From an optimization exercise on the open Yosys and OpenROAD flow, aimed at small area, a short achievable clock period and few clock cycles; shortcuts taken in it are not production practice. At most, simulation tests tie the RTL to the original design; equivalence was not proved. The series may have gaps, and a smaller design here may also do less where the tests do not look. Function not checked in runs 2 to 5: the RTL went through the layout flow alone.

`flow/config.mk`:
```
export PLATFORM = sky130hd
export DESIGN_NAME = LASER
export DESIGN_NICKNAME = LASER
export VERILOG_FILES = /design/flow/design.v
export SDC_FILE = /design/flow/constraint.sdc
export NUM_CORES = 4
export LEC_CHECK = 0
export CAP_MARGIN = 20
export CORE_MARGIN = 2
export CORE_UTILIZATION = 40
export SLEW_MARGIN = 20
```
`flow/constraint.sdc`:
```
create_clock -name core_clock -period 8.0 [get_ports {CLK}]
set_input_delay 1.6000 -clock core_clock [delete_from_list [all_inputs] [get_ports {CLK}]]
set_output_delay 1.6000 -clock core_clock [all_outputs]
set_load 0.01 [all_outputs]
```
`flow/design.v`:
```
module LASER (
    input        CLK,
    input        RST,
    input  [3:0] X,
    input  [3:0] Y,
    output [3:0] C1X,
    output [3:0] C1Y,
    output [3:0] C2X,
    output [3:0] C2Y,
    output DONE
);
integer i;
genvar j;
parameter S_IN  = 0;
parameter S_TRV = 1;
parameter S_NEW = 2;
parameter S_END = 3;
parameter TS_R = 0;
parameter TS_L = 1;
parameter TS_D = 2;
parameter TS_CALC = 3;
parameter TS_END  = 4;
reg  [1:0] state, next_state;
reg  [2:0] trv_state, next_trv_state;
wire converge;
wire calc_end, trv_end;
reg  [5:0] in_count, next_in_count;
reg  [1:0] cvg_count, next_cvg_count;
reg  [3:0] points_x [0:39], next_points_x [0:39];
reg  [3:0] points_y [0:39], next_points_y [0:39];
reg  is_valid [0:39], next_is_valid [0:39];
reg  [3:0] x, next_x;
reg  [3:0] y, next_y;
reg  [5:0] cover_num, next_cover_num;
wire [3:0] calc_tmp;
reg  [2:0] calc_count, next_calc_count;
reg  [5:0] max_cover, next_max_cover;
reg  [3:0] max_x, next_max_x;
reg  [3:0] max_y, next_max_y;
wire cv_out [0:7];
reg  valid_cv_out [0:7];
wire [3:0] cv_cx, cv_cy;
reg  [3:0] cx1, next_cx1;
reg  [3:0] cy1, next_cy1;
reg  [3:0] cx2, next_cx2;
reg  [3:0] cy2, next_cy2;
assign C1X = cx1;
assign C1Y = cy1;
assign C2X = cx2;
assign C2Y = cy2;
assign DONE = (state == S_END);
assign cv_cx = (state == S_TRV) ? x : max_x;
assign cv_cy = (state == S_TRV) ? y : max_y;
generate
    for (j = 0; j < 8; j = j + 1) begin
        is_covered cv0 (
            .ci(cv_cx), .cj(cv_cy), 
            .pi(points_x[j]), .pj(points_y[j]), 
            .covered(cv_out[j])
            );
    end
endgenerate
always @(*) begin
    case (state)
        S_IN : next_state = (in_count == 39) ? S_TRV : S_IN;
        S_TRV: next_state = (trv_end) ? S_NEW : S_TRV;
        S_NEW: begin
            if (calc_end) begin
                next_state = (converge && cvg_count >= 2) ? S_END : S_TRV;
            end
            else begin
                next_state = S_NEW;
            end
        end
        S_END: next_state = S_IN;
        default: next_state = S_IN;
    endcase
    if (state == S_TRV) begin
        case (trv_state)
            TS_R: next_trv_state = TS_CALC;
            TS_L: next_trv_state = TS_CALC;
            TS_D: next_trv_state = TS_CALC;
            TS_CALC: next_trv_state = (calc_end) ? TS_END : TS_CALC;
            TS_END: begin
                if (y[0]) begin   
                    if (x == 0) next_trv_state = TS_D;
                    else        next_trv_state = TS_L;
                end
                else begin   
                    if (x == 15) next_trv_state = TS_D;
                    else         next_trv_state = TS_R;
                end
            end
            default: next_trv_state = TS_CALC;
        endcase
    end
    else begin
        next_trv_state = TS_CALC;
    end
end
always @(posedge CLK or posedge RST) begin
    if (RST) begin
        state <= S_IN;
        trv_state <= TS_CALC;
    end
    else begin
        state <= next_state;
        trv_state <= next_trv_state;
    end
end
assign converge = (state == S_NEW && max_x == cx1 && max_y == cy1);
assign calc_end = (calc_count == 4);
assign trv_end = (x == 0 && y == 15 && trv_state == TS_END);
always @(*) begin
    if (state == S_IN) begin
        next_in_count = in_count + 1;
    end
    else begin
        next_in_count = 0;
    end
    if (state == S_IN) begin
        next_cvg_count = 0;
    end
    else if (trv_end && cvg_count < 2) begin
        next_cvg_count = cvg_count + 1;
    end
    else begin
        next_cvg_count = cvg_count;
    end
end
always @(*) begin
    case (state)
        S_IN: begin
            next_points_x[0] = X;
            next_points_y[0] = Y;
            for (i = 1; i < 40; i = i + 1) begin
                next_points_x[i] = points_x[i-1];
                next_points_y[i] = points_y[i-1];
            end
            for (i = 0; i < 40; i = i + 1) begin
                next_is_valid[i] = 1;
            end
        end
        S_TRV: begin
            if (trv_state == TS_CALC) begin
                for (i = 0; i < 8; i = i + 1) begin
                    next_points_x[i] = points_x[i+32];
                    next_points_y[i] = points_y[i+32];
                    next_is_valid[i] = is_valid[i+32];
                end
                for (i = 8; i < 40; i = i + 1) begin
                    next_points_x[i] = points_x[i-8];
                    next_points_y[i] = points_y[i-8];
                    next_is_valid[i] = is_valid[i-8];
                end
            end
            else begin
                for (i = 0; i < 40; i = i + 1) begin
                    next_points_x[i] = points_x[i];
                    next_points_y[i] = points_y[i];
                    next_is_valid[i] = is_valid[i];
                end
            end
        end
        S_NEW: begin
            for (i = 0; i < 8; i = i + 1) begin
                next_points_x[i] = points_x[i+32];
                next_points_y[i] = points_y[i+32];
            end
            for (i = 8; i < 40; i = i + 1) begin
                next_points_x[i] = points_x[i-8];
                next_points_y[i] = points_y[i-8];
            end
            for (i = 0; i < 8; i = i + 1) begin
                next_is_valid[i] = is_valid[i+32];
            end
            for (i = 8; i < 16; i = i + 1) begin
                next_is_valid[i] = ~cv_out[i-8];
            end
            for (i = 16; i < 40; i = i + 1) begin
                next_is_valid[i] = is_valid[i-8];
            end
        end
        default: begin
            for (i = 0; i < 40; i = i + 1) begin
                next_points_x[i] = points_x[i];
                next_points_y[i] = points_y[i];
                next_is_valid[i] = is_valid[i];
            end
        end
    endcase
end
always @(*) begin
    for (i = 0; i < 8; i = i + 1) begin
        valid_cv_out[i] = cv_out[i] & is_valid[i];
    end
end
assign calc_tmp = valid_cv_out[0] + valid_cv_out[1] 
                + valid_cv_out[2] + valid_cv_out[3] 
                + valid_cv_out[4] + valid_cv_out[5] 
                + valid_cv_out[6] + valid_cv_out[7];
always @(*) begin
    if (state == S_TRV) begin
        case (trv_state)
            TS_R: begin
                next_x = x + 1;
                next_y = y;
            end
            TS_L: begin
                next_x = x - 1;
                next_y = y;
            end
            TS_D: begin
                next_x = x;
                next_y = y + 1;
            end
            default: begin
                next_x = x;
                next_y = y;
            end
        endcase
    end
    else begin
        next_x = 0;
        next_y = 0;
    end
    if (state == S_TRV) begin
        case (trv_state)
            TS_CALC: next_calc_count = calc_count + 1;
            TS_END : next_calc_count = 0;
            default: next_calc_count = calc_count;
        endcase
    end
    else if (state == S_NEW) begin
        next_calc_count = (calc_end) ? 0 : calc_count + 1;
    end
    else begin
        next_calc_count = 0;
    end
    if (state == S_TRV) begin
        case (trv_state)
            TS_CALC: next_cover_num = cover_num + calc_tmp;
            TS_END : next_cover_num = 0;
            default: next_cover_num = cover_num;
        endcase
    end
    else begin
        next_cover_num = 0;
    end
    case (state)
        S_TRV: begin
            if (trv_state == TS_END) begin
                next_max_cover = (max_cover > cover_num) ? max_cover : cover_num;
                next_max_x = (max_cover > cover_num) ? max_x : x;
                next_max_y = (max_cover > cover_num) ? max_y : y;
            end
            else begin
                next_max_cover = max_cover;
                next_max_x = max_x;
                next_max_y = max_y;
            end
        end
        S_NEW: begin
            if (calc_end) begin
                next_max_cover = 0;
                next_max_x = 0;
                next_max_y = 0;
            end
            else begin
                next_max_cover = max_cover;
                next_max_x = max_x;
                next_max_y = max_y;
            end
        end
        default: begin
            next_max_cover = max_cover;
            next_max_x = max_x;
            next_max_y = max_y;
        end
    endcase
end
always @(*) begin
    case (state)
        S_IN: begin
            next_cx1 = 0;
            next_cy1 = 0;
            next_cx2 = 0;
            next_cy2 = 0;
        end
        S_NEW: begin
            if (calc_end) begin
                next_cx1 = cx2;
                next_cy1 = cy2;
                next_cx2 = max_x;
                next_cy2 = max_y;
            end
            else begin
                next_cx1 = cx1;
                next_cy1 = cy1;
                next_cx2 = cx2;
                next_cy2 = cy2;
            end
        end
        default: begin
            next_cx1 = cx1;
            next_cy1 = cy1;
            next_cx2 = cx2;
            next_cy2 = cy2;
        end
    endcase
end
always @(posedge CLK or posedge RST) begin
    if (RST) begin
        in_count <= 0;
        cvg_count <= 0;
        for (i = 0; i < 40; i = i + 1) begin
            points_x[i] <= 0;
            points_y[i] <= 0;
            is_valid[i] <= 0;
        end
        x <= 0; y <= 0;
        cover_num <= 0;
        calc_count <= 0;
        max_cover <= 0;
        max_x <= 0; max_y <= 0;
        cx1 <= 0; cy1 <= 0;
        cx2 <= 0; cy2 <= 0;
    end
    else begin
        in_count <= next_in_count;
        cvg_count <= next_cvg_count;
        for (i = 0; i < 40; i = i + 1) begin
            points_x[i] <= next_points_x[i];
            points_y[i] <= next_points_y[i];
            is_valid[i] <= next_is_valid[i];
        end
        x <= next_x; y <= next_y;
        cover_num <= next_cover_num;
        calc_count <= next_calc_count;
        max_cover <= next_max_cover;
        max_x <= next_max_x; max_y <= next_max_y;
        cx1 <= next_cx1; cy1 <= next_cy1;
        cx2 <= next_cx2; cy2 <= next_cy2;
    end
end
endmodule
module is_covered (
    input  [3:0] ci,
    input  [3:0] cj,
    input  [3:0] pi,
    input  [3:0] pj,
    output covered
);
wire [3:0] diff_i, diff_j;
wire [3:0] valid;
assign covered = |valid;
assign diff_i = (ci > pi) ? (ci - pi) : (pi - ci);
assign diff_j = (cj > pj) ? (cj - pj) : (pj - cj);
assign valid[0] = (diff_i == 0) & (diff_j <= 4);
assign valid[1] = (diff_i <= 2) & (diff_j <= 3);
assign valid[2] = (diff_i <= 3) & (diff_j <= 2);
assign valid[3] = (diff_i <= 4) & (diff_j == 0);
endmodule
```
`flow/run.sh`:
```
#!/bin/bash
# synth_recipe.tcl (not shown) runs the flow's synth.tcl, then flattens the netlist and writes it again
# the make line also repeats each setting of config.mk as NAME=value (left out here)
make -C /OpenROAD-flow-scripts/flow DESIGN_CONFIG=/design/flow/config.mk WORK_HOME=/design/flow/orfs CLKGATE_MAP_FILE= SYNTH_SCRIPT=/design/flow/synth_recipe.tcl finish
```
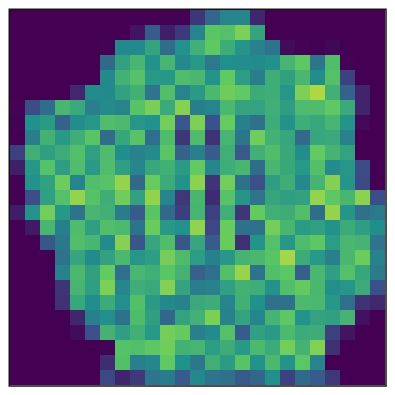
**Above:** run 1 (cell area per tile).
(1.5 px per um) 25 x 25 tiles, from dark purple (low) to yellow (high), 0 to 100% covered.
- nearly empty tiles: 22%
- fullest tile: 88%
- mean over tiles: 41%

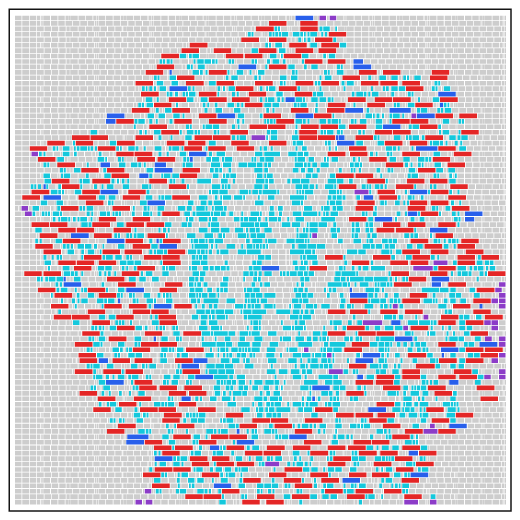
**Above:** run 1 (cells coloured by class).
(2 px per um) Fill, decap, tap and diode cells in grey.
- red: sequential cells (cells 420)
- cyan: combinational and other logic (cells 1911)
- blue: clock drivers and dummy loads (cells 84)
- purple: remaining buffers and delay cells (cells 43)

==> out/qor.yml, run 1 <==
critical_path:
  crit_path_end_kind: "register"
  cp.depth: 26
  timing.rr.start: "state[1]$_DFF_PP0_"
  path_max_fanout: 15
  startpoint: "state[1]$_DFF_PP0_"
  cpMostUsedCell: "fa_1"
synth:
  synth_edf_count: 0
  synth_xor_area_frac: 0.0159
  async_flop_share: 1.00
  postSynthCellCount: 2463
  synth_top_area_share: 0.432
  synthTopCellsByCount: "dfrtp_1, nand2_1, o21ai_0"
  synth_most_common_cell: "dfrtp_1"
  ys.flop_type: "dfrtp_1"
  syn_area_per_cell_um2: 9.84
finish:
  fin_nets: 2607
  multi_input_area_um2: 12600
  syn_to_final_growth_pct: 10.9
  largest_cell_class: "multi-input gates"
  final_common_cell: "dfrtp_1"
  buffer_area_frac: 0.0192
  fill_cells: 5608
  layout.cells.non_filler: 3241
  seq_area_um2: 10500
  inverters_excl_clock: 168
  postLayoutCoreUtil: 0.447
route:
  drc_errors: 0
  drtIter0Drc: 1390
  wl_per_cell_um: 16.9
  wl_met1_um: 26000
  dr.max_layer_used: "met4"
  dr_wl_met2_um: 24900
  avgViaCountPerCell: 5.31
clock_tree:
  numClockSinks: 420
  hold_buffers: 0
floorplanning:
  die_area_um2: 62600
  dieWidth_um: 250
  well_tap_count: 782
  io_pins: 27
  die_h_um: 250
grt:
  overflow: 0
  grt_usage: 0.176
  gr-usage-met3: 0.0319
worst_hold_path:
  hold_depth: 1
  worstHoldStart: "in_count[0]$_DFF_PP0_"
placement:
  dp_hpwl_um: 37600
  preCtsSetupSlack_ns: 0.973
  place_area_um2: 25200
timing:
  worstMarginPinSlew_ns: 1.12
  hold_viol: 0
  fin_crit_ns: 7.06
  clock_skew_ns: 0.0319
  fin_ws_ns: 0.940
  drv_slew: 0
run_status:
  status: "no timing/DRC/antenna violations"
Testbench counts for the RTL of run 1, summed over its fixed seeds: cycles 956,644.
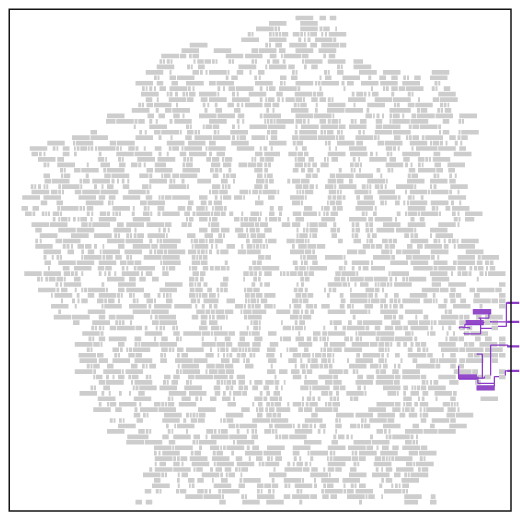
**Above:** run 1 (wires at chosen ports, followed through buffers).
(2 px per um)
- purple: C2X (bits 4; direction output; edge right; end cells 4; buffers 4; wire 159 um)

**Run 1: clock wiring as the flow saved it**

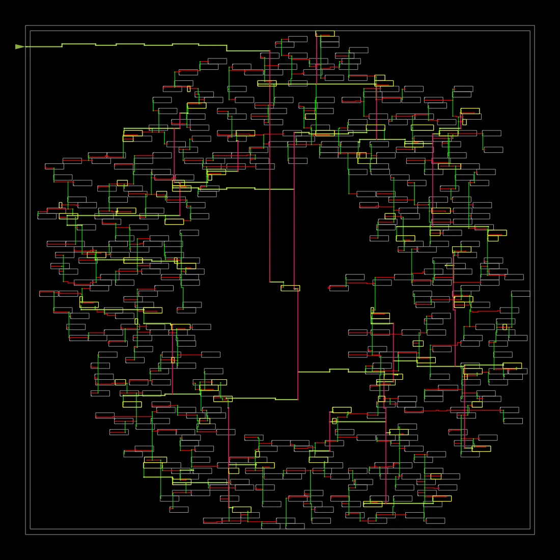

==> run 2: a larger rewrite; changed files in full <==
==> flow/design.v <==
module LASER (
    input        CLK,
    input        RST,
    input  [3:0] X,
    input  [3:0] Y,
    output [3:0] C1X,
    output [3:0] C1Y,
    output [3:0] C2X,
    output [3:0] C2Y,
    output       DONE
);
integer i;
localparam S_IN = 2'd0, S_RUN = 2'd1, S_DONE = 2'd2;
reg  [1:0] state;
reg  [5:0] in_cnt;
reg  [4:0] ph;         
reg        k2;         
reg        done_r;
reg  [3:0] px [0:39];
reg  [3:0] py [0:39];
reg        pv [0:39];
reg  [3:0] ax, ay, bx, by;
reg  [5:0] cnt_r [0:15];
reg  [3:0] y1;
reg  [5:0] best;
reg  [3:0] mx, my;
assign C1X  = ax;
assign C1Y  = ay;
assign C2X  = bx;
assign C2Y  = by;
assign DONE = done_r;
wire in_last  = (state == S_IN) && (in_cnt == 6'd39);
wire pass_end = (state == S_RUN) && (ph == 5'd17);
wire conv     = k2 && (mx == ax) && (my == ay);
function [3:0] absdiff;
    input [3:0] a, b;
    absdiff = (a > b) ? (a - b) : (b - a);
endfunction
function covered;
    input [3:0] cx, cy, qx, qy;
    reg [3:0] dx, dy;
    begin
        dx = absdiff(cx, qx);
        dy = absdiff(cy, qy);
        covered = ((dx == 0) && (dy <= 4)) || ((dx <= 2) && (dy <= 3)) ||
                  ((dx <= 3) && (dy <= 2)) || ((dx <= 4) && (dy == 0));
    end
endfunction
wire [3:0] cy = ph[3:0];
reg  [15:0] msk [0:39];
reg  [5:0]  cnt [0:15];
integer x;
always @(*) begin
    for (i = 0; i < 40; i = i + 1)
        for (x = 0; x < 16; x = x + 1)
            msk[i][x] = pv[i] & covered(x[3:0], cy, px[i], py[i]);
    for (x = 0; x < 16; x = x + 1) begin
        cnt[x] = 6'd0;
        for (i = 0; i < 40; i = i + 1)
            cnt[x] = cnt[x] + {5'd0, msk[i][x]};
    end
end
wire odd = y1[0];
reg  [5:0] l1c [0:7];  reg [0:0] l1x [0:7];
reg  [5:0] l2c [0:3];  reg [1:0] l2x [0:3];
reg  [5:0] l3c [0:1];  reg [2:0] l3x [0:1];
reg  [5:0] rc;         reg [3:0] rx;
reg        tr;
always @(*) begin
    for (i = 0; i < 8; i = i + 1) begin
        tr = odd ? (cnt_r[2*i+1] > cnt_r[2*i]) : (cnt_r[2*i+1] >= cnt_r[2*i]);
        l1c[i] = tr ? cnt_r[2*i+1] : cnt_r[2*i];
        l1x[i] = tr;
    end
    for (i = 0; i < 4; i = i + 1) begin
        tr = odd ? (l1c[2*i+1] > l1c[2*i]) : (l1c[2*i+1] >= l1c[2*i]);
        l2c[i] = tr ? l1c[2*i+1] : l1c[2*i];
        l2x[i] = tr ? {1'b1, l1x[2*i+1]} : {1'b0, l1x[2*i]};
    end
    for (i = 0; i < 2; i = i + 1) begin
        tr = odd ? (l2c[2*i+1] > l2c[2*i]) : (l2c[2*i+1] >= l2c[2*i]);
        l3c[i] = tr ? l2c[2*i+1] : l2c[2*i];
        l3x[i] = tr ? {1'b1, l2x[2*i+1]} : {1'b0, l2x[2*i]};
    end
    tr = odd ? (l3c[1] > l3c[0]) : (l3c[1] >= l3c[0]);
    rc = tr ? l3c[1] : l3c[0];
    rx = tr ? {1'b1, l3x[1]} : {1'b0, l3x[0]};
end
always @(posedge CLK or posedge RST) begin
    if (RST) begin
        state  <= S_IN;
        in_cnt <= 6'd0;
        ph     <= 5'd0;
        done_r <= 1'b0;
    end else begin
        done_r <= 1'b0;
        case (state)
            S_IN: begin
                in_cnt <= in_cnt + 6'd1;
                ph     <= 5'd0;
                if (in_last) state <= S_RUN;
            end
            S_RUN: begin
                in_cnt <= 6'd0;
                if (pass_end) begin
                    ph <= 5'd0;
                    if (conv) begin
                        state  <= S_DONE;
                        done_r <= 1'b1;
                    end
                end else begin
                    ph <= ph + 5'd1;
                end
            end
            default: begin
                state  <= S_IN;
                in_cnt <= 6'd0;
                ph     <= 5'd0;
            end
        endcase
    end
end
always @(posedge CLK) begin
    px[0] <= (state == S_IN) ? X : px[39];
    py[0] <= (state == S_IN) ? Y : py[39];
    for (i = 1; i < 40; i = i + 1) begin
        px[i] <= px[i-1];
        py[i] <= py[i-1];
    end
end
always @(posedge CLK) begin
    for (i = 0; i < 40; i = i + 1) begin
        if (state != S_RUN)
            pv[i] <= 1'b1;
        else if (pass_end)
            pv[i] <= ~covered(mx, my, px[(i+39)%40], py[(i+39)%40]);
        else
            pv[i] <= pv[(i+39)%40];
    end
end
always @(posedge CLK) begin
    for (x = 0; x < 16; x = x + 1)
        cnt_r[x] <= cnt[x];
    y1 <= cy;
end
always @(posedge CLK) begin
    if (state == S_IN) begin
        ax <= 4'd0; ay <= 4'd0;
        bx <= 4'd0; by <= 4'd0;
        k2 <= 1'b0;
    end else if (pass_end) begin
        ax <= bx; ay <= by;
        bx <= mx; by <= my;
        k2 <= 1'b1;
    end
    if (state == S_RUN && ph >= 5'd1 && ph <= 5'd16 &&
        (ph == 5'd1 || rc >= best)) begin
        best <= rc;
        mx   <= rx;
        my   <= y1;
    end
end
endmodule
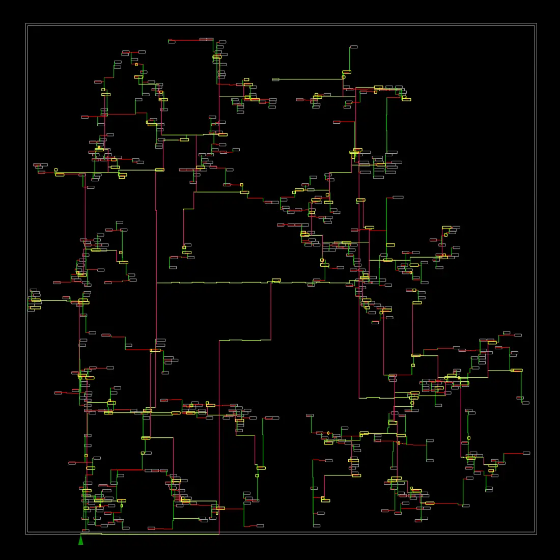
**Above:** run 2 (clock wiring as the flow saved it).
TritonCTS buffer count: 84
Clock Sinks: 505
FFs & Latches: 505
Final Skew: 0.0478 ns

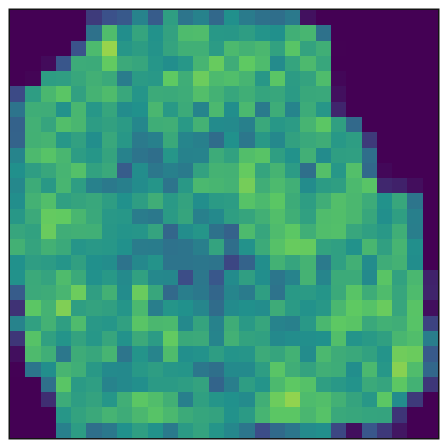
**Above:** run 2 (cell area per tile).
28 x 28 tiles, from dark purple (low) to yellow (high), 0 to 100% covered.
- nearly empty tiles: 13%
- emptiest ninth of the die: upper right
- fullest tile: 84%
- mean over tiles: 47%
- tiles over 75% full: 2.8%

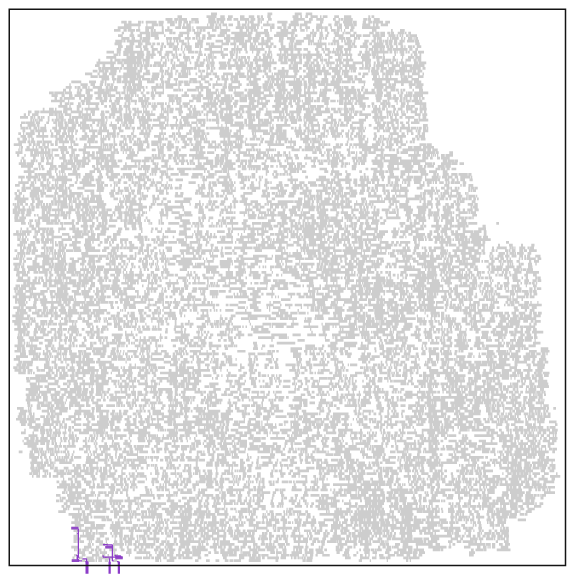
**Above:** run 2 (wires at chosen ports, followed through buffers).
(1 px per um)
I/O Buffers: 26
io pins: 27

==> run 2 against run 1 <==
  * Maximum frequency decreased by 19%
  * Highest routed layer is now met5
  * Routed wire length increased to 10 times the previous value
  * Flip-flop and latch count increased by 85
  * Now fails the layout checks on negative setup slack
  * Clock skew increased by 0.016 ns
  * Critical path depth increased by 9
==> out/qor.yml, run 2 <==
critical_path:
  r2r_end: "cnt_r[8][4]$_DFF_P_"  # was cover_num[5]$_DFFE_PP0P_
  crit_path_end_kind: "register"  # unchanged
  path_buf_inv: 13  # was 4
  path_max_fanout: 5  # was 15
  cpMostUsedCell: "fa_2"  # was fa_1
  startpoint: "ph[0]$_DFF_PP0_"  # was state[1]$_DFF_PP0_
  crit_family: "adder cells"  # unchanged
  timing.rr.start: "ph[0]$_DFF_PP0_"  # was state[1]$_DFF_PP0_
  cpPeakStageDelay_ns: 0.63  # was 0.53 ns
  cp.depth: 35  # was 26
  crit_slowest_cell: "fa_2"  # was fa_1
  start_kind: "register"  # unchanged
synth:
  netlist_area_um2: 121000  # was 24200 um2
  yosys.area_share.adder: 0.312  # was 0.0978
  synth_edf_count: 14  # was 0
  synthTopCellsByArea: "ha_1, fa_1, dfxtp_1"  # was dfrtp_1, mux2i_1, ha_1
  synthTopCellsByCount: "ha_1, a21oi_1, o21ai_0"  # was dfrtp_1, nand2_1, o21ai_0
  synthMuxAreaShare: 0.0774  # was 0.155
  postSynthCellCount: 15971  # was 2463
  async_flop_share: 0.0277  # was 1.00
  synth_top_area_cell: "ha_1"  # was dfrtp_1
  yosysSeqAreaShare: 0.0851  # was 0.434
  synth_xor_area_frac: 0.0640  # was 0.0159
  synth_top_family_by_area: "adder cells"  # was multiplexers
  syn_area_per_cell_um2: 7.60  # was 9.84 um2
  synth-simple-area-share: 0.149  # was 0.102
  synth_top_area_share: 0.190  # was 0.432
  synth_most_common_cell: "ha_1"  # was dfrtp_1
  ys.flop_type: "dfxtp_1"  # was dfrtp_1
  synth_fp_nets: 18558  # was 2646
finish:
  syn_to_final_growth_pct: 23.5  # was 10.9%
  seq_area_um2: 10300  # was 10500 um2
  final_area_um2: 150000  # was 26900 um2
  final_common_cell: "buf_4"  # was dfrtp_1
  fin_nets: 19981  # was 2607
  clkCellAreaFrac: 0.0182  # was 0.0599
  antennaDiodeCount: 11  # was 1
  multi_input_area_um2: 109000  # was 12600 um2
  largest_cell_class: "multi-input gates"  # unchanged
  inverters_excl_clock: 1309  # was 168
  buffer_area_frac: 0.116  # was 0.0192
  postLayoutCoreUtil: 0.496  # was 0.447
  fill_cells: 29472  # was 5608
  layout.cells.non_filler: 21443  # was 3241
  drive_gt1_frac: 0.199  # was 0.0590
timing:
  fin_crit_ns: 8.74  # was 7.06 ns
  relSlewSlack: 0.212  # was 0.253
  setup_violations: 95  # was 0
  worstMarginPinSlew_ns: 1.18  # was 1.12 ns
  fin_crit_sh: 1.09  # was 0.882
  fmax_mhz: 114  # was 142 MHz
  fin_ws_ns: -0.737  # was 0.940 ns
  grt_setup_unrepaired: "yes"  # was no
  hold_viol: 0  # unchanged
  drv_slew: 0  # unchanged
clock_tree:
  hold_buffers: 0  # unchanged
  cts_htree_levels: 3  # was 2
  cts.path.max_buffers: 4  # was 3
  post-cts-setup-buffers: 124  # was 0
floorplanning:
  dieWidth_um: 555  # was 250 um
  die_h_um: 555  # was 250 um
  die_area_um2: 308000  # was 62600 um2
  initial_core_util: 0.401  # was 0.403
  well_tap_count: 3978  # was 782
route:
  avgViaCountPerCell: 5.97  # was 5.31
  drc_errors: 0  # unchanged
  drtIter0Drc: 14729  # was 1390
  dr_wl_met2_um: 232000  # was 24900 um
  wl_met1_um: 234000  # was 26000 um
  wl_per_cell_um: 26.2  # was 16.9 um
  dr.max_layer_used: "met5"  # was met4
placement:
  place_area_um2: 142000  # was 25200 um2
  preCtsSetupSlack_ns: -0.908  # was 0.973 ns
  dp_hpwl_um: 434000  # was 37600 um
run_status:
  so_faults: "negative setup slack"
  status: "complete, but fails checks"  # was no timing/DRC/antenna violations
grt:
  overflow: 0  # unchanged
  gr-usage-met3: 0.0767  # was 0.0319
  grt_use_met2: 0.514  # was 0.276
  use_met1: 0.469  # was 0.244
  grt_pass1_wl_um: 814000  # was 90300 um
  grt_usage: 0.350  # was 0.176
  grt_max_degree: 47  # was 293
  first_global_vias: 119710  # was 16863
  antenna_found_initial: 29  # was 1
worst_hold_path:
  hold_depth: 0  # was 1
  worstHoldStart: "py[10][3]$_DFF_P_"  # was in_count[0]$_DFF_PP0_
  hold_path_class: "register to register"  # unchanged
**Run 2: cells coloured by class**

(1 px per um) Fill, decap, tap and diode cells in grey.
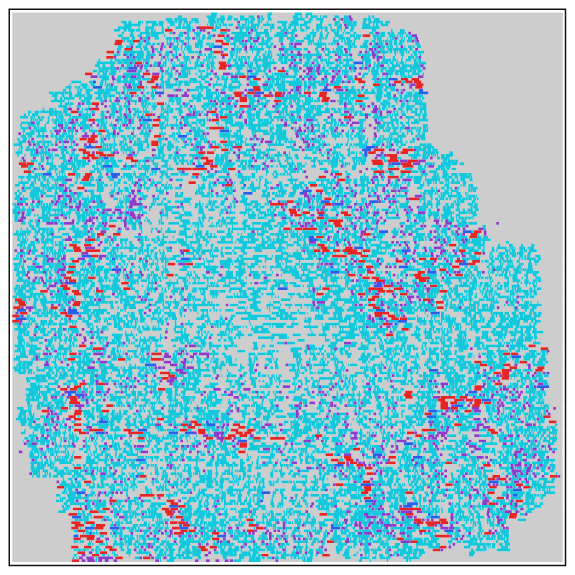

--- run 3: outline of the changes from run 2 ---
flow/design.v: 163 -> 2618 lines; modules unchanged: 0
  LASER: edited, 163 -> 2618 lines
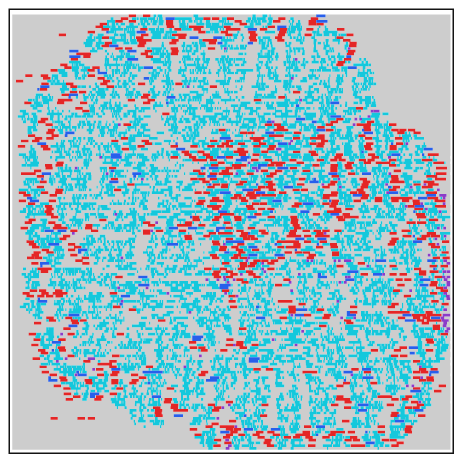
**Above:** run 3 (cells coloured by class).
(1 px per um) Fill, decap, tap and diode cells in grey.
- red: sequential cells (cells 861)
- cyan: combinational and other logic (cells 8040)
- blue: clock drivers and dummy loads (cells 193)
- purple: remaining buffers and delay cells (cells 145)

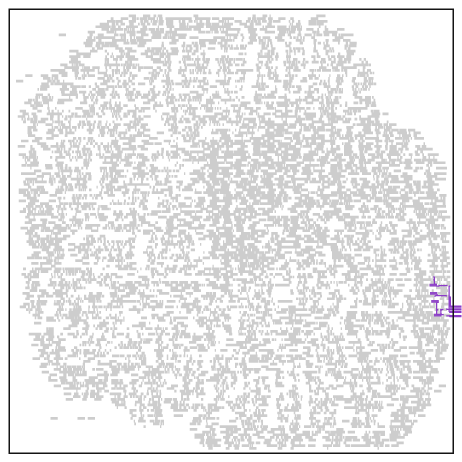
**Above:** run 3 (wires at chosen ports, followed through buffers).
(1 px per um)
- purple: C2X (bits 4; direction output; edge right; end cells 4; buffers 4; wire 122 um)

==> run 3 against run 2 <==
  * The run now finishes clean
  * Worst setup slack better by 3.0 ns
  * Via count down 41%
  * Non-clock buffer count down 1957
  * Sequential share of layout area up 14 points
  * Worst hold slack worse by 0.010 ns
  * Global-route usage down 1.0 points
  * Synthesized area down 37%
  * Maximum frequency up 51%
  * First-iteration DRC count down 23%
==> out/qor.yml, run 3 <==
timing:
  fin_crit_ns: 5.78  # was 8.74 ns
  drv_slew: 0  # unchanged
  fmax_mhz: 173  # was 114 MHz
  fin_ws_ns: 2.22  # was -0.737 ns
  hold_viol: 0  # unchanged
  clock_skew_ns: 0.0666  # was 0.0478 ns
  setup_violations: 0  # was 95
  fin_crit_sh: 0.722  # was 1.09
synth:
  synth_edf_count: 14  # unchanged
  postSynthCellCount: 9560  # was 15971
  synth_fp_nets: 10569  # was 18558
  netlist_area_um2: 76900  # was 121000 um2
  synth_top_family_by_area: "compound AO/OA/AOI/OAI gates"  # was adder cells
  synth_top_area_cell: "dfxtp_1"  # was ha_1
  synthMuxAreaShare: 0.0185  # was 0.0774
  ys.flop_type: "dfxtp_1"  # unchanged
  synth-simple-area-share: 0.175  # was 0.149
finish:
  fin_nets: 10161  # was 19981
  antennaDiodeCount: 12  # was 11
  syn_to_final_growth_pct: 7.65  # was 23.5%
  postLayoutCoreUtil: 0.434  # was 0.496
  final_common_cell: "inv_1"  # was buf_4
  seq_area_um2: 17400  # was 10300 um2
  inverters_excl_clock: 1002  # was 1309
  drive_gt1_frac: 0.0513  # was 0.199
  final_area_um2: 82800  # was 150000 um2
floorplanning:
  well_tap_count: 2511  # was 3978
  initial_core_util: 0.403  # was 0.401
  die_area_um2: 196000  # was 308000 um2
critical_path:
  cp.depth: 12  # was 35
  crit_slowest_cell: "a2111oi_1"  # was fa_2
  crit_path_end_kind: "register"  # unchanged
  start_kind: "register"  # unchanged
  path_max_fanout: 28  # was 5
clock_tree:
  cts_htree_levels: 3  # unchanged
  numCtsBuffers: 104  # was 84
  hold_buffers: 0  # unchanged
  numClockSinks: 861  # was 505
  cts.path.max_buffers: 3  # was 4
worst_hold_path:
  hold_depth: 0  # unchanged
  hold_path_class: "register to register"  # unchanged
  worstHoldStart: "py[24][0]$_DFF_P_"  # was py[10][3]$_DFF_P_
grt:
  grt_use_met2: 0.491  # was 0.514
  grt_usage: 0.340  # was 0.350
  overflow: 0  # unchanged
  first_global_vias: 69260  # was 119710
  antenna_found_initial: 31  # was 29
placement:
  preCtsSetupSlack_ns: 2.51  # was -0.908 ns
route:
  drtIter0Drc: 11295  # was 14729
  wl_per_cell_um: 29.3  # was 26.2 um
  avgViaCountPerCell: 6.38  # was 5.97
run_status:
  status: "no timing/DRC/antenna violations"  # was complete, but fails checks
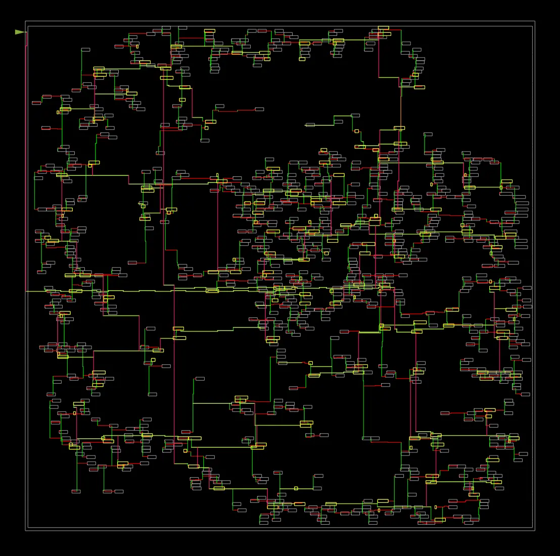
**Above:** run 3 (clock wiring as the flow saved it).
FFs & Latches: 861
# clk buffers: 132
Clk Latency, worst-skew pair: 0.83 ns

**Run 3: cell area per tile**

22 x 22 tiles, from dark purple (low) to yellow (high), 0 to 100% covered.
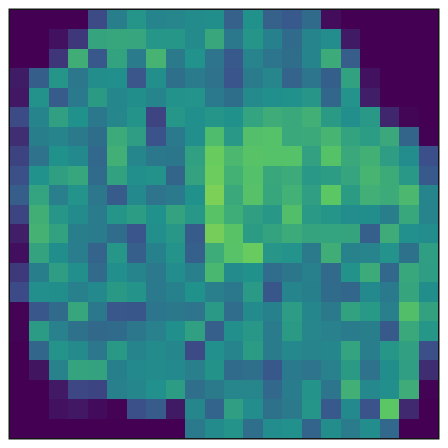

--- run 4: outline of the changes from run 3 ---
flow/design.v: 2618 -> 2704 lines; modules unchanged: 0
  LASER: edited, 2618 -> 2704 lines
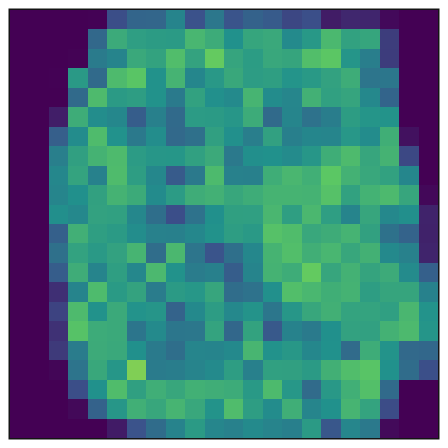
**Above:** run 4 (cell area per tile).
22 x 22 tiles, from dark purple (low) to yellow (high), 0 to 100% covered.
- nearly empty tiles: 17%
- mean over tiles: 42%
- tiles over 75% full: 0.60%
- fullest tile: 80%

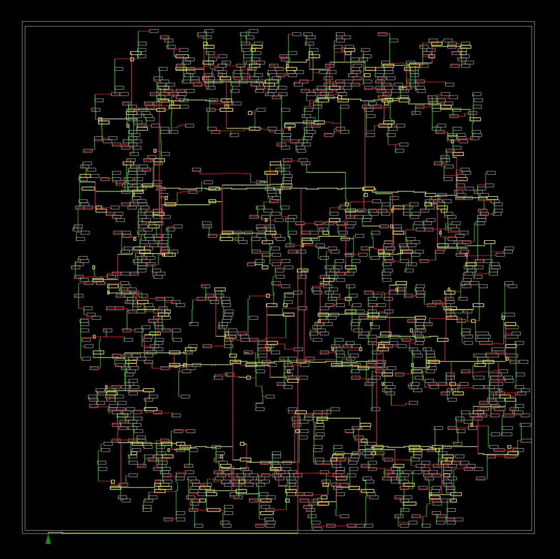
**Above:** run 4 (clock wiring as the flow saved it).
TritonCTS buffer count: 144
# clk buffers: 194
Final Skew: 0.0302 ns
Clock Sinks: 1263

==> run 4 against run 3 <==
  * Design area up 2.2%
  * Still clean on timing, DRC and antenna
  * Routed wire length fell by 17%
  * Synthesized cell count decreased by 18%
  * Count of clock-buffer cells in the layout increased by 62
  * Final cell count is 11% lower
  * Critical path depth grew 1
  * Via count fell by 19%
  * Critical endpoint is now F0[11]$_DFF_P_
  * Non-clock buffer count is 57 lower
==> out/qor.yml, run 4 <==
grt:
  first_global_vias: 59102  # was 69260
  overflow: 0  # unchanged
  use_met1: 0.372  # was 0.454
  grt_use_met2: 0.435  # was 0.491
  grt_usage: 0.284  # was 0.340
critical_path:
  timing.rr.start: "pe_r$_DFF_PP0_"  # was ph[0]$_DFF_PP0_
  crit_family: "buffers and inverters"  # was adder cells
  path_max_fanout: 39  # was 28
  r2r_end: "F0[11]$_DFF_P_"  # was col2_61r$_DFF_P_
  startpoint: "pe_r$_DFF_PP0_"  # was ph[0]$_DFF_PP0_
  crit_slowest_cell: "buf_4"  # was a2111oi_1
  start_kind: "register"  # unchanged
synth:
  syn_area_per_cell_um2: 9.84  # was 8.04 um2
  yosysSeqAreaShare: 0.332  # was 0.227
  async_flop_share: 0.0127  # was 0.0163
  synth-simple-area-share: 0.154  # was 0.175
  netlist_area_um2: 76800  # was 76900 um2
  synth_xor_area_frac: 0.0261  # was 0.0216
  synth_top_area_share: 0.321  # was 0.217
  synthMuxAreaShare: 0.0694  # was 0.0185
  synth_most_common_cell: "dfxtp_1"  # was inv_1
  synthTopCellsByCount: "dfxtp_1, inv_1, fa_1"  # was inv_1, dfxtp_1, o21ai_0
  synth_edf_count: 14  # unchanged
  synth_top_family_by_area: "adder cells"  # was compound AO/OA/AOI/OAI gates
  postSynthCellCount: 7805  # was 9560
finish:
  largest_cell_class: "multi-input gates"  # unchanged
  seq_cells: 1263  # was 861
  antennaDiodeCount: 9  # was 12
  postLayoutCoreUtil: 0.444  # was 0.434
  drive_gt1_frac: 0.101  # was 0.0513
  buffer_area_frac: 0.00887  # was 0.0144
  clkCellAreaFrac: 0.0588  # was 0.0473
  final_common_cell: "dfxtp_1"  # was inv_1
  layout.cells.non_filler: 10413  # was 11762
timing:
  setup_violations: 0  # unchanged
  fin_crit_sh: 0.717  # was 0.722
  fmax_mhz: 174  # was 173 MHz
  drv_slew: 0  # unchanged
  hold_viol: 0  # unchanged
  fin_ws_ns: 2.27  # was 2.22 ns
  worstMarginPinSlew_ns: 1.26  # was 1.27 ns
  grt_setup_unrepaired: "no"  # unchanged
route:
  avgViaCountPerCell: 5.87  # was 6.38
  drc_errors: 0  # unchanged
  wl_per_cell_um: 27.3  # was 29.3 um
  dr.max_layer_used: "met5"  # unchanged
  drtIter0Drc: 6978  # was 11295
placement:
  dp_hpwl_um: 222000  # was 263000 um
  place_area_um2: 79600  # was 78800 um2
floorplanning:
  dieWidth_um: 442  # about the same
  die_h_um: 442  # about the same
clock_tree:
  cts.path.max_buffers: 3  # unchanged
  post-cts-setup-buffers: 0  # unchanged
worst_hold_path:
  hold_depth: 0  # unchanged
  hold_path_class: "register to register"  # unchanged
run_status:
  status: "no timing/DRC/antenna violations"  # unchanged
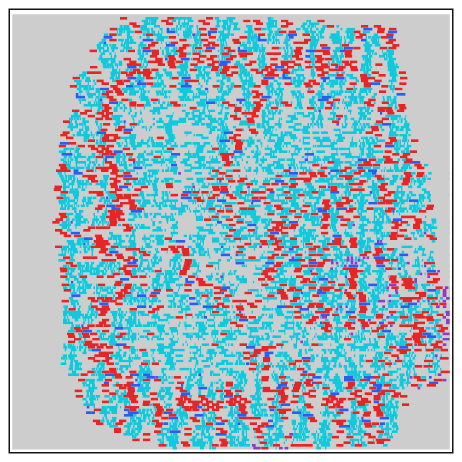
**Above:** run 4 (cells coloured by class).
(1 px per um) Fill, decap, tap and diode cells in grey.
- blue: clock drivers and dummy loads (cells 260)
- red: sequential cells (cells 1263)
- cyan: combinational and other logic (cells 6282)
- purple: remaining buffers and delay cells (cells 88)

**Run 4: wires at chosen ports, followed through buffers**

(1 px per um)
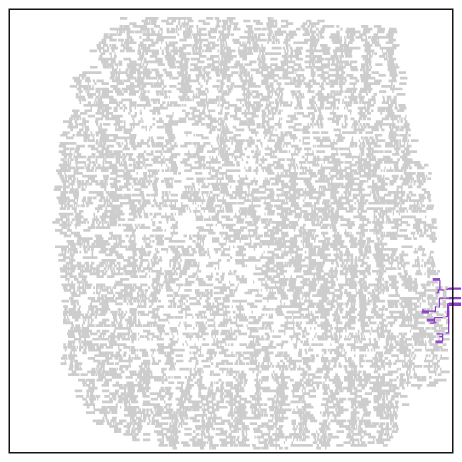

--- run 5 (diff from run 4) ---
--- a/flow/design.v
+++ b/flow/design.v
@@ -35,7 +35,7 @@
 wire pass_end = pe_r;
 wire vupd     = vu_r;
 wire conv     = k2 && (mx == ax) && (my == ay);
-wire [3:0] cy = pass_end ? my : ph[3:0];
+reg  [3:0] cy;      
 wire pvn0;
 wire pvn1;
 wire pvn2;
@@ -79,14 +79,12 @@
 wire [4:0] ncy = 5'd0 - {1'b0, cy};
 function [2:0] cls;
     input [4:0] s;
-    case (s)
-        5'd0:            cls = 3'b111;
-        5'd1,  5'd2,
-        5'd31, 5'd30:    cls = 3'b110;
-        5'd3,  5'd29:    cls = 3'b101;
-        5'd4,  5'd28:    cls = 3'b100;
-        default:         cls = 3'b000;
-    endcase
+    begin
+        cls[2] = (s == 5'd0) | (s == 5'd1) | (s == 5'd2) | (s == 5'd3) | (s == 5'd4) |
+                 (s == 5'd31) | (s == 5'd30) | (s == 5'd29) | (s == 5'd28);
+        cls[1] = (s == 5'd0) | (s == 5'd1) | (s == 5'd2) | (s == 5'd31) | (s == 5'd30);
+        cls[0] = (s == 5'd0) | (s == 5'd3) | (s == 5'd29);
+    end
 endfunction
 wire [4:0] s0 = {1'b0, py[39]} + ncy;
 wire [4:0] s1 = {1'b0, py[0]} + ncy;
@@ -172,25 +170,20 @@
 end
 function [11:0] ftab;    
     input [3:0] rb;
-    case (rb)
-        4'd0: ftab = {4'd0, 4'd0, 4'd1};
-        4'd1: ftab = {4'd0, 4'd0, 4'd2};
-        4'd2: ftab = {4'd0, 4'd0, 4'd4};
-        4'd3: ftab = {4'd0, 4'd0, 4'd8};
-        4'd4: ftab = {4'd12, 4'd0, 4'd7};
-        4'd5: ftab = {4'd8, 4'd0, 4'd15};
-        4'd6: ftab = {4'd0, 4'd1, 4'd15};
-        4'd7: ftab = {4'd0, 4'd3, 4'd14};
-        4'd8: ftab = {4'd14, 4'd0, 4'd15};
-        4'd9: ftab = {4'd12, 4'd1, 4'd15};
-        4'd10: ftab = {4'd8, 4'd3, 4'd15};
-        4'd11: ftab = {4'd0, 4'd7, 4'd15};
-        4'd12: ftab = {4'd15, 4'd1, 4'd15};
-        4'd13: ftab = {4'd14, 4'd3, 4'd15};
-        4'd14: ftab = {4'd12, 4'd7, 4'd15};
-        4'd15: ftab = {4'd8, 4'd15, 4'd15};
-        default: ftab = 12'd0;
-    endcase
+    begin
+        ftab[0] = (rb == 4'd0) | (rb == 4'd4) | (rb == 4'd5) | (rb == 4'd6) | (rb == 4'd8) | (rb == 4'd9) | (rb == 4'd10) | (rb == 4'd11) | (rb == 4'd12) | (rb == 4'd13) | (rb == 4'd14) | (rb == 4'd15);
+        ftab[1] = (rb == 4'd1) | (rb == 4'd4) | (rb == 4'd5) | (rb == 4'd6) | (rb == 4'd7) | (rb == 4'd8) | (rb == 4'd9) | (rb == 4'd10) | (rb == 4'd11) | (rb == 4'd12) | (rb == 4'd13) | (rb == 4'd14) | (rb == 4'd15);
+        ftab[2] = (rb == 4'd2) | (rb == 4'd4) | (rb == 4'd5) | (rb == 4'd6) | (rb == 4'd7) | (rb == 4'd8) | (rb == 4'd9) | (rb == 4'd10) | (rb == 4'd11) | (rb == 4'd12) | (rb == 4'd13) | (rb == 4'd14) | (rb == 4'd15);
+        ftab[3] = (rb == 4'd3) | (rb == 4'd5) | (rb == 4'd6) | (rb == 4'd7) | (rb == 4'd8) | (rb == 4'd9) | (rb == 4'd10) | (rb == 4'd11) | (rb == 4'd12) | (rb == 4'd13) | (rb == 4'd14) | (rb == 4'd15);
+        ftab[4] = (rb == 4'd6) | (rb == 4'd7) | (rb == 4'd9) | (rb == 4'd10) | (rb == 4'd11) | (rb == 4'd12) | (rb == 4'd13) | (rb == 4'd14) | (rb == 4'd15);
+        ftab[5] = (rb == 4'd7) | (rb == 4'd10) | (rb == 4'd11) | (rb == 4'd13) | (rb == 4'd14) | (rb == 4'd15);
+        ftab[6] = (rb == 4'd11) | (rb == 4'd14) | (rb == 4'd15);
+        ftab[7] = (rb == 4'd15);
+        ftab[8] = (rb == 4'd12);
+        ftab[9] = (rb == 4'd8) | (rb == 4'd12) | (rb == 4'd13);
+        ftab[10] = (rb == 4'd4) | (rb == 4'd8) | (rb == 4'd9) | (rb == 4'd12) | (rb == 4'd13) | (rb == 4'd14);
+        ftab[11] = (rb == 4'd4) | (rb == 4'd5) | (rb == 4'd8) | (rb == 4'd9) | (rb == 4'd10) | (rb == 4'd12) | (rb == 4'd13) | (rb == 4'd14) | (rb == 4'd15);
+    end
 endfunction
 wire [15:0] mxo;
 assign mxo[0] = ~mx[3] & ~mx[2] & ~mx[1] & ~mx[0];
@@ -2556,6 +2549,9 @@
     rc = t4 ? l3c[1] : l3c[0];
     rx = t4 ? {1'b1, l3x[1]} : {1'b0, l3x[0]};
 end
+wire mwin = state == S_RUN && ph >= 5'd4 && ph <= 5'd19 &&
+            (ph == 5'd4 || rc >= best);
+wire [3:0] my_d = mwin ? rowB[3:0] : my;
 always @(posedge CLK or posedge RST) begin
     if (RST) begin
         state  <= S_IN;
@@ -2694,11 +2690,12 @@
         bx <= mx; by <= my;
         k2 <= 1'b1;
     end
-    if (state == S_RUN && ph >= 5'd4 && ph <= 5'd19 &&
-        (ph == 5'd4 || rc >= best)) begin
+    if (mwin) begin
         best <= rc;
         mx   <= rx;
         my   <= rowB[3:0];
     end
+    cy <= (state == S_RUN && ph == 5'd19) ? my_d :
+          (state == S_RUN && !pass_end) ? ph[3:0] + 4'd1 : 4'd0;
 end
 endmodule
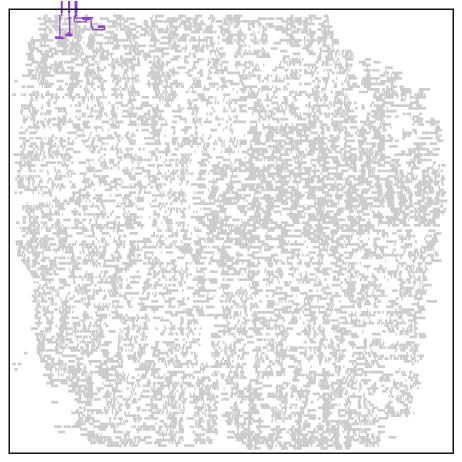
**Above:** run 5 (wires at chosen ports, followed through buffers).
(1 px per um)
- purple: C2X (bits 4; direction output; edge top; end cells 4; buffers 4; wire 155 um)

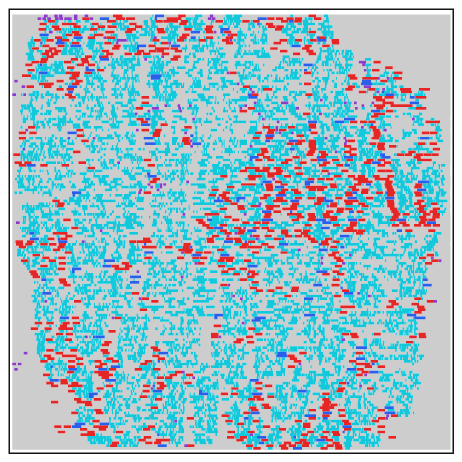
**Above:** run 5 (cells coloured by class).
(1 px per um) Fill, decap, tap and diode cells in grey.
core area: 191000 um2
Seq/total area: 0.212
utilization after layout: 0.434
final instance area: 82700 um2
num rows: 160

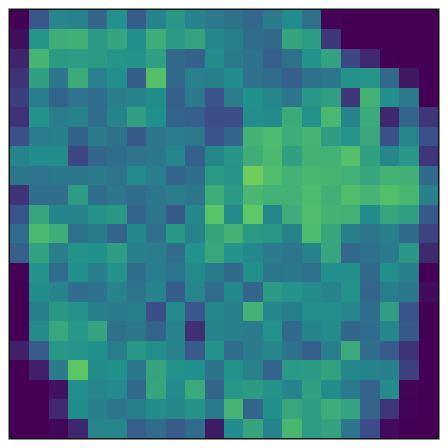
**Above:** run 5 (cell area per tile).
22 x 22 tiles, from dark purple (low) to yellow (high), 0 to 100% covered.
- mean over tiles: 41%
- fullest tile: 78%
- nearly empty tiles: 8.3%
- tiles over 75% full: 0.20%
- emptiest ninth of the die: upper right

==> run 5 against run 4 <==
  * Worst hold slack barely moved
  * Clock skew is 0.059 ns higher
  * Via count grew 27%
  * Count of clock-buffer cells in the layout is 54 lower
  * First-iteration DRC count is 80% higher
  * Design area fell by 2.2%
  * Critical path type unchanged
  * Highest routed layer unchanged
==> out/qor.yml, run 5 <==
run_status:
  status: "no timing/DRC/antenna violations"  # unchanged
finish:
  fin_nets: 10224  # was 8788
  buffer_area_frac: 0.0153  # was 0.00887
  seq_cells: 867  # was 1263
  seq_area_um2: 17500  # was 25500 um2
  nClkBuffers: 140  # was 194
  inverters_excl_clock: 930  # was 945
  largest_cell_class: "multi-input gates"  # unchanged
  antennaDiodeCount: 28  # was 9
  drive_gt1_frac: 0.0505  # was 0.101
  clkCellAreaFrac: 0.0472  # was 0.0588
critical_path:
  startpoint: "ph[0]$_DFF_PP0_"  # was pe_r$_DFF_PP0_
  crit_family: "compound AO/OA/AOI/OAI gates"  # was buffers and inverters
  crit_path_end_kind: "register"  # unchanged
  start_kind: "register"  # unchanged
  r2r_end: "cy[1]$_DFF_P_"  # was F0[11]$_DFF_P_
  timing.rr.start: "ph[0]$_DFF_PP0_"  # was pe_r$_DFF_PP0_
placement:
  preCtsSetupSlack_ns: 2.47  # was 2.29 ns
  numPortBuffers: 26  # unchanged
timing:
  fin_crit_sh: 0.684  # was 0.717
  fmax_mhz: 183  # was 174 MHz
  fin_ws_ns: 2.53  # was 2.27 ns
  fin_crit_ns: 5.47  # was 5.73 ns
  worstMarginPinSlew_ns: 1.22  # was 1.26 ns
  grt_setup_unrepaired: "no"  # unchanged
  clock_skew_ns: 0.0894  # was 0.0302 ns
  hold_viol: 0  # unchanged
  relSlewSlack: 0.187  # was 0.154
  setup_violations: 0  # unchanged
route:
  dr_wl_met2_um: 151000  # was 123000 um
  drc_errors: 0  # unchanged
  dr.max_layer_used: "met5"  # unchanged
  wl_per_cell_um: 30.9  # was 27.3 um
  avgViaCountPerCell: 6.48  # was 5.87
  wl_met1_um: 150000  # was 117000 um
synth:
  synth_top_area_cell: "dfxtp_1"  # unchanged
  synth_edf_count: 10  # was 14
  synth-simple-area-share: 0.189  # was 0.154
  yosys.area_share.adder: 0.203  # was 0.221
  syn_area_per_cell_um2: 7.87  # was 9.84 um2
  postSynthCellCount: 9770  # was 7805
  synth_top_area_share: 0.219  # was 0.321
  synth_fp_nets: 10653  # was 8814
  synth_most_common_cell: "nand2_1"  # was dfxtp_1
  synth_xor_area_frac: 0.0253  # was 0.0261
  ys.flop_type: "dfxtp_1"  # unchanged
  netlist_area_um2: 76900  # was 76800 um2
worst_hold_path:
  hold_path_class: "register to register"  # unchanged
  hold_depth: 0  # unchanged
clock_tree:
  hold_buffers: 0  # unchanged
  numClockSinks: 867  # was 1263
  post-cts-setup-buffers: 0  # unchanged
  numCtsBuffers: 105  # was 144
  cts.path.max_buffers: 3  # unchanged
grt:
  grt_use_met2: 0.516  # was 0.435
  overflow: 0  # unchanged
  grt_usage: 0.364  # was 0.284
  gr-usage-met3: 0.0932  # was 0.0746
  use_met1: 0.493  # was 0.372
  grt_max_degree: 45  # was 40
floorplanning:
  dieWidth_um: 442  # about the same
  die_h_um: 442  # about the same
  io_pins: 27  # unchanged
  die_area_um2: 196000  # was 195000 um2
  well_tap_count: 2511  # unchanged
  initial_core_util: 0.403  # about the same
**Run 5: clock wiring as the flow saved it**

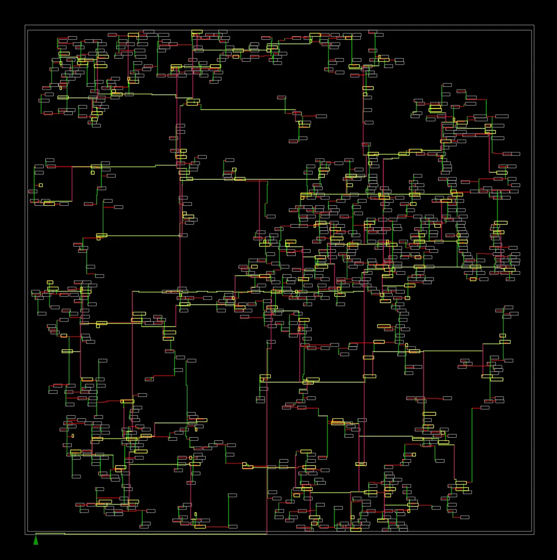

--- run 6 (diff from run 5) ---
--- a/flow/design.v
+++ b/flow/design.v
@@ -2511,8 +2511,11 @@
     cnt_r[14] <= col14;
     cnt_r[15] <= col15;
 end
-wire [4:0] rowA = ph - 5'd3;    
-wire [4:0] rowB = ph - 5'd4;         
+reg  [4:0] rowA;       
+reg  [4:0] rowB;       
+reg        mact;       
+reg        mfst;       
+reg        lmrg;       
 wire oddA = rowA[0];
 wire oddB = rowB[0];
 reg  [5:0] l1c [0:7];  reg [0:0] l1x [0:7];
@@ -2549,8 +2552,24 @@
     rc = t4 ? l3c[1] : l3c[0];
     rx = t4 ? {1'b1, l3x[1]} : {1'b0, l3x[0]};
 end
-wire mwin = state == S_RUN && ph >= 5'd4 && ph <= 5'd19 &&
-            (ph == 5'd4 || rc >= best);
+wire mwin = mact && (mfst || rc >= best);
+wire       run_nx = (state == S_IN && in_last) || (state == S_RUN && !(pass_end && conv));
+wire [4:0] ph_nx  = (state == S_RUN && !pass_end) ? ph + 5'd1 : 5'd0;
+always @(posedge CLK or posedge RST) begin
+    if (RST) begin
+        rowA <= 5'd0;
+        rowB <= 5'd0;
+        mact <= 1'b0;
+        mfst <= 1'b0;
+        lmrg <= 1'b0;
+    end else begin
+        rowA <= ph_nx - 5'd3;
+        rowB <= ph_nx - 5'd4;
+        mact <= run_nx && ph_nx >= 5'd4 && ph_nx <= 5'd19;
+        mfst <= run_nx && ph_nx == 5'd4;
+        lmrg <= run_nx && ph_nx == 5'd19;
+    end
+end
 wire [3:0] my_d = mwin ? rowB[3:0] : my;
 always @(posedge CLK or posedge RST) begin
     if (RST) begin
@@ -2562,7 +2581,7 @@
         vu_r   <= 1'b0;
     end else begin
         done_r <= 1'b0;
-        pe_r   <= (state == S_RUN) && (ph == 5'd19);
+        pe_r   <= lmrg;
         vu_r   <= pass_end && !conv;
         case (state)
             S_IN: begin
@@ -2695,7 +2714,6 @@
         mx   <= rx;
         my   <= rowB[3:0];
     end
-    cy <= (state == S_RUN && ph == 5'd19) ? my_d :
-          (state == S_RUN && !pass_end) ? ph[3:0] + 4'd1 : 4'd0;
+    cy <= lmrg ? my_d : ph_nx[3:0];
 end
 endmodule
--- a/flow/config.mk
+++ b/flow/config.mk
@@ -8,4 +8,5 @@
 export CAP_MARGIN = 20
 export CORE_MARGIN = 2
 export CORE_UTILIZATION = 40
+export SETUP_SLACK_MARGIN = 3.5
 export SLEW_MARGIN = 20
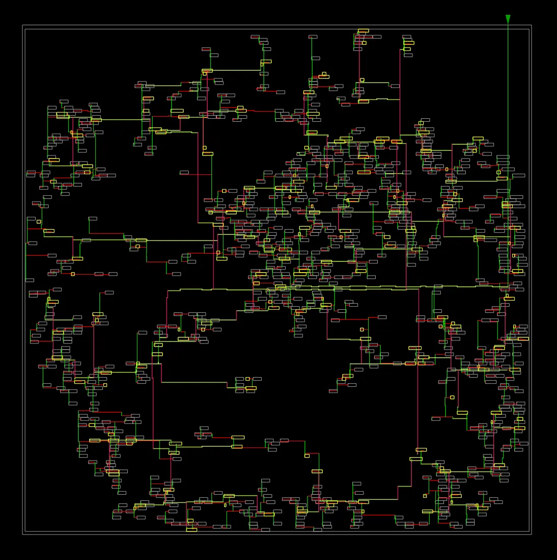
**Above:** run 6 (clock wiring as the flow saved it).
# clk buffers: 139
FFs & Latches: 875
Clock Sinks: 875

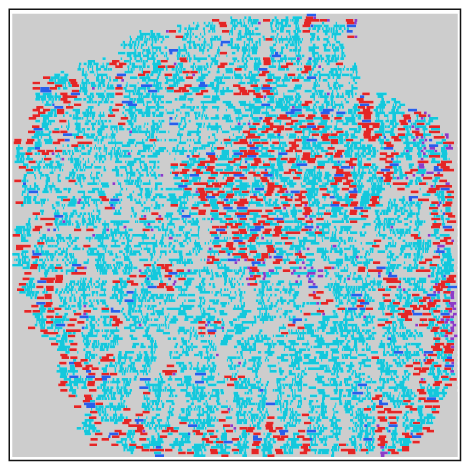
**Above:** run 6 (cells coloured by class).
(1 px per um) Fill, decap, tap and diode cells in grey.
- blue: clock drivers and dummy loads (cells 205)
- red: sequential cells (cells 875)
- cyan: combinational and other logic (cells 8365)
- purple: remaining buffers and delay cells (cells 189)

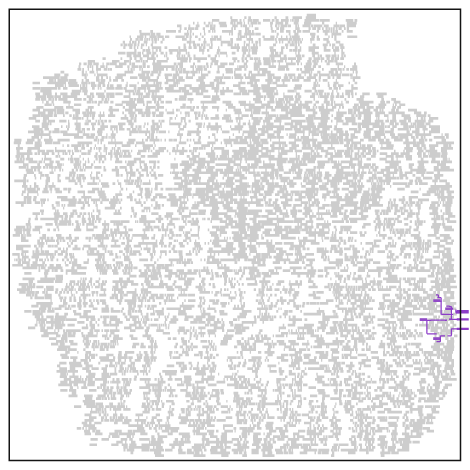
**Above:** run 6 (wires at chosen ports, followed through buffers).
(1 px per um)
- purple: C2X (bits 4; direction output; edge right; end cells 4; buffers 4; wire 157 um)

==> run 6 against run 5 <==
  * Core utilization is 0.091 points higher
  * Critical path depth rose by 7
  * Die area is 3.3% higher
  * Count of clock-buffer cells in the layout shrank 1
  * Via count is 2.8% higher
  * Maximum frequency increased by 20%
  * Global-route usage fell by 0.55 points
  * Synthesized area rose by 3.4%
  * Routed wire length is 1.9% higher
==> out/qor.yml, run 6 <==
worst_hold_path:
  hold_path_class: "register to register"  # unchanged
  hold_depth: 0  # unchanged
route:
  dr.max_layer_used: "met5"  # unchanged
  avgViaCountPerCell: 6.48  # about the same
  dr_wl_met2_um: 152000  # was 151000 um
timing:
  fin_crit_ns: 4.56  # was 5.47 ns
  drv_slew: 0  # unchanged
  setup_violations: 0  # unchanged
  clock_skew_ns: 0.0585  # was 0.0894 ns
  grt_setup_unrepaired: "yes"  # was no
  hold_viol: 0  # unchanged
  fmax_mhz: 219  # was 183 MHz
  fin_crit_sh: 0.570  # was 0.684
run_status:
  status: "no timing/DRC/antenna violations"  # unchanged
critical_path:
  timing.rr.start: "q2c[3][0]$_DFF_P_"  # was ph[0]$_DFF_PP0_
  crit_family: "compound AO/OA/AOI/OAI gates"  # unchanged
  startpoint: "q2c[3][0]$_DFF_P_"  # was ph[0]$_DFF_PP0_
  crit_path_end_kind: "register"  # unchanged
  start_kind: "register"  # unchanged
  cp.depth: 26  # was 19
  cpPeakStageDelay_ns: 0.33  # was 0.76 ns
  r2r_end: "cy[1]$_DFF_P_"  # unchanged
synth:
  synth-simple-area-share: 0.199  # was 0.189
  synth_most_common_cell: "inv_1"  # was nand2_1
  netlist_area_um2: 79500  # was 76900 um2
  synthTopCellsByCount: "inv_1, dfxtp_1, nand2_1"  # was nand2_1, inv_1, dfxtp_1
  synth_top_area_cell: "dfxtp_1"  # unchanged
  yosys.area_share.adder: 0.197  # was 0.203
  syn_area_per_cell_um2: 7.96  # was 7.87 um2
  synth_top_family_by_area: "compound AO/OA/AOI/OAI gates"  # unchanged
finish:
  syn_to_final_growth_pct: 8.06  # was 7.60%
  seq_share: 0.207  # was 0.212
  inverters_excl_clock: 952  # was 930
  seq_area_um2: 17800  # was 17500 um2
  buffer_area_frac: 0.0179  # was 0.0153
  postLayoutCoreUtil: 0.435  # was 0.434
  layout.cells.non_filler: 12295  # was 11971
  largest_cell_class: "multi-input gates"  # unchanged
  antennaDiodeCount: 21  # was 28
clock_tree:
  cts_htree_levels: 3  # unchanged
  numCtsBuffers: 110  # was 105
  hold_buffers: 0  # unchanged
  post-cts-setup-buffers: 22  # was 0
  cts.path.max_buffers: 3  # unchanged
floorplanning:
  initial_core_util: 0.403  # about the same
  io_pins: 27  # unchanged
  dieWidth_um: 450  # was 442 um
  well_tap_count: 2640  # was 2511
grt:
  grt_usage: 0.359  # was 0.364
  grt_max_degree: 53  # was 45
  first_global_vias: 73346  # was 70769
  gr-usage-met3: 0.0923  # was 0.0932
placement:
  preCtsSetupSlack_ns: 2.51  # was 2.47 ns
Testbench counts for the RTL of run 6, summed over its fixed seeds: cycles 17,669.
**Run 6: cell area per tile**

22 x 22 tiles, from dark purple (low) to yellow (high), 0 to 100% covered.
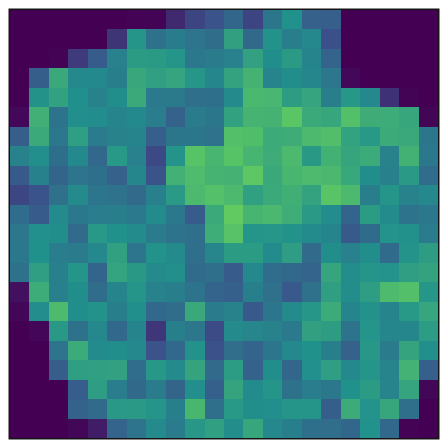

--- run 7 (diff from run 6) ---
--- a/flow/config.mk
+++ b/flow/config.mk
@@ -8,5 +8,4 @@
 export CAP_MARGIN = 20
 export CORE_MARGIN = 2
 export CORE_UTILIZATION = 40
-export SETUP_SLACK_MARGIN = 3.5
 export SLEW_MARGIN = 20
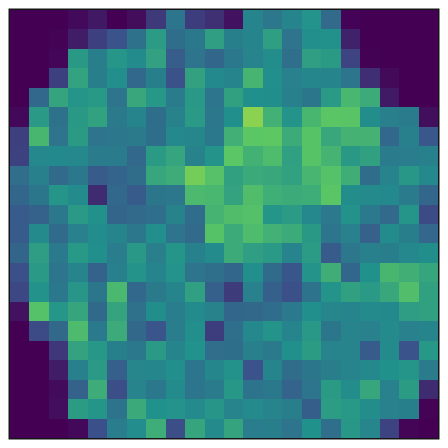
**Above:** run 7 (cell area per tile).
22 x 22 tiles, from dark purple (low) to yellow (high), 0 to 100% covered.
- nearly empty tiles: 9.3%
- tiles over 75% full: 0.40%
- mean over tiles: 41%
- fullest tile: 82%

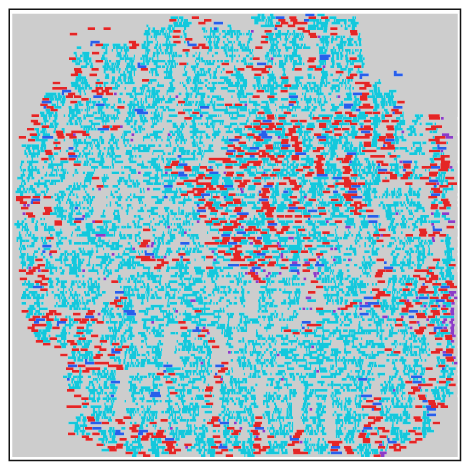
**Above:** run 7 (cells coloured by class).
(1 px per um) Fill, decap, tap and diode cells in grey.
- purple: remaining buffers and delay cells (cells 163)
- cyan: combinational and other logic (cells 8365)
- blue: clock drivers and dummy loads (cells 203)
- red: sequential cells (cells 875)

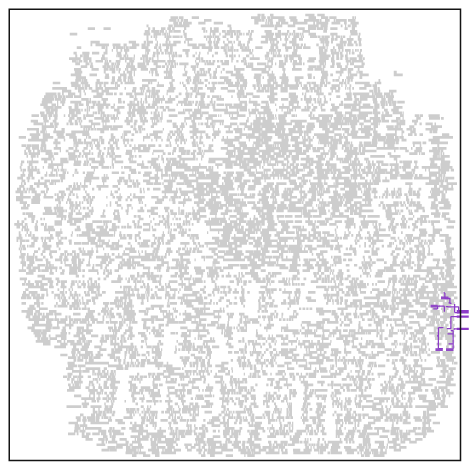
**Above:** run 7 (wires at chosen ports, followed through buffers).
(1 px per um)

==> run 7 against run 6 <==
  * Critical endpoint is now cy[0]$_DFF_P_
  * Global-route usage up 0.16 points
  * Register-to-register slack worse by 0.74 ns
==> out/qor.yml, run 7 <==
critical_path:
  startpoint: "q2c[3][0]$_DFF_P_"  # unchanged
  crit_path_end_kind: "register"  # unchanged
  path_buf_inv: 5  # unchanged
  cpPeakStageDelay_ns: 0.37  # was 0.33 ns
  cp.depth: 25  # was 26
  crit_family: "compound AO/OA/AOI/OAI gates"  # unchanged
  r2r_end: "cy[0]$_DFF_P_"  # was cy[1]$_DFF_P_
  crit_slowest_cell: "mux2_2"  # was dfxtp_2
  timing.rr.start: "q2c[3][0]$_DFF_P_"  # unchanged
  cpMostUsedCell: "o21ai_0"  # was a21o_1
  path_max_fanout: 14  # was 6
timing:
  fin_crit_ns: 5.30  # was 4.56 ns
  fin_ws_ns: 2.70  # was 3.44 ns
  hold_viol: 0  # unchanged
  drv_slew: 0  # unchanged
  worstMarginPinSlew_ns: 1.10  # was 1.16 ns
  grt_setup_unrepaired: "no"  # was yes
  fin_crit_sh: 0.663  # was 0.570
  clock_skew_ns: 0.0614  # was 0.0585 ns
  setup_violations: 0  # unchanged
  fmax_mhz: 189  # was 219 MHz
synth:
  synth-simple-area-share: 0.199  # unchanged
  synth_top_area_share: 0.212  # unchanged
  async_flop_share: 0.0274  # unchanged
  synthTopCellsByArea: "dfxtp_1, fa_1, ha_1"  # unchanged
  synth_fp_nets: 10866  # unchanged
  yosysSeqAreaShare: 0.223  # unchanged
  yosys.area_share.adder: 0.197  # unchanged
  postSynthCellCount: 9985  # unchanged
  synth_top_family_by_area: "compound AO/OA/AOI/OAI gates"  # unchanged
  ys.flop_type: "dfxtp_1"  # unchanged
  netlist_area_um2: 79500  # unchanged
  syn_area_per_cell_um2: 7.96  # unchanged
  synthMuxAreaShare: 0.0246  # unchanged
  synth_most_common_cell: "inv_1"  # unchanged
  synth_edf_count: 10  # unchanged
  synth_xor_area_frac: 0.0244  # unchanged
finish:
  inverters_excl_clock: 952  # unchanged
  fin_nets: 10394  # was 10422
  multi_input_area_um2: 55500  # was 55800 um2
  largest_cell_class: "multi-input gates"  # unchanged
  drive_gt1_frac: 0.0506  # was 0.0579
  final_area_um2: 85300  # was 85900 um2
  fill_cells: 19982  # was 19690
  final_common_cell: "inv_1"  # unchanged
  buffer_area_frac: 0.0159  # was 0.0179
  clkCellAreaFrac: 0.0451  # was 0.0450
  nClkBuffers: 137  # was 139
  seq_share: 0.208  # was 0.207
  syn_to_final_growth_pct: 7.39  # was 8.06%
placement:
  preCtsSetupSlack_ns: 2.67  # was 2.51 ns
  numPortBuffers: 26  # unchanged
  place_area_um2: 81400  # was 81500 um2
  dp_hpwl_um: 281000  # was 279000 um
floorplanning:
  rows: 163  # unchanged
  core_um2: 197000  # unchanged
  initial_core_util: 0.403  # unchanged
  well_tap_count: 2640  # unchanged
  die_area_um2: 202000  # unchanged
  die_h_um: 450  # unchanged
route:
  avgViaCountPerCell: 6.47  # was 6.48
  dr_wl_met2_um: 154000  # was 152000 um
  wl_met1_um: 151000  # was 150000 um
  wl_per_cell_um: 30.8  # was 30.7 um
  drc_errors: 0  # unchanged
grt:
  first_global_vias: 73430  # was 73346
  grt_pass1_wl_um: 536000  # was 534000 um
  grt_usage: 0.360  # was 0.359
  grt_max_degree: 56  # was 53
  grt_use_met2: 0.516  # was 0.506
  overflow: 0  # unchanged
  gr-usage-met3: 0.0854  # was 0.0923
clock_tree:
  numClockSinks: 875  # unchanged
  post-cts-setup-buffers: 0  # was 22
  hold_buffers: 0  # unchanged
  numCtsBuffers: 108  # was 110
  cts.path.max_buffers: 3  # unchanged
  clk_latency_ns: 0.81  # was 0.83 ns
worst_hold_path:
  hold_depth: 0  # unchanged
  hold_path_class: "register to register"  # unchanged
run_status:
  status: "no timing/DRC/antenna violations"  # unchanged
**Run 7: clock wiring as the flow saved it**

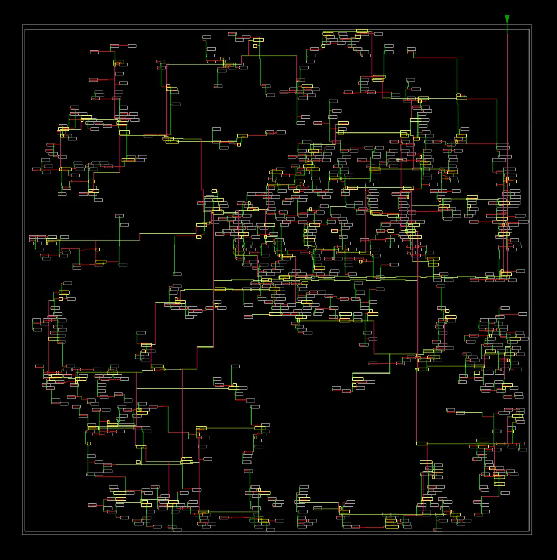

--- run 8 (diff from run 7) ---
--- a/flow/design.v
+++ b/flow/design.v
@@ -30,11 +30,15 @@
 assign C2Y  = by;
 assign DONE = done_r;
 wire in_last  = (state == S_IN) && (in_cnt == 6'd39);
-reg  pe_r;      
 reg  vu_r;      
-wire pass_end = pe_r;
+reg  g0_r;      
+reg  prev;      
+reg  rd;        
+reg  [3:0] gx, gy;    
 wire vupd     = vu_r;
+wire chk      = (state == S_RUN) && !rd && prev && (ph == 5'd3);
 wire conv     = k2 && (mx == ax) && (my == ay);
+wire miss     = (mx != gx) || (my != gy);
 reg  [3:0] cy;      
 wire pvn0;
 wire pvn1;
@@ -127,46 +131,46 @@
 wire [4:0] s38 = {1'b0, py[37]} + ncy;
 wire [4:0] s39 = {1'b0, py[38]} + ncy;
 always @(posedge CLK) begin
-    {pk[0], pr[0]} <= cls(s0) & {pass_end | pvn0, 2'b11};
-    {pk[1], pr[1]} <= cls(s1) & {pass_end | pvn1, 2'b11};
-    {pk[2], pr[2]} <= cls(s2) & {pass_end | pvn2, 2'b11};
-    {pk[3], pr[3]} <= cls(s3) & {pass_end | pvn3, 2'b11};
-    {pk[4], pr[4]} <= cls(s4) & {pass_end | pvn4, 2'b11};
-    {pk[5], pr[5]} <= cls(s5) & {pass_end | pvn5, 2'b11};
-    {pk[6], pr[6]} <= cls(s6) & {pass_end | pvn6, 2'b11};
-    {pk[7], pr[7]} <= cls(s7) & {pass_end | pvn7, 2'b11};
-    {pk[8], pr[8]} <= cls(s8) & {pass_end | pvn8, 2'b11};
-    {pk[9], pr[9]} <= cls(s9) & {pass_end | pvn9, 2'b11};
-    {pk[10], pr[10]} <= cls(s10) & {pass_end | pvn10, 2'b11};
-    {pk[11], pr[11]} <= cls(s11) & {pass_end | pvn11, 2'b11};
-    {pk[12], pr[12]} <= cls(s12) & {pass_end | pvn12, 2'b11};
-    {pk[13], pr[13]} <= cls(s13) & {pass_end | pvn13, 2'b11};
-    {pk[14], pr[14]} <= cls(s14) & {pass_end | pvn14, 2'b11};
-    {pk[15], pr[15]} <= cls(s15) & {pass_end | pvn15, 2'b11};
-    {pk[16], pr[16]} <= cls(s16) & {pass_end | pvn16, 2'b11};
-    {pk[17], pr[17]} <= cls(s17) & {pass_end | pvn17, 2'b11};
-    {pk[18], pr[18]} <= cls(s18) & {pass_end | pvn18, 2'b11};
-    {pk[19], pr[19]} <= cls(s19) & {pass_end | pvn19, 2'b11};
-    {pk[20], pr[20]} <= cls(s20) & {pass_end | pvn20, 2'b11};
-    {pk[21], pr[21]} <= cls(s21) & {pass_end | pvn21, 2'b11};
-    {pk[22], pr[22]} <= cls(s22) & {pass_end | pvn22, 2'b11};
-    {pk[23], pr[23]} <= cls(s23) & {pass_end | pvn23, 2'b11};
-    {pk[24], pr[24]} <= cls(s24) & {pass_end | pvn24, 2'b11};
-    {pk[25], pr[25]} <= cls(s25) & {pass_end | pvn25, 2'b11};
-    {pk[26], pr[26]} <= cls(s26) & {pass_end | pvn26, 2'b11};
-    {pk[27], pr[27]} <= cls(s27) & {pass_end | pvn27, 2'b11};
-    {pk[28], pr[28]} <= cls(s28) & {pass_end | pvn28, 2'b11};
-    {pk[29], pr[29]} <= cls(s29) & {pass_end | pvn29, 2'b11};
-    {pk[30], pr[30]} <= cls(s30) & {pass_end | pvn30, 2'b11};
-    {pk[31], pr[31]} <= cls(s31) & {pass_end | pvn31, 2'b11};
-    {pk[32], pr[32]} <= cls(s32) & {pass_end | pvn32, 2'b11};
-    {pk[33], pr[33]} <= cls(s33) & {pass_end | pvn33, 2'b11};
-    {pk[34], pr[34]} <= cls(s34) & {pass_end | pvn34, 2'b11};
-    {pk[35], pr[35]} <= cls(s35) & {pass_end | pvn35, 2'b11};
-    {pk[36], pr[36]} <= cls(s36) & {pass_end | pvn36, 2'b11};
-    {pk[37], pr[37]} <= cls(s37) & {pass_end | pvn37, 2'b11};
-    {pk[38], pr[38]} <= cls(s38) & {pass_end | pvn38, 2'b11};
-    {pk[39], pr[39]} <= cls(s39) & {pass_end | pvn39, 2'b11};
+    {pk[0], pr[0]} <= cls(s0) & {g0_r | pvn0, 2'b11};
+    {pk[1], pr[1]} <= cls(s1) & {g0_r | pvn1, 2'b11};
+    {pk[2], pr[2]} <= cls(s2) & {g0_r | pvn2, 2'b11};
+    {pk[3], pr[3]} <= cls(s3) & {g0_r | pvn3, 2'b11};
+    {pk[4], pr[4]} <= cls(s4) & {g0_r | pvn4, 2'b11};
+    {pk[5], pr[5]} <= cls(s5) & {g0_r | pvn5, 2'b11};
+    {pk[6], pr[6]} <= cls(s6) & {g0_r | pvn6, 2'b11};
+    {pk[7], pr[7]} <= cls(s7) & {g0_r | pvn7, 2'b11};
+    {pk[8], pr[8]} <= cls(s8) & {g0_r | pvn8, 2'b11};
+    {pk[9], pr[9]} <= cls(s9) & {g0_r | pvn9, 2'b11};
+    {pk[10], pr[10]} <= cls(s10) & {g0_r | pvn10, 2'b11};
+    {pk[11], pr[11]} <= cls(s11) & {g0_r | pvn11, 2'b11};
+    {pk[12], pr[12]} <= cls(s12) & {g0_r | pvn12, 2'b11};
+    {pk[13], pr[13]} <= cls(s13) & {g0_r | pvn13, 2'b11};
+    {pk[14], pr[14]} <= cls(s14) & {g0_r | pvn14, 2'b11};
+    {pk[15], pr[15]} <= cls(s15) & {g0_r | pvn15, 2'b11};
+    {pk[16], pr[16]} <= cls(s16) & {g0_r | pvn16, 2'b11};
+    {pk[17], pr[17]} <= cls(s17) & {g0_r | pvn17, 2'b11};
+    {pk[18], pr[18]} <= cls(s18) & {g0_r | pvn18, 2'b11};
+    {pk[19], pr[19]} <= cls(s19) & {g0_r | pvn19, 2'b11};
+    {pk[20], pr[20]} <= cls(s20) & {g0_r | pvn20, 2'b11};
+    {pk[21], pr[21]} <= cls(s21) & {g0_r | pvn21, 2'b11};
+    {pk[22], pr[22]} <= cls(s22) & {g0_r | pvn22, 2'b11};
+    {pk[23], pr[23]} <= cls(s23) & {g0_r | pvn23, 2'b11};
+    {pk[24], pr[24]} <= cls(s24) & {g0_r | pvn24, 2'b11};
+    {pk[25], pr[25]} <= cls(s25) & {g0_r | pvn25, 2'b11};
+    {pk[26], pr[26]} <= cls(s26) & {g0_r | pvn26, 2'b11};
+    {pk[27], pr[27]} <= cls(s27) & {g0_r | pvn27, 2'b11};
+    {pk[28], pr[28]} <= cls(s28) & {g0_r | pvn28, 2'b11};
+    {pk[29], pr[29]} <= cls(s29) & {g0_r | pvn29, 2'b11};
+    {pk[30], pr[30]} <= cls(s30) & {g0_r | pvn30, 2'b11};
+    {pk[31], pr[31]} <= cls(s31) & {g0_r | pvn31, 2'b11};
+    {pk[32], pr[32]} <= cls(s32) & {g0_r | pvn32, 2'b11};
+    {pk[33], pr[33]} <= cls(s33) & {g0_r | pvn33, 2'b11};
+    {pk[34], pr[34]} <= cls(s34) & {g0_r | pvn34, 2'b11};
+    {pk[35], pr[35]} <= cls(s35) & {g0_r | pvn35, 2'b11};
+    {pk[36], pr[36]} <= cls(s36) & {g0_r | pvn36, 2'b11};
+    {pk[37], pr[37]} <= cls(s37) & {g0_r | pvn37, 2'b11};
+    {pk[38], pr[38]} <= cls(s38) & {g0_r | pvn38, 2'b11};
+    {pk[39], pr[39]} <= cls(s39) & {g0_r | pvn39, 2'b11};
 end
 function [11:0] ftab;    
     input [3:0] rb;
@@ -186,22 +190,22 @@
     end
 endfunction
 wire [15:0] mxo;
-assign mxo[0] = ~mx[3] & ~mx[2] & ~mx[1] & ~mx[0];
-assign mxo[1] = ~mx[3] & ~mx[2] & ~mx[1] & mx[0];
-assign mxo[2] = ~mx[3] & ~mx[2] & mx[1] & ~mx[0];
-assign mxo[3] = ~mx[3] & ~mx[2] & mx[1] & mx[0];
-assign mxo[4] = ~mx[3] & mx[2] & ~mx[1] & ~mx[0];
-assign mxo[5] = ~mx[3] & mx[2] & ~mx[1] & mx[0];
-assign mxo[6] = ~mx[3] & mx[2] & mx[1] & ~mx[0];
-assign mxo[7] = ~mx[3] & mx[2] & mx[1] & mx[0];
-assign mxo[8] = mx[3] & ~mx[2] & ~mx[1] & ~mx[0];
-assign mxo[9] = mx[3] & ~mx[2] & ~mx[1] & mx[0];
-assign mxo[10] = mx[3] & ~mx[2] & mx[1] & ~mx[0];
-assign mxo[11] = mx[3] & ~mx[2] & mx[1] & mx[0];
-assign mxo[12] = mx[3] & mx[2] & ~mx[1] & ~mx[0];
-assign mxo[13] = mx[3] & mx[2] & ~mx[1] & mx[0];
-assign mxo[14] = mx[3] & mx[2] & mx[1] & ~mx[0];
-assign mxo[15] = mx[3] & mx[2] & mx[1] & mx[0];
+assign mxo[0] = ~gx[3] & ~gx[2] & ~gx[1] & ~gx[0];
+assign mxo[1] = ~gx[3] & ~gx[2] & ~gx[1] & gx[0];
+assign mxo[2] = ~gx[3] & ~gx[2] & gx[1] & ~gx[0];
+assign mxo[3] = ~gx[3] & ~gx[2] & gx[1] & gx[0];
+assign mxo[4] = ~gx[3] & gx[2] & ~gx[1] & ~gx[0];
+assign mxo[5] = ~gx[3] & gx[2] & ~gx[1] & gx[0];
+assign mxo[6] = ~gx[3] & gx[2] & gx[1] & ~gx[0];
+assign mxo[7] = ~gx[3] & gx[2] & gx[1] & gx[0];
+assign mxo[8] = gx[3] & ~gx[2] & ~gx[1] & ~gx[0];
+assign mxo[9] = gx[3] & ~gx[2] & ~gx[1] & gx[0];
+assign mxo[10] = gx[3] & ~gx[2] & gx[1] & ~gx[0];
+assign mxo[11] = gx[3] & ~gx[2] & gx[1] & gx[0];
+assign mxo[12] = gx[3] & gx[2] & ~gx[1] & ~gx[0];
+assign mxo[13] = gx[3] & gx[2] & ~gx[1] & gx[0];
+assign mxo[14] = gx[3] & gx[2] & gx[1] & ~gx[0];
+assign mxo[15] = gx[3] & gx[2] & gx[1] & gx[0];
 wire e0 = pk[0];
 wire [3:0] A0 = {e0 & px[0][3] & px[0][2], e0 & px[0][3] & ~px[0][2], e0 & ~px[0][3] & px[0][2], e0 & ~px[0][3] & ~px[0][2]};
 wire [11:0] F0 = ftab({pr[0], px[0][1:0]});
@@ -2553,8 +2557,34 @@
     rx = t4 ? {1'b1, l3x[1]} : {1'b0, l3x[0]};
 end
 wire mwin = mact && (mfst || rc >= best);
-wire       run_nx = (state == S_IN && in_last) || (state == S_RUN && !(pass_end && conv));
-wire [4:0] ph_nx  = (state == S_RUN && !pass_end) ? ph + 5'd1 : 5'd0;
+reg        run_nx, rd_nx, prev_nx, done_nx;
+reg  [4:0] ph_nx;
+always @(*) begin
+    run_nx  = 1'b0;
+    rd_nx   = 1'b0;
+    prev_nx = 1'b0;
+    done_nx = 1'b0;
+    ph_nx   = 5'd0;
+    case (state)
+        S_IN:  run_nx = in_last;
+        S_RUN: begin
+            if (rd) begin
+                run_nx = 1'b1;
+            end else if (chk && conv) begin
+                done_nx = 1'b1;
+            end else if (chk && miss) begin
+                run_nx = 1'b1;
+                rd_nx  = 1'b1;
+            end else begin
+                run_nx  = 1'b1;
+                ph_nx   = (ph == 5'd16) ? 5'd0 : ph + 5'd1;
+                prev_nx = (ph == 5'd16) ? 1'b1 : prev;
+            end
+        end
+        default: ;
+    endcase
+end
+wire nrow = run_nx && !rd_nx;
 always @(posedge CLK or posedge RST) begin
     if (RST) begin
         rowA <= 5'd0;
@@ -2563,13 +2593,14 @@
         mfst <= 1'b0;
         lmrg <= 1'b0;
     end else begin
-        rowA <= ph_nx - 5'd3;
-        rowB <= ph_nx - 5'd4;
-        mact <= run_nx && ph_nx >= 5'd4 && ph_nx <= 5'd19;
-        mfst <= run_nx && ph_nx == 5'd4;
-        lmrg <= run_nx && ph_nx == 5'd19;
+        rowA <= (ph_nx >= 5'd3) ? ph_nx - 5'd3 : ph_nx + 5'd14;
+        rowB <= (ph_nx >= 5'd4) ? ph_nx - 5'd4 : ph_nx + 5'd13;
+        mact <= nrow && (ph_nx >= 5'd4 || (prev_nx && ph_nx <= 5'd2));
+        mfst <= nrow && ph_nx == 5'd4;
+        lmrg <= nrow && ph_nx == 5'd15;
     end
 end
+wire [3:0] mx_d = mwin ? rx : mx;
 wire [3:0] my_d = mwin ? rowB[3:0] : my;
 always @(posedge CLK or posedge RST) begin
     if (RST) begin
@@ -2577,36 +2608,19 @@
         in_cnt <= 6'd0;
         ph     <= 5'd0;
         done_r <= 1'b0;
-        pe_r   <= 1'b0;
         vu_r   <= 1'b0;
+        g0_r   <= 1'b0;
+        prev   <= 1'b0;
+        rd     <= 1'b0;
     end else begin
-        done_r <= 1'b0;
-        pe_r   <= lmrg;
-        vu_r   <= pass_end && !conv;
-        case (state)
-            S_IN: begin
-                in_cnt <= in_cnt + 6'd1;
-                ph     <= 5'd0;
-                if (in_last) state <= S_RUN;
-            end
-            S_RUN: begin
-                in_cnt <= 6'd0;
-                if (pass_end) begin
-                    ph <= 5'd0;
-                    if (conv) begin
-                        state  <= S_DONE;
-                        done_r <= 1'b1;
-                    end
-                end else begin
-                    ph <= ph + 5'd1;
-                end
-            end
-            default: begin
-                state  <= S_IN;
-                in_cnt <= 6'd0;
-                ph     <= 5'd0;
-            end
-        endcase
+        done_r <= done_nx;
+        vu_r   <= run_nx && (rd || (state == S_RUN && ph == 5'd16));
+        g0_r   <= rd_nx || (nrow && ph_nx == 5'd16);
+        prev   <= prev_nx;
+        rd     <= rd_nx;
+        ph     <= ph_nx;
+        in_cnt <= (state == S_IN) ? in_cnt + 6'd1 : 6'd0;
+        state  <= run_nx ? S_RUN : done_nx ? S_DONE : S_IN;
     end
 end
 always @(posedge CLK) begin
@@ -2704,7 +2718,7 @@
         ax <= 4'd0; ay <= 4'd0;
         bx <= 4'd0; by <= 4'd0;
         k2 <= 1'b0;
-    end else if (pass_end) begin
+    end else if (chk) begin
         ax <= bx; ay <= by;
         bx <= mx; by <= my;
         k2 <= 1'b1;
@@ -2714,6 +2728,13 @@
         mx   <= rx;
         my   <= rowB[3:0];
     end
-    cy <= lmrg ? my_d : ph_nx[3:0];
+    cy <= rd_nx ? my : lmrg ? my_d : ph_nx[3:0];
+    if (rd_nx) begin
+        gx <= mx;
+        gy <= my;
+    end else if (lmrg) begin
+        gx <= mx_d;
+        gy <= my_d;
+    end
 end
 endmodule
--- a/flow/config.mk
+++ b/flow/config.mk
@@ -8,4 +8,5 @@
 export CAP_MARGIN = 20
 export CORE_MARGIN = 2
 export CORE_UTILIZATION = 40
+export SETUP_SLACK_MARGIN = 4.5
 export SLEW_MARGIN = 20
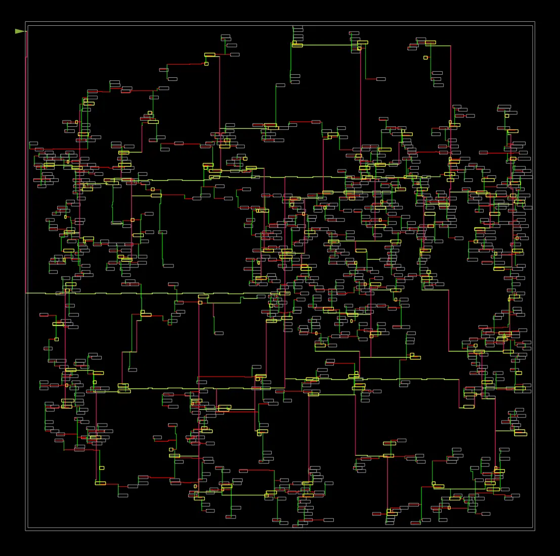
**Above:** run 8 (clock wiring as the flow saved it).
# clk buffers: 128
Final Skew: 0.101 ns
Clock Sinks: 885
TritonCTS buffer count: 107

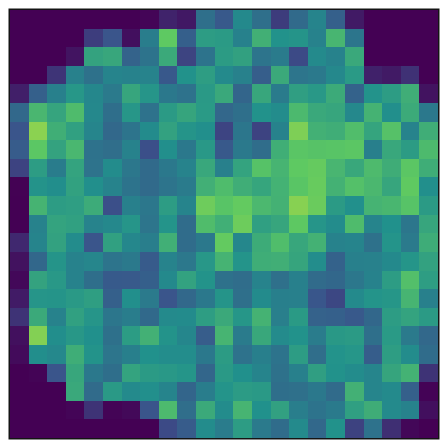
**Above:** run 8 (cell area per tile).
23 x 23 tiles, from dark purple (low) to yellow (high), 0 to 100% covered.
- tiles over 75% full: 2.3%
- fullest tile: 82%
- nearly empty tiles: 10%
- mean over tiles: 42%

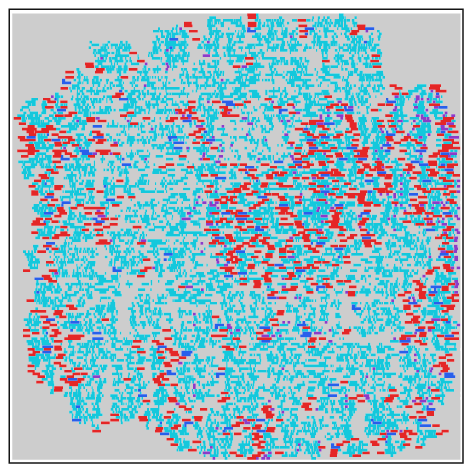
**Above:** run 8 (cells coloured by class).
(1 px per um) Fill, decap, tap and diode cells in grey.
num rows: 164
Seq/total area: 0.207
final instance area: 90000 um2
core area: 200000 um2

==> run 8 against run 7 <==
  * Routed wire length increased by 1.5%
  * First-iteration DRC count shrank 1.5%
  * Final cell count up 1.5%
  * Largest cell class unchanged
==> out/qor.yml, run 8 <==
finish:
  postLayoutCoreUtil: 0.450  # was 0.432
  multi_input_area_um2: 57800  # was 55500 um2
  seq_cells: 885  # was 875
  inverters_excl_clock: 952  # unchanged
  final_common_cell: "inv_1"  # unchanged
  clkCellAreaFrac: 0.0424  # was 0.0451
  syn_to_final_growth_pct: 11.9  # was 7.39%
  buffer_area_frac: 0.0313  # was 0.0159
  seq_area_um2: 18600  # was 17700 um2
  layout.cells.non_filler: 12446  # was 12261
route:
  dr.max_layer_used: "met5"  # unchanged
  wl_met1_um: 151000  # about the same
  drtIter0Drc: 12863  # was 13061
clock_tree:
  cts_htree_levels: 3  # unchanged
  cts.path.max_buffers: 3  # unchanged
synth:
  async_flop_share: 0.0294  # was 0.0274
  postSynthCellCount: 10020  # was 9985
  yosys.area_share.adder: 0.197  # about the same
  ys.flop_type: "dfxtp_1"  # unchanged
  synthTopCellsByArea: "dfxtp_1, fa_1, ha_1"  # unchanged
  synth_top_family_by_area: "compound AO/OA/AOI/OAI gates"  # unchanged
  synth_fp_nets: 10911  # was 10866
  synthMuxAreaShare: 0.0256  # was 0.0246
  synth_most_common_cell: "inv_1"  # unchanged
  synth_top_area_share: 0.210  # was 0.212
grt:
  overflow: 0  # unchanged
  use_met1: 0.478  # was 0.480
  grt_use_met2: 0.512  # was 0.516
timing:
  drv_slew: 0  # unchanged
  relSlewSlack: 0.163  # was 0.263
  fin_crit_sh: 0.600  # was 0.663
  fmax_mhz: 208  # was 189 MHz
  fin_ws_ns: 3.20  # was 2.70 ns
critical_path:
  path_max_fanout: 7  # was 14
  r2r_end: "gy[1]$_DFFE_PP_"  # was cy[0]$_DFF_P_
  timing.rr.start: "q2c[3][4]$_DFF_P_"  # was q2c[3][0]$_DFF_P_
  start_kind: "register"  # unchanged
  crit_slowest_cell: "dfxtp_4"  # was mux2_2
  crit_family: "compound AO/OA/AOI/OAI gates"  # unchanged
  cp.depth: 23  # was 25
  cpPeakStageDelay_ns: 0.36  # was 0.37 ns
floorplanning:
  die_area_um2: 205000  # was 202000 um2
  io_pins: 27  # unchanged
  well_tap_count: 2656  # was 2640
placement:
  dp_hpwl_um: 281000  # about the same
  preCtsSetupSlack_ns: 2.45  # was 2.67 ns
  place_area_um2: 82400  # was 81400 um2
worst_hold_path:
  hold_depth: 0  # unchanged
run_status:
  status: "no timing/DRC/antenna violations"  # unchanged
Testbench counts for the RTL of run 8, summed over its fixed seeds: cycles 16,723.
**Run 8: wires at chosen ports, followed through buffers**

(1 px per um)
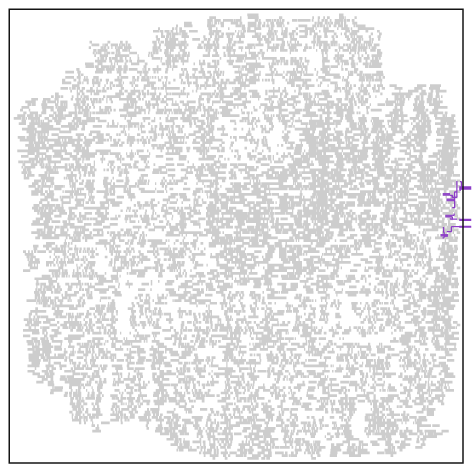

--- run 9 (diff from run 8) ---
--- a/flow/config.mk
+++ b/flow/config.mk
@@ -8,5 +8,5 @@
 export CAP_MARGIN = 20
 export CORE_MARGIN = 2
 export CORE_UTILIZATION = 40
-export SETUP_SLACK_MARGIN = 4.5
+export SETUP_SLACK_MARGIN = 3.5
 export SLEW_MARGIN = 20
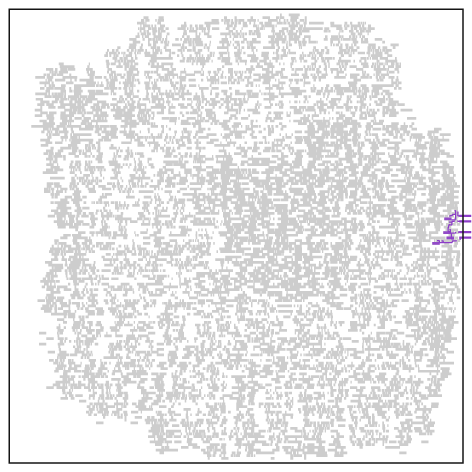
**Above:** run 9 (wires at chosen ports, followed through buffers).
(1 px per um)

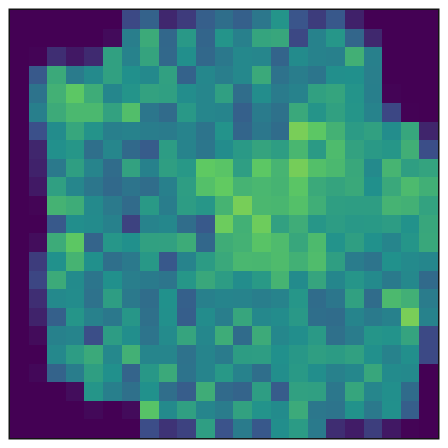
**Above:** run 9 (cell area per tile).
23 x 23 tiles, from dark purple (low) to yellow (high), 0 to 100% covered.
Starting Density: 0.402
utilization after layout: 0.432

==> run 9 against run 8 <==
  * Still clean on timing, DRC and antenna
  * Register-to-register slack got worse by 0.08 ns
  * Via count is 0.83% lower
  * Design area shrank 4.0%
  * Worst hold slack improved by 0.0090 ns
  * Critical path type unchanged
==> out/qor.yml, run 9 <==
finish:
  buffer_area_frac: 0.0170  # was 0.0313
  fin_nets: 10439  # was 10574
  drive_gt1_frac: 0.0560  # was 0.120
  seq_cells: 885  # unchanged
  fill_cells: 19837  # was 19690
  clkCellAreaFrac: 0.0430  # was 0.0424
  final_common_cell: "inv_1"  # unchanged
  multi_input_area_um2: 56300  # was 57800 um2
  largest_cell_class: "multi-input gates"  # unchanged
  antennaDiodeCount: 10  # was 15
critical_path:
  crit_family: "compound AO/OA/AOI/OAI gates"  # unchanged
  crit_path_end_kind: "register"  # unchanged
  startpoint: "q2c[1][0]$_DFF_P_"  # was q2c[3][4]$_DFF_P_
  start_kind: "register"  # unchanged
floorplanning:
  io_pins: 27  # unchanged
  die_area_um2: 205000  # unchanged
  dieWidth_um: 452  # unchanged
  die_h_um: 452  # unchanged
synth:
  synth_edf_count: 14  # unchanged
  synth_fp_nets: 10911  # unchanged
  yosysSeqAreaShare: 0.224  # unchanged
  syn_area_per_cell_um2: 8.03  # unchanged
  postSynthCellCount: 10020  # unchanged
  netlist_area_um2: 80400  # unchanged
placement:
  dp_hpwl_um: 274000  # was 281000 um
worst_hold_path:
  worstHoldStart: "py[6][0]$_DFF_P_"  # was py[7][3]$_DFF_P_
  hold_path_class: "register to register"  # unchanged
timing:
  relSlewSlack: 0.176  # was 0.163
  fin_crit_ns: 4.88  # was 4.80 ns
  fmax_mhz: 205  # was 208 MHz
route:
  drc_errors: 0  # unchanged
  dr_wl_met2_um: 150000  # was 155000 um
grt:
  gr-usage-met3: 0.0950  # was 0.0986
  grt_usage: 0.351  # was 0.359
  grt_pass1_wl_um: 528000  # was 538000 um
run_status:
  status: "no timing/DRC/antenna violations"  # unchanged
clock_tree:
  cts_htree_levels: 3  # unchanged
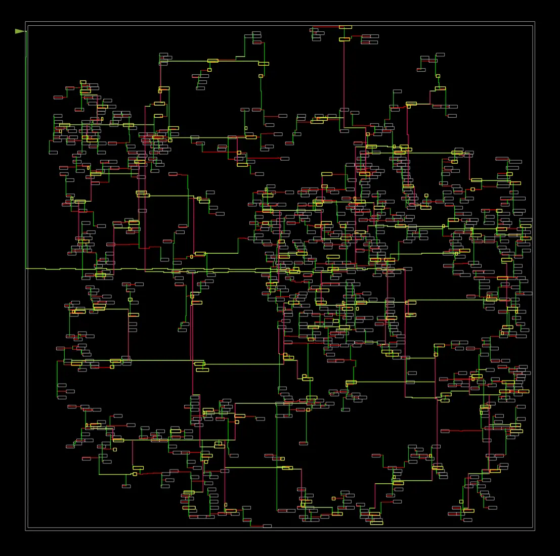
**Above:** run 9 (clock wiring as the flow saved it).
TritonCTS buffer count: 106
Clk Latency, worst-skew pair: 0.82 ns
# clk buffers: 132
Final Skew: 0.0668 ns

**Run 9: cells coloured by class**

(1 px per um) Fill, decap, tap and diode cells in grey.
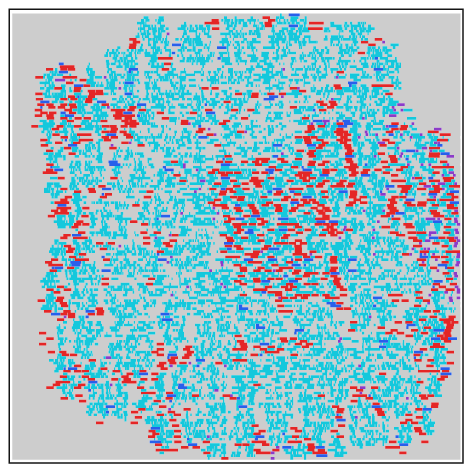

--- run 10 (diff from run 9) ---
--- a/flow/design.v
+++ b/flow/design.v
@@ -189,23 +189,7 @@
         ftab[11] = (rb == 4'd4) | (rb == 4'd5) | (rb == 4'd8) | (rb == 4'd9) | (rb == 4'd10) | (rb == 4'd12) | (rb == 4'd13) | (rb == 4'd14) | (rb == 4'd15);
     end
 endfunction
-wire [15:0] mxo;
-assign mxo[0] = ~gx[3] & ~gx[2] & ~gx[1] & ~gx[0];
-assign mxo[1] = ~gx[3] & ~gx[2] & ~gx[1] & gx[0];
-assign mxo[2] = ~gx[3] & ~gx[2] & gx[1] & ~gx[0];
-assign mxo[3] = ~gx[3] & ~gx[2] & gx[1] & gx[0];
-assign mxo[4] = ~gx[3] & gx[2] & ~gx[1] & ~gx[0];
-assign mxo[5] = ~gx[3] & gx[2] & ~gx[1] & gx[0];
-assign mxo[6] = ~gx[3] & gx[2] & gx[1] & ~gx[0];
-assign mxo[7] = ~gx[3] & gx[2] & gx[1] & gx[0];
-assign mxo[8] = gx[3] & ~gx[2] & ~gx[1] & ~gx[0];
-assign mxo[9] = gx[3] & ~gx[2] & ~gx[1] & gx[0];
-assign mxo[10] = gx[3] & ~gx[2] & gx[1] & ~gx[0];
-assign mxo[11] = gx[3] & ~gx[2] & gx[1] & gx[0];
-assign mxo[12] = gx[3] & gx[2] & ~gx[1] & ~gx[0];
-assign mxo[13] = gx[3] & gx[2] & ~gx[1] & gx[0];
-assign mxo[14] = gx[3] & gx[2] & gx[1] & ~gx[0];
-assign mxo[15] = gx[3] & gx[2] & gx[1] & gx[0];
+reg  [15:0] mxo;      
 wire e0 = pk[0];
 wire [3:0] A0 = {e0 & px[0][3] & px[0][2], e0 & px[0][3] & ~px[0][2], e0 & ~px[0][3] & px[0][2], e0 & ~px[0][3] & ~px[0][2]};
 wire [11:0] F0 = ftab({pr[0], px[0][1:0]});
@@ -2496,65 +2480,74 @@
     col15_66r <= col15_42;
     col15_67r <= col15_54;
 end
-reg [5:0] cnt_r [0:15];
-always @(posedge CLK) begin
-    cnt_r[0] <= col0;
-    cnt_r[1] <= col1;
-    cnt_r[2] <= col2;
-    cnt_r[3] <= col3;
-    cnt_r[4] <= col4;
-    cnt_r[5] <= col5;
-    cnt_r[6] <= col6;
-    cnt_r[7] <= col7;
-    cnt_r[8] <= col8;
-    cnt_r[9] <= col9;
-    cnt_r[10] <= col10;
-    cnt_r[11] <= col11;
-    cnt_r[12] <= col12;
-    cnt_r[13] <= col13;
-    cnt_r[14] <= col14;
-    cnt_r[15] <= col15;
-end
+reg  [4:0] rowC;       
 reg  [4:0] rowA;       
 reg  [4:0] rowB;       
 reg        mact;       
 reg        mfst;       
 reg        lmrg;       
+wire oddC = rowC[0];
 wire oddA = rowA[0];
 wire oddB = rowB[0];
+wire [5:0] cs [0:15];
 reg  [5:0] l1c [0:7];  reg [0:0] l1x [0:7];
+reg  [5:0] q1c [0:7];  reg [0:0] q1x [0:7];
 reg  [5:0] l2c [0:3];  reg [1:0] l2x [0:3];
-reg  [5:0] q2c [0:3];  reg [1:0] q2x [0:3];
 reg  [5:0] l3c [0:1];  reg [2:0] l3x [0:1];
+reg  [5:0] q3c [0:1];  reg [2:0] q3x [0:1];
 reg  [5:0] rc;         reg [3:0] rx;
 reg        t1, t2, t3, t4;
+assign cs[0] = col0;
+assign cs[1] = col1;
+assign cs[2] = col2;
+assign cs[3] = col3;
+assign cs[4] = col4;
+assign cs[5] = col5;
+assign cs[6] = col6;
+assign cs[7] = col7;
+assign cs[8] = col8;
+assign cs[9] = col9;
+assign cs[10] = col10;
+assign cs[11] = col11;
+assign cs[12] = col12;
+assign cs[13] = col13;
+assign cs[14] = col14;
+assign cs[15] = col15;
 always @(*) begin
     for (i = 0; i < 8; i = i + 1) begin
-        t1 = oddA ? (cnt_r[2*i+1] > cnt_r[2*i]) : (cnt_r[2*i+1] >= cnt_r[2*i]);
-        l1c[i] = t1 ? cnt_r[2*i+1] : cnt_r[2*i];
+        t1 = oddC ? (cs[2*i+1] > cs[2*i]) : (cs[2*i+1] >= cs[2*i]);
+        l1c[i] = t1 ? cs[2*i+1] : cs[2*i];
         l1x[i] = t1;
     end
-    for (i = 0; i < 4; i = i + 1) begin
-        t2 = oddA ? (l1c[2*i+1] > l1c[2*i]) : (l1c[2*i+1] >= l1c[2*i]);
-        l2c[i] = t2 ? l1c[2*i+1] : l1c[2*i];
-        l2x[i] = t2 ? {1'b1, l1x[2*i+1]} : {1'b0, l1x[2*i]};
-    end
 end
 always @(posedge CLK) begin
-    for (i = 0; i < 4; i = i + 1) begin
-        q2c[i] <= l2c[i];
-        q2x[i] <= l2x[i];
+    for (i = 0; i < 8; i = i + 1) begin
+        q1c[i] <= l1c[i];
+        q1x[i] <= l1x[i];
     end
 end
 always @(*) begin
+    for (i = 0; i < 4; i = i + 1) begin
+        t2 = oddA ? (q1c[2*i+1] > q1c[2*i]) : (q1c[2*i+1] >= q1c[2*i]);
+        l2c[i] = t2 ? q1c[2*i+1] : q1c[2*i];
+        l2x[i] = t2 ? {1'b1, q1x[2*i+1]} : {1'b0, q1x[2*i]};
+    end
     for (i = 0; i < 2; i = i + 1) begin
-        t3 = oddB ? (q2c[2*i+1] > q2c[2*i]) : (q2c[2*i+1] >= q2c[2*i]);
-        l3c[i] = t3 ? q2c[2*i+1] : q2c[2*i];
-        l3x[i] = t3 ? {1'b1, q2x[2*i+1]} : {1'b0, q2x[2*i]};
+        t3 = oddA ? (l2c[2*i+1] > l2c[2*i]) : (l2c[2*i+1] >= l2c[2*i]);
+        l3c[i] = t3 ? l2c[2*i+1] : l2c[2*i];
+        l3x[i] = t3 ? {1'b1, l2x[2*i+1]} : {1'b0, l2x[2*i]};
     end
-    t4 = oddB ? (l3c[1] > l3c[0]) : (l3c[1] >= l3c[0]);
-    rc = t4 ? l3c[1] : l3c[0];
-    rx = t4 ? {1'b1, l3x[1]} : {1'b0, l3x[0]};
+end
+always @(posedge CLK) begin
+    for (i = 0; i < 2; i = i + 1) begin
+        q3c[i] <= l3c[i];
+        q3x[i] <= l3x[i];
+    end
+end
+always @(*) begin
+    t4 = oddB ? (q3c[1] > q3c[0]) : (q3c[1] >= q3c[0]);
+    rc = t4 ? q3c[1] : q3c[0];
+    rx = t4 ? {1'b1, q3x[1]} : {1'b0, q3x[0]};
 end
 wire mwin = mact && (mfst || rc >= best);
 reg        run_nx, rd_nx, prev_nx, done_nx;
@@ -2587,12 +2580,14 @@
 wire nrow = run_nx && !rd_nx;
 always @(posedge CLK or posedge RST) begin
     if (RST) begin
+        rowC <= 5'd0;
         rowA <= 5'd0;
         rowB <= 5'd0;
         mact <= 1'b0;
         mfst <= 1'b0;
         lmrg <= 1'b0;
     end else begin
+        rowC <= (ph_nx >= 5'd2) ? ph_nx - 5'd2 : ph_nx + 5'd15;
         rowA <= (ph_nx >= 5'd3) ? ph_nx - 5'd3 : ph_nx + 5'd14;
         rowB <= (ph_nx >= 5'd4) ? ph_nx - 5'd4 : ph_nx + 5'd13;
         mact <= nrow && (ph_nx >= 5'd4 || (prev_nx && ph_nx <= 5'd2));
@@ -2730,11 +2725,13 @@
     end
     cy <= rd_nx ? my : lmrg ? my_d : ph_nx[3:0];
     if (rd_nx) begin
-        gx <= mx;
-        gy <= my;
+        gx  <= mx;
+        gy  <= my;
+        mxo <= 16'd1 << mx;
     end else if (lmrg) begin
-        gx <= mx_d;
-        gy <= my_d;
+        gx  <= mx_d;
+        gy  <= my_d;
+        mxo <= 16'd1 << mx_d;
     end
 end
 endmodule
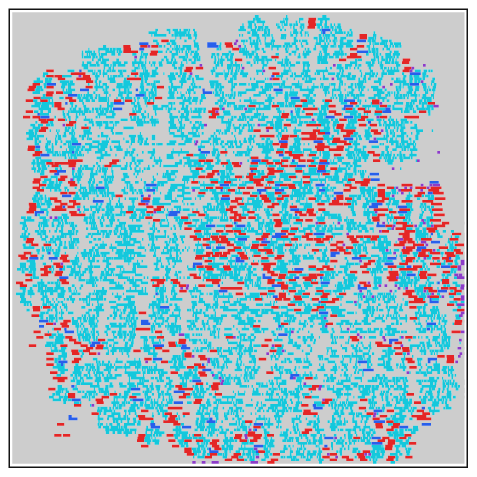
**Above:** run 10 (cells coloured by class).
(1 px per um) Fill, decap, tap and diode cells in grey.
core area: 204000 um2
utilization after layout: 0.429
num rows: 166
final instance area: 87500 um2
Seq/total area: 0.199

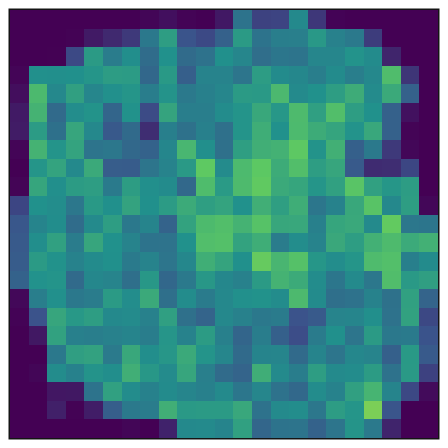
**Above:** run 10 (cell area per tile).
23 x 23 tiles, from dark purple (low) to yellow (high), 0 to 100% covered.
Starting Density: 0.401

==> run 10 against run 9 <==
  * Still clean on timing, DRC and antenna
  * Global-route usage decreased by 0.57 points
  * Critical path depth decreased by 14
  * Maximum frequency up 11%
  * Flip-flop and latch count fell by 37
  * Synthesized cell count increased by 4.8%
  * Register-to-register slack better by 0.50 ns
  * Largest cell class unchanged
==> out/qor.yml, run 10 <==
finish:
  multi_input_area_um2: 57800  # was 56300 um2
  antennaDiodeCount: 9  # was 10
  fin_nets: 10843  # was 10439
  clkCellAreaFrac: 0.0445  # was 0.0430
  layout.cells.non_filler: 12758  # was 12299
  buffer_area_frac: 0.0162  # was 0.0170
  nClkBuffers: 141  # was 132
  drive_gt1_frac: 0.0529  # was 0.0560
  largest_cell_class: "multi-input gates"  # unchanged
  seq_cells: 848  # was 885
  seq_area_um2: 17400  # was 18000 um2
  final_common_cell: "inv_1"  # unchanged
  syn_to_final_growth_pct: 6.84  # was 7.48%
grt:
  antenna_found_initial: 25  # was 26
  overflow: 0  # unchanged
  use_met1: 0.462  # was 0.468
  gr-usage-met3: 0.0887  # was 0.0950
  grt_max_degree: 63  # was 52
  grt_usage: 0.345  # was 0.351
  grt_use_met2: 0.498  # was 0.497
  grt_pass1_wl_um: 535000  # was 528000 um
synth:
  synth_edf_count: 30  # was 14
  synth_most_common_cell: "inv_1"  # unchanged
  yosys.area_share.adder: 0.189  # was 0.197
  synthMuxAreaShare: 0.0271  # was 0.0256
  synth_top_area_cell: "dfxtp_1"  # unchanged
  netlist_area_um2: 81900  # was 80400 um2
  postSynthCellCount: 10497  # was 10020
  synth_top_family_by_area: "compound AO/OA/AOI/OAI gates"  # unchanged
  yosysSeqAreaShare: 0.213  # was 0.224
  synthTopCellsByArea: "dfxtp_1, fa_1, ha_1"  # unchanged
  synth_top_area_share: 0.193  # was 0.210
  synth_fp_nets: 11373  # was 10911
  synth_compound_area_frac: 0.266  # was 0.254
  synth_xor_area_frac: 0.0242  # was 0.0233
  async_flop_share: 0.0318  # was 0.0294
  syn_area_per_cell_um2: 7.80  # was 8.03 um2
  synth-simple-area-share: 0.198  # was 0.194
  ys.flop_type: "dfxtp_1"  # unchanged
clock_tree:
  numCtsBuffers: 107  # was 106
  numClockSinks: 848  # was 885
  hold_buffers: 0  # unchanged
  cts_htree_levels: 3  # unchanged
timing:
  grt_setup_unrepaired: "no"  # was yes
  relSlewSlack: 0.176  # about the same
  fin_crit_ns: 4.38  # was 4.88 ns
  fin_crit_sh: 0.548  # was 0.610
  hold_viol: 0  # unchanged
  worstMarginPinSlew_ns: 1.23  # about the same
  drv_slew: 0  # unchanged
  fmax_mhz: 228  # was 205 MHz
placement:
  dp_hpwl_um: 276000  # was 274000 um
  preCtsSetupSlack_ns: 3.65  # was 2.30 ns
  numPortBuffers: 26  # unchanged
  place_area_um2: 83600  # was 82200 um2
critical_path:
  crit_slowest_cell: "dfxtp_1"  # was a32oi_4
  cpPeakStageDelay_ns: 0.98  # was 0.38 ns
  timing.rr.start: "pr[13][1]$_DFF_P_"  # was q2c[1][0]$_DFF_P_
  cp.depth: 7  # was 21
  r2r_end: "col9_55r$_DFF_P_"  # was gy[2]$_DFFE_PP_
  startpoint: "pr[13][1]$_DFF_P_"  # was q2c[1][0]$_DFF_P_
  crit_family: "adder cells"  # was compound AO/OA/AOI/OAI gates
  crit_path_end_kind: "register"  # unchanged
  path_buf_inv: 0  # was 3
  cpMostUsedCell: "fa_1"
  start_kind: "register"  # unchanged
worst_hold_path:
  hold_path_class: "register to register"  # unchanged
  hold_depth: 0  # unchanged
route:
  wl_per_cell_um: 29.3  # was 30.3 um
  drc_errors: 0  # unchanged
  wl_met1_um: 150000  # was 146000 um
  drtIter0Drc: 14209  # was 13648
  dr.max_layer_used: "met5"  # unchanged
  avgViaCountPerCell: 6.48  # was 6.51
  dr_wl_met2_um: 154000  # was 150000 um
floorplanning:
  dieWidth_um: 457  # was 452 um
  io_pins: 27  # unchanged
  well_tap_count: 2688  # was 2656
  die_area_um2: 208000  # was 205000 um2
  die_h_um: 457  # was 452 um
run_status:
  status: "no timing/DRC/antenna violations"  # unchanged
Testbench counts for the RTL of run 10, summed over its fixed seeds: cycles 16,723.
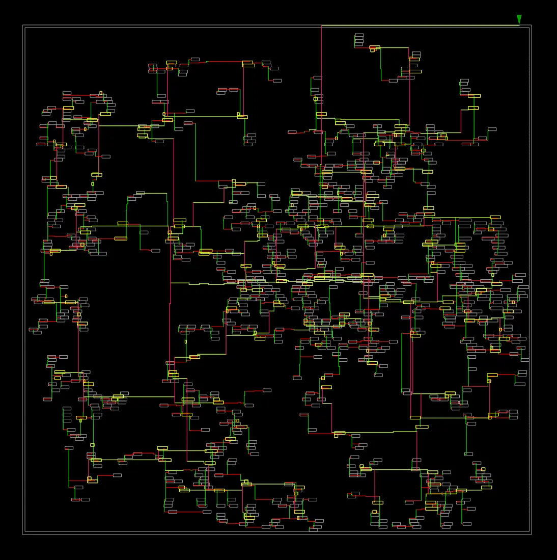
**Above:** run 10 (clock wiring as the flow saved it).
Final Skew: 0.0606 ns
Clk Latency, worst-skew pair: 0.81 ns

**Run 10: wires at chosen ports, followed through buffers**

(1 px per um)
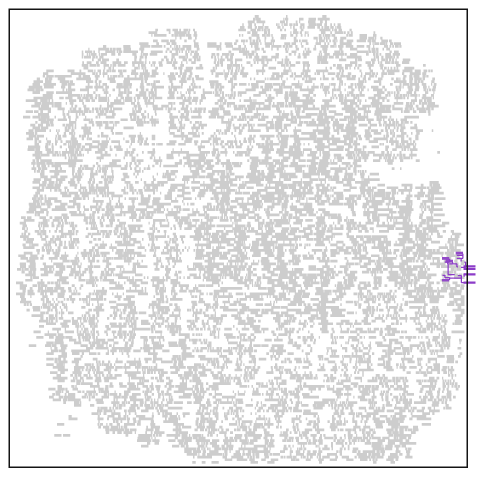

--- run 11 (diff from run 10) ---
--- a/flow/config.mk
+++ b/flow/config.mk
@@ -7,6 +7,6 @@
 export LEC_CHECK = 0
 export CAP_MARGIN = 20
 export CORE_MARGIN = 2
-export CORE_UTILIZATION = 40
+export CORE_UTILIZATION = 55
 export SETUP_SLACK_MARGIN = 3.5
 export SLEW_MARGIN = 20
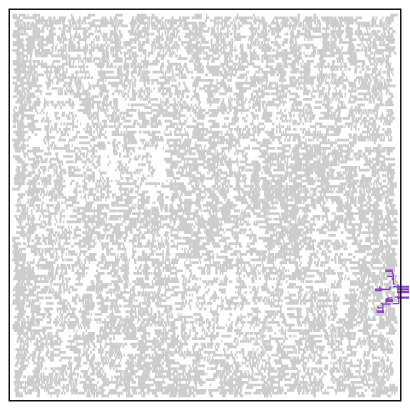
**Above:** run 11 (wires at chosen ports, followed through buffers).
(1 px per um)
- purple: C2X (bits 4; direction output; edge right; end cells 4; buffers 4; wire 117 um)

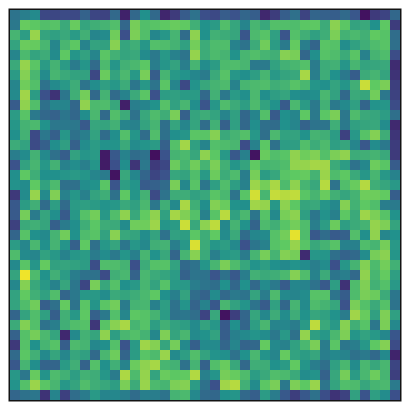
**Above:** run 11 (cell area per tile).
(1 px per um) 39 x 39 tiles, from dark purple (low) to yellow (high), 0 to 100% covered.
- mean over tiles: 55%
- tiles over 75% full: 12%
- fullest tile: 98%

==> run 11 against run 10 <==
  * Sequential share of layout area grew 0.31 points
  * Worst hold slack improved by 0.013 ns
  * Flip-flop and latch count stayed put
  * Design area fell by 1.5%
  * Worst setup slack improved by 0.032 ns
  * Global-route usage grew 11 points
  * Count of clock-buffer cells in the layout fell by 8
  * Maximum frequency up 0.73%
  * Critical path type unchanged
==> out/qor.yml, run 11 <==
synth:
  synth_xor_area_frac: 0.0242  # unchanged
  synth_most_common_cell: "inv_1"  # unchanged
  synth_top_family_by_area: "compound AO/OA/AOI/OAI gates"  # unchanged
  yosysSeqAreaShare: 0.213  # unchanged
  synth_top_area_cell: "dfxtp_1"  # unchanged
  async_flop_share: 0.0318  # unchanged
  synthTopCellsByCount: "inv_1, nand2_1, dfxtp_1"  # unchanged
  synthTopCellsByArea: "dfxtp_1, fa_1, ha_1"  # unchanged
  netlist_area_um2: 81900  # unchanged
  synth_top_area_share: 0.193  # unchanged
  synth_fp_nets: 11373  # unchanged
  synthMuxAreaShare: 0.0271  # unchanged
  postSynthCellCount: 10497  # unchanged
  ys.flop_type: "dfxtp_1"  # unchanged
  synth-simple-area-share: 0.198  # unchanged
timing:
  fin_crit_sh: 0.544  # was 0.548
  clock_skew_ns: 0.0377  # was 0.0606 ns
  fmax_mhz: 230  # was 228 MHz
  grt_setup_unrepaired: "no"  # unchanged
  relSlewSlack: 0.159  # was 0.176
  setup_violations: 0  # unchanged
  hold_viol: 0  # unchanged
  drv_slew: 0  # unchanged
  fin_crit_ns: 4.35  # was 4.38 ns
  worstMarginPinSlew_ns: 1.26  # was 1.23 ns
route:
  wl_per_cell_um: 30.0  # was 29.3 um
  dr_wl_met2_um: 143000  # was 154000 um
  drtIter0Drc: 14185  # was 14209
  wl_met1_um: 136000  # was 150000 um
  avgViaCountPerCell: 6.98  # was 6.48
  drc_errors: 0  # unchanged
  dr.max_layer_used: "met5"  # unchanged
finish:
  fin_nets: 10822  # was 10843
  buffer_area_frac: 0.0154  # was 0.0162
  layout.cells.non_filler: 11988  # was 12758
  final_common_cell: "inv_1"  # unchanged
  final_area_um2: 86200  # was 87500 um2
  multi_input_area_um2: 57800  # about the same
  seq_share: 0.202  # was 0.199
  inverters_excl_clock: 970  # unchanged
  multi_input_area_share: 0.670  # was 0.660
  seq_area_um2: 17400  # unchanged
  postLayoutCoreUtil: 0.583  # was 0.429
  antennaDiodeCount: 27  # was 9
  syn_to_final_growth_pct: 5.21  # was 6.84%
placement:
  place_area_um2: 82500  # was 83600 um2
  numPortBuffers: 26  # unchanged
grt:
  grt_usage: 0.459  # was 0.345
  grt_pass1_wl_um: 516000  # was 535000 um
  use_met1: 0.603  # was 0.462
  grt_use_met2: 0.632  # was 0.498
  grt_max_degree: 67  # was 63
  first_global_vias: 76015  # was 76215
  gr-usage-met3: 0.155  # was 0.0887
  antenna_found_initial: 22  # was 25
  overflow: 0  # unchanged
worst_hold_path:
  worstHoldStart: "py[12][0]$_DFF_P_"  # was py[2][3]$_DFF_P_
  hold_depth: 0  # unchanged
  hold_path_class: "register to register"  # unchanged
clock_tree:
  cts.path.max_buffers: 3  # unchanged
  cts_htree_levels: 3  # unchanged
  post-cts-setup-buffers: 2  # was 0
  hold_buffers: 0  # unchanged
critical_path:
  r2r_end: "col6_58r$_DFF_P_"  # was col9_55r$_DFF_P_
  crit_path_end_kind: "register"  # unchanged
  cpPeakStageDelay_ns: 1.06  # was 0.98 ns
  timing.rr.start: "pr[33][0]$_DFF_P_"  # was pr[13][1]$_DFF_P_
  crit_family: "adder cells"  # unchanged
  cp.depth: 7  # unchanged
  crit_slowest_cell: "dfxtp_1"  # unchanged
  startpoint: "pr[33][0]$_DFF_P_"  # was pr[13][1]$_DFF_P_
  path_max_fanout: 26  # was 28
  cpMostUsedCell: "fa_1"  # unchanged
  path_buf_inv: 0  # unchanged
floorplanning:
  initial_core_util: 0.554  # was 0.401
  die_h_um: 390  # was 457 um
  well_tap_count: 1930  # was 2688
  rows: 141  # was 166
  dieWidth_um: 390  # was 457 um
  die_area_um2: 152000  # was 208000 um2
run_status:
  status: "no timing/DRC/antenna violations"  # unchanged
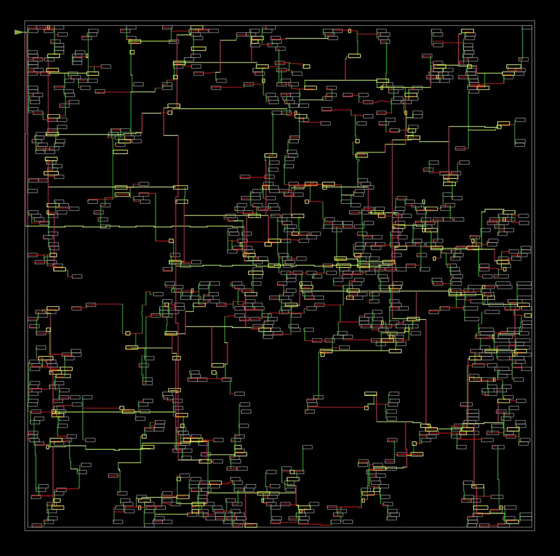
**Above:** run 11 (clock wiring as the flow saved it).
# clk buffers: 133
Clock Sinks: 848
FFs & Latches: 848
TritonCTS buffer count: 101
Clk Latency, worst-skew pair: 0.76 ns

==> re-timing with driven ports <==
In the flow no input, the clock included, has a driving cell. The finished layouts below were timed again as built, in two steps. Step 1 assumes that a clkbuf_16 drives the clock port and a buf_2 every other input. Step 2 adds t to the input delays and takes it off the output delays; t is the mean of the earliest and latest rising clock arrival at the registers after step 1. Input paths then give back, and output paths get back, about the clock's delay inside the block. Three values: ideal, step 1, step 2; two values: the first two.
run	shift t [ns]	setup WS [ns]	worst setup path at the end	worst register clock-pin slew, ns
run 1	0.644	0.940 / 0.940 / 0.940	register to register	0.06 / 0.06
run 2	0.930	-0.737 / -0.737 / -0.737	register to register	0.08 / 0.08
run 3	0.879	2.221 / 2.221 / 2.221	register to register	0.08 / 0.08
run 4	0.888	2.266 / 2.266 / 2.266	register to register	0.07 / 0.07
run 5	0.849	2.525 / 2.525 / 2.525	register to register	0.07 / 0.07
run 6	0.886	3.440 / 3.440 / 3.440	register to register	0.07 / 0.07
run 7	0.879	2.697 / 2.697 / 2.697	register to register	0.07 / 0.07
run 8	0.879	3.199 / 3.199 / 3.199	register to register	0.07 / 0.07
run 9	0.865	3.121 / 3.121 / 3.121	register to register	0.07 / 0.07
run 10	0.865	3.618 / 3.618 / 3.618	register to register	0.07 / 0.07
run 11	0.824	3.650 / 3.650 / 3.650	register to register	0.07 / 0.07
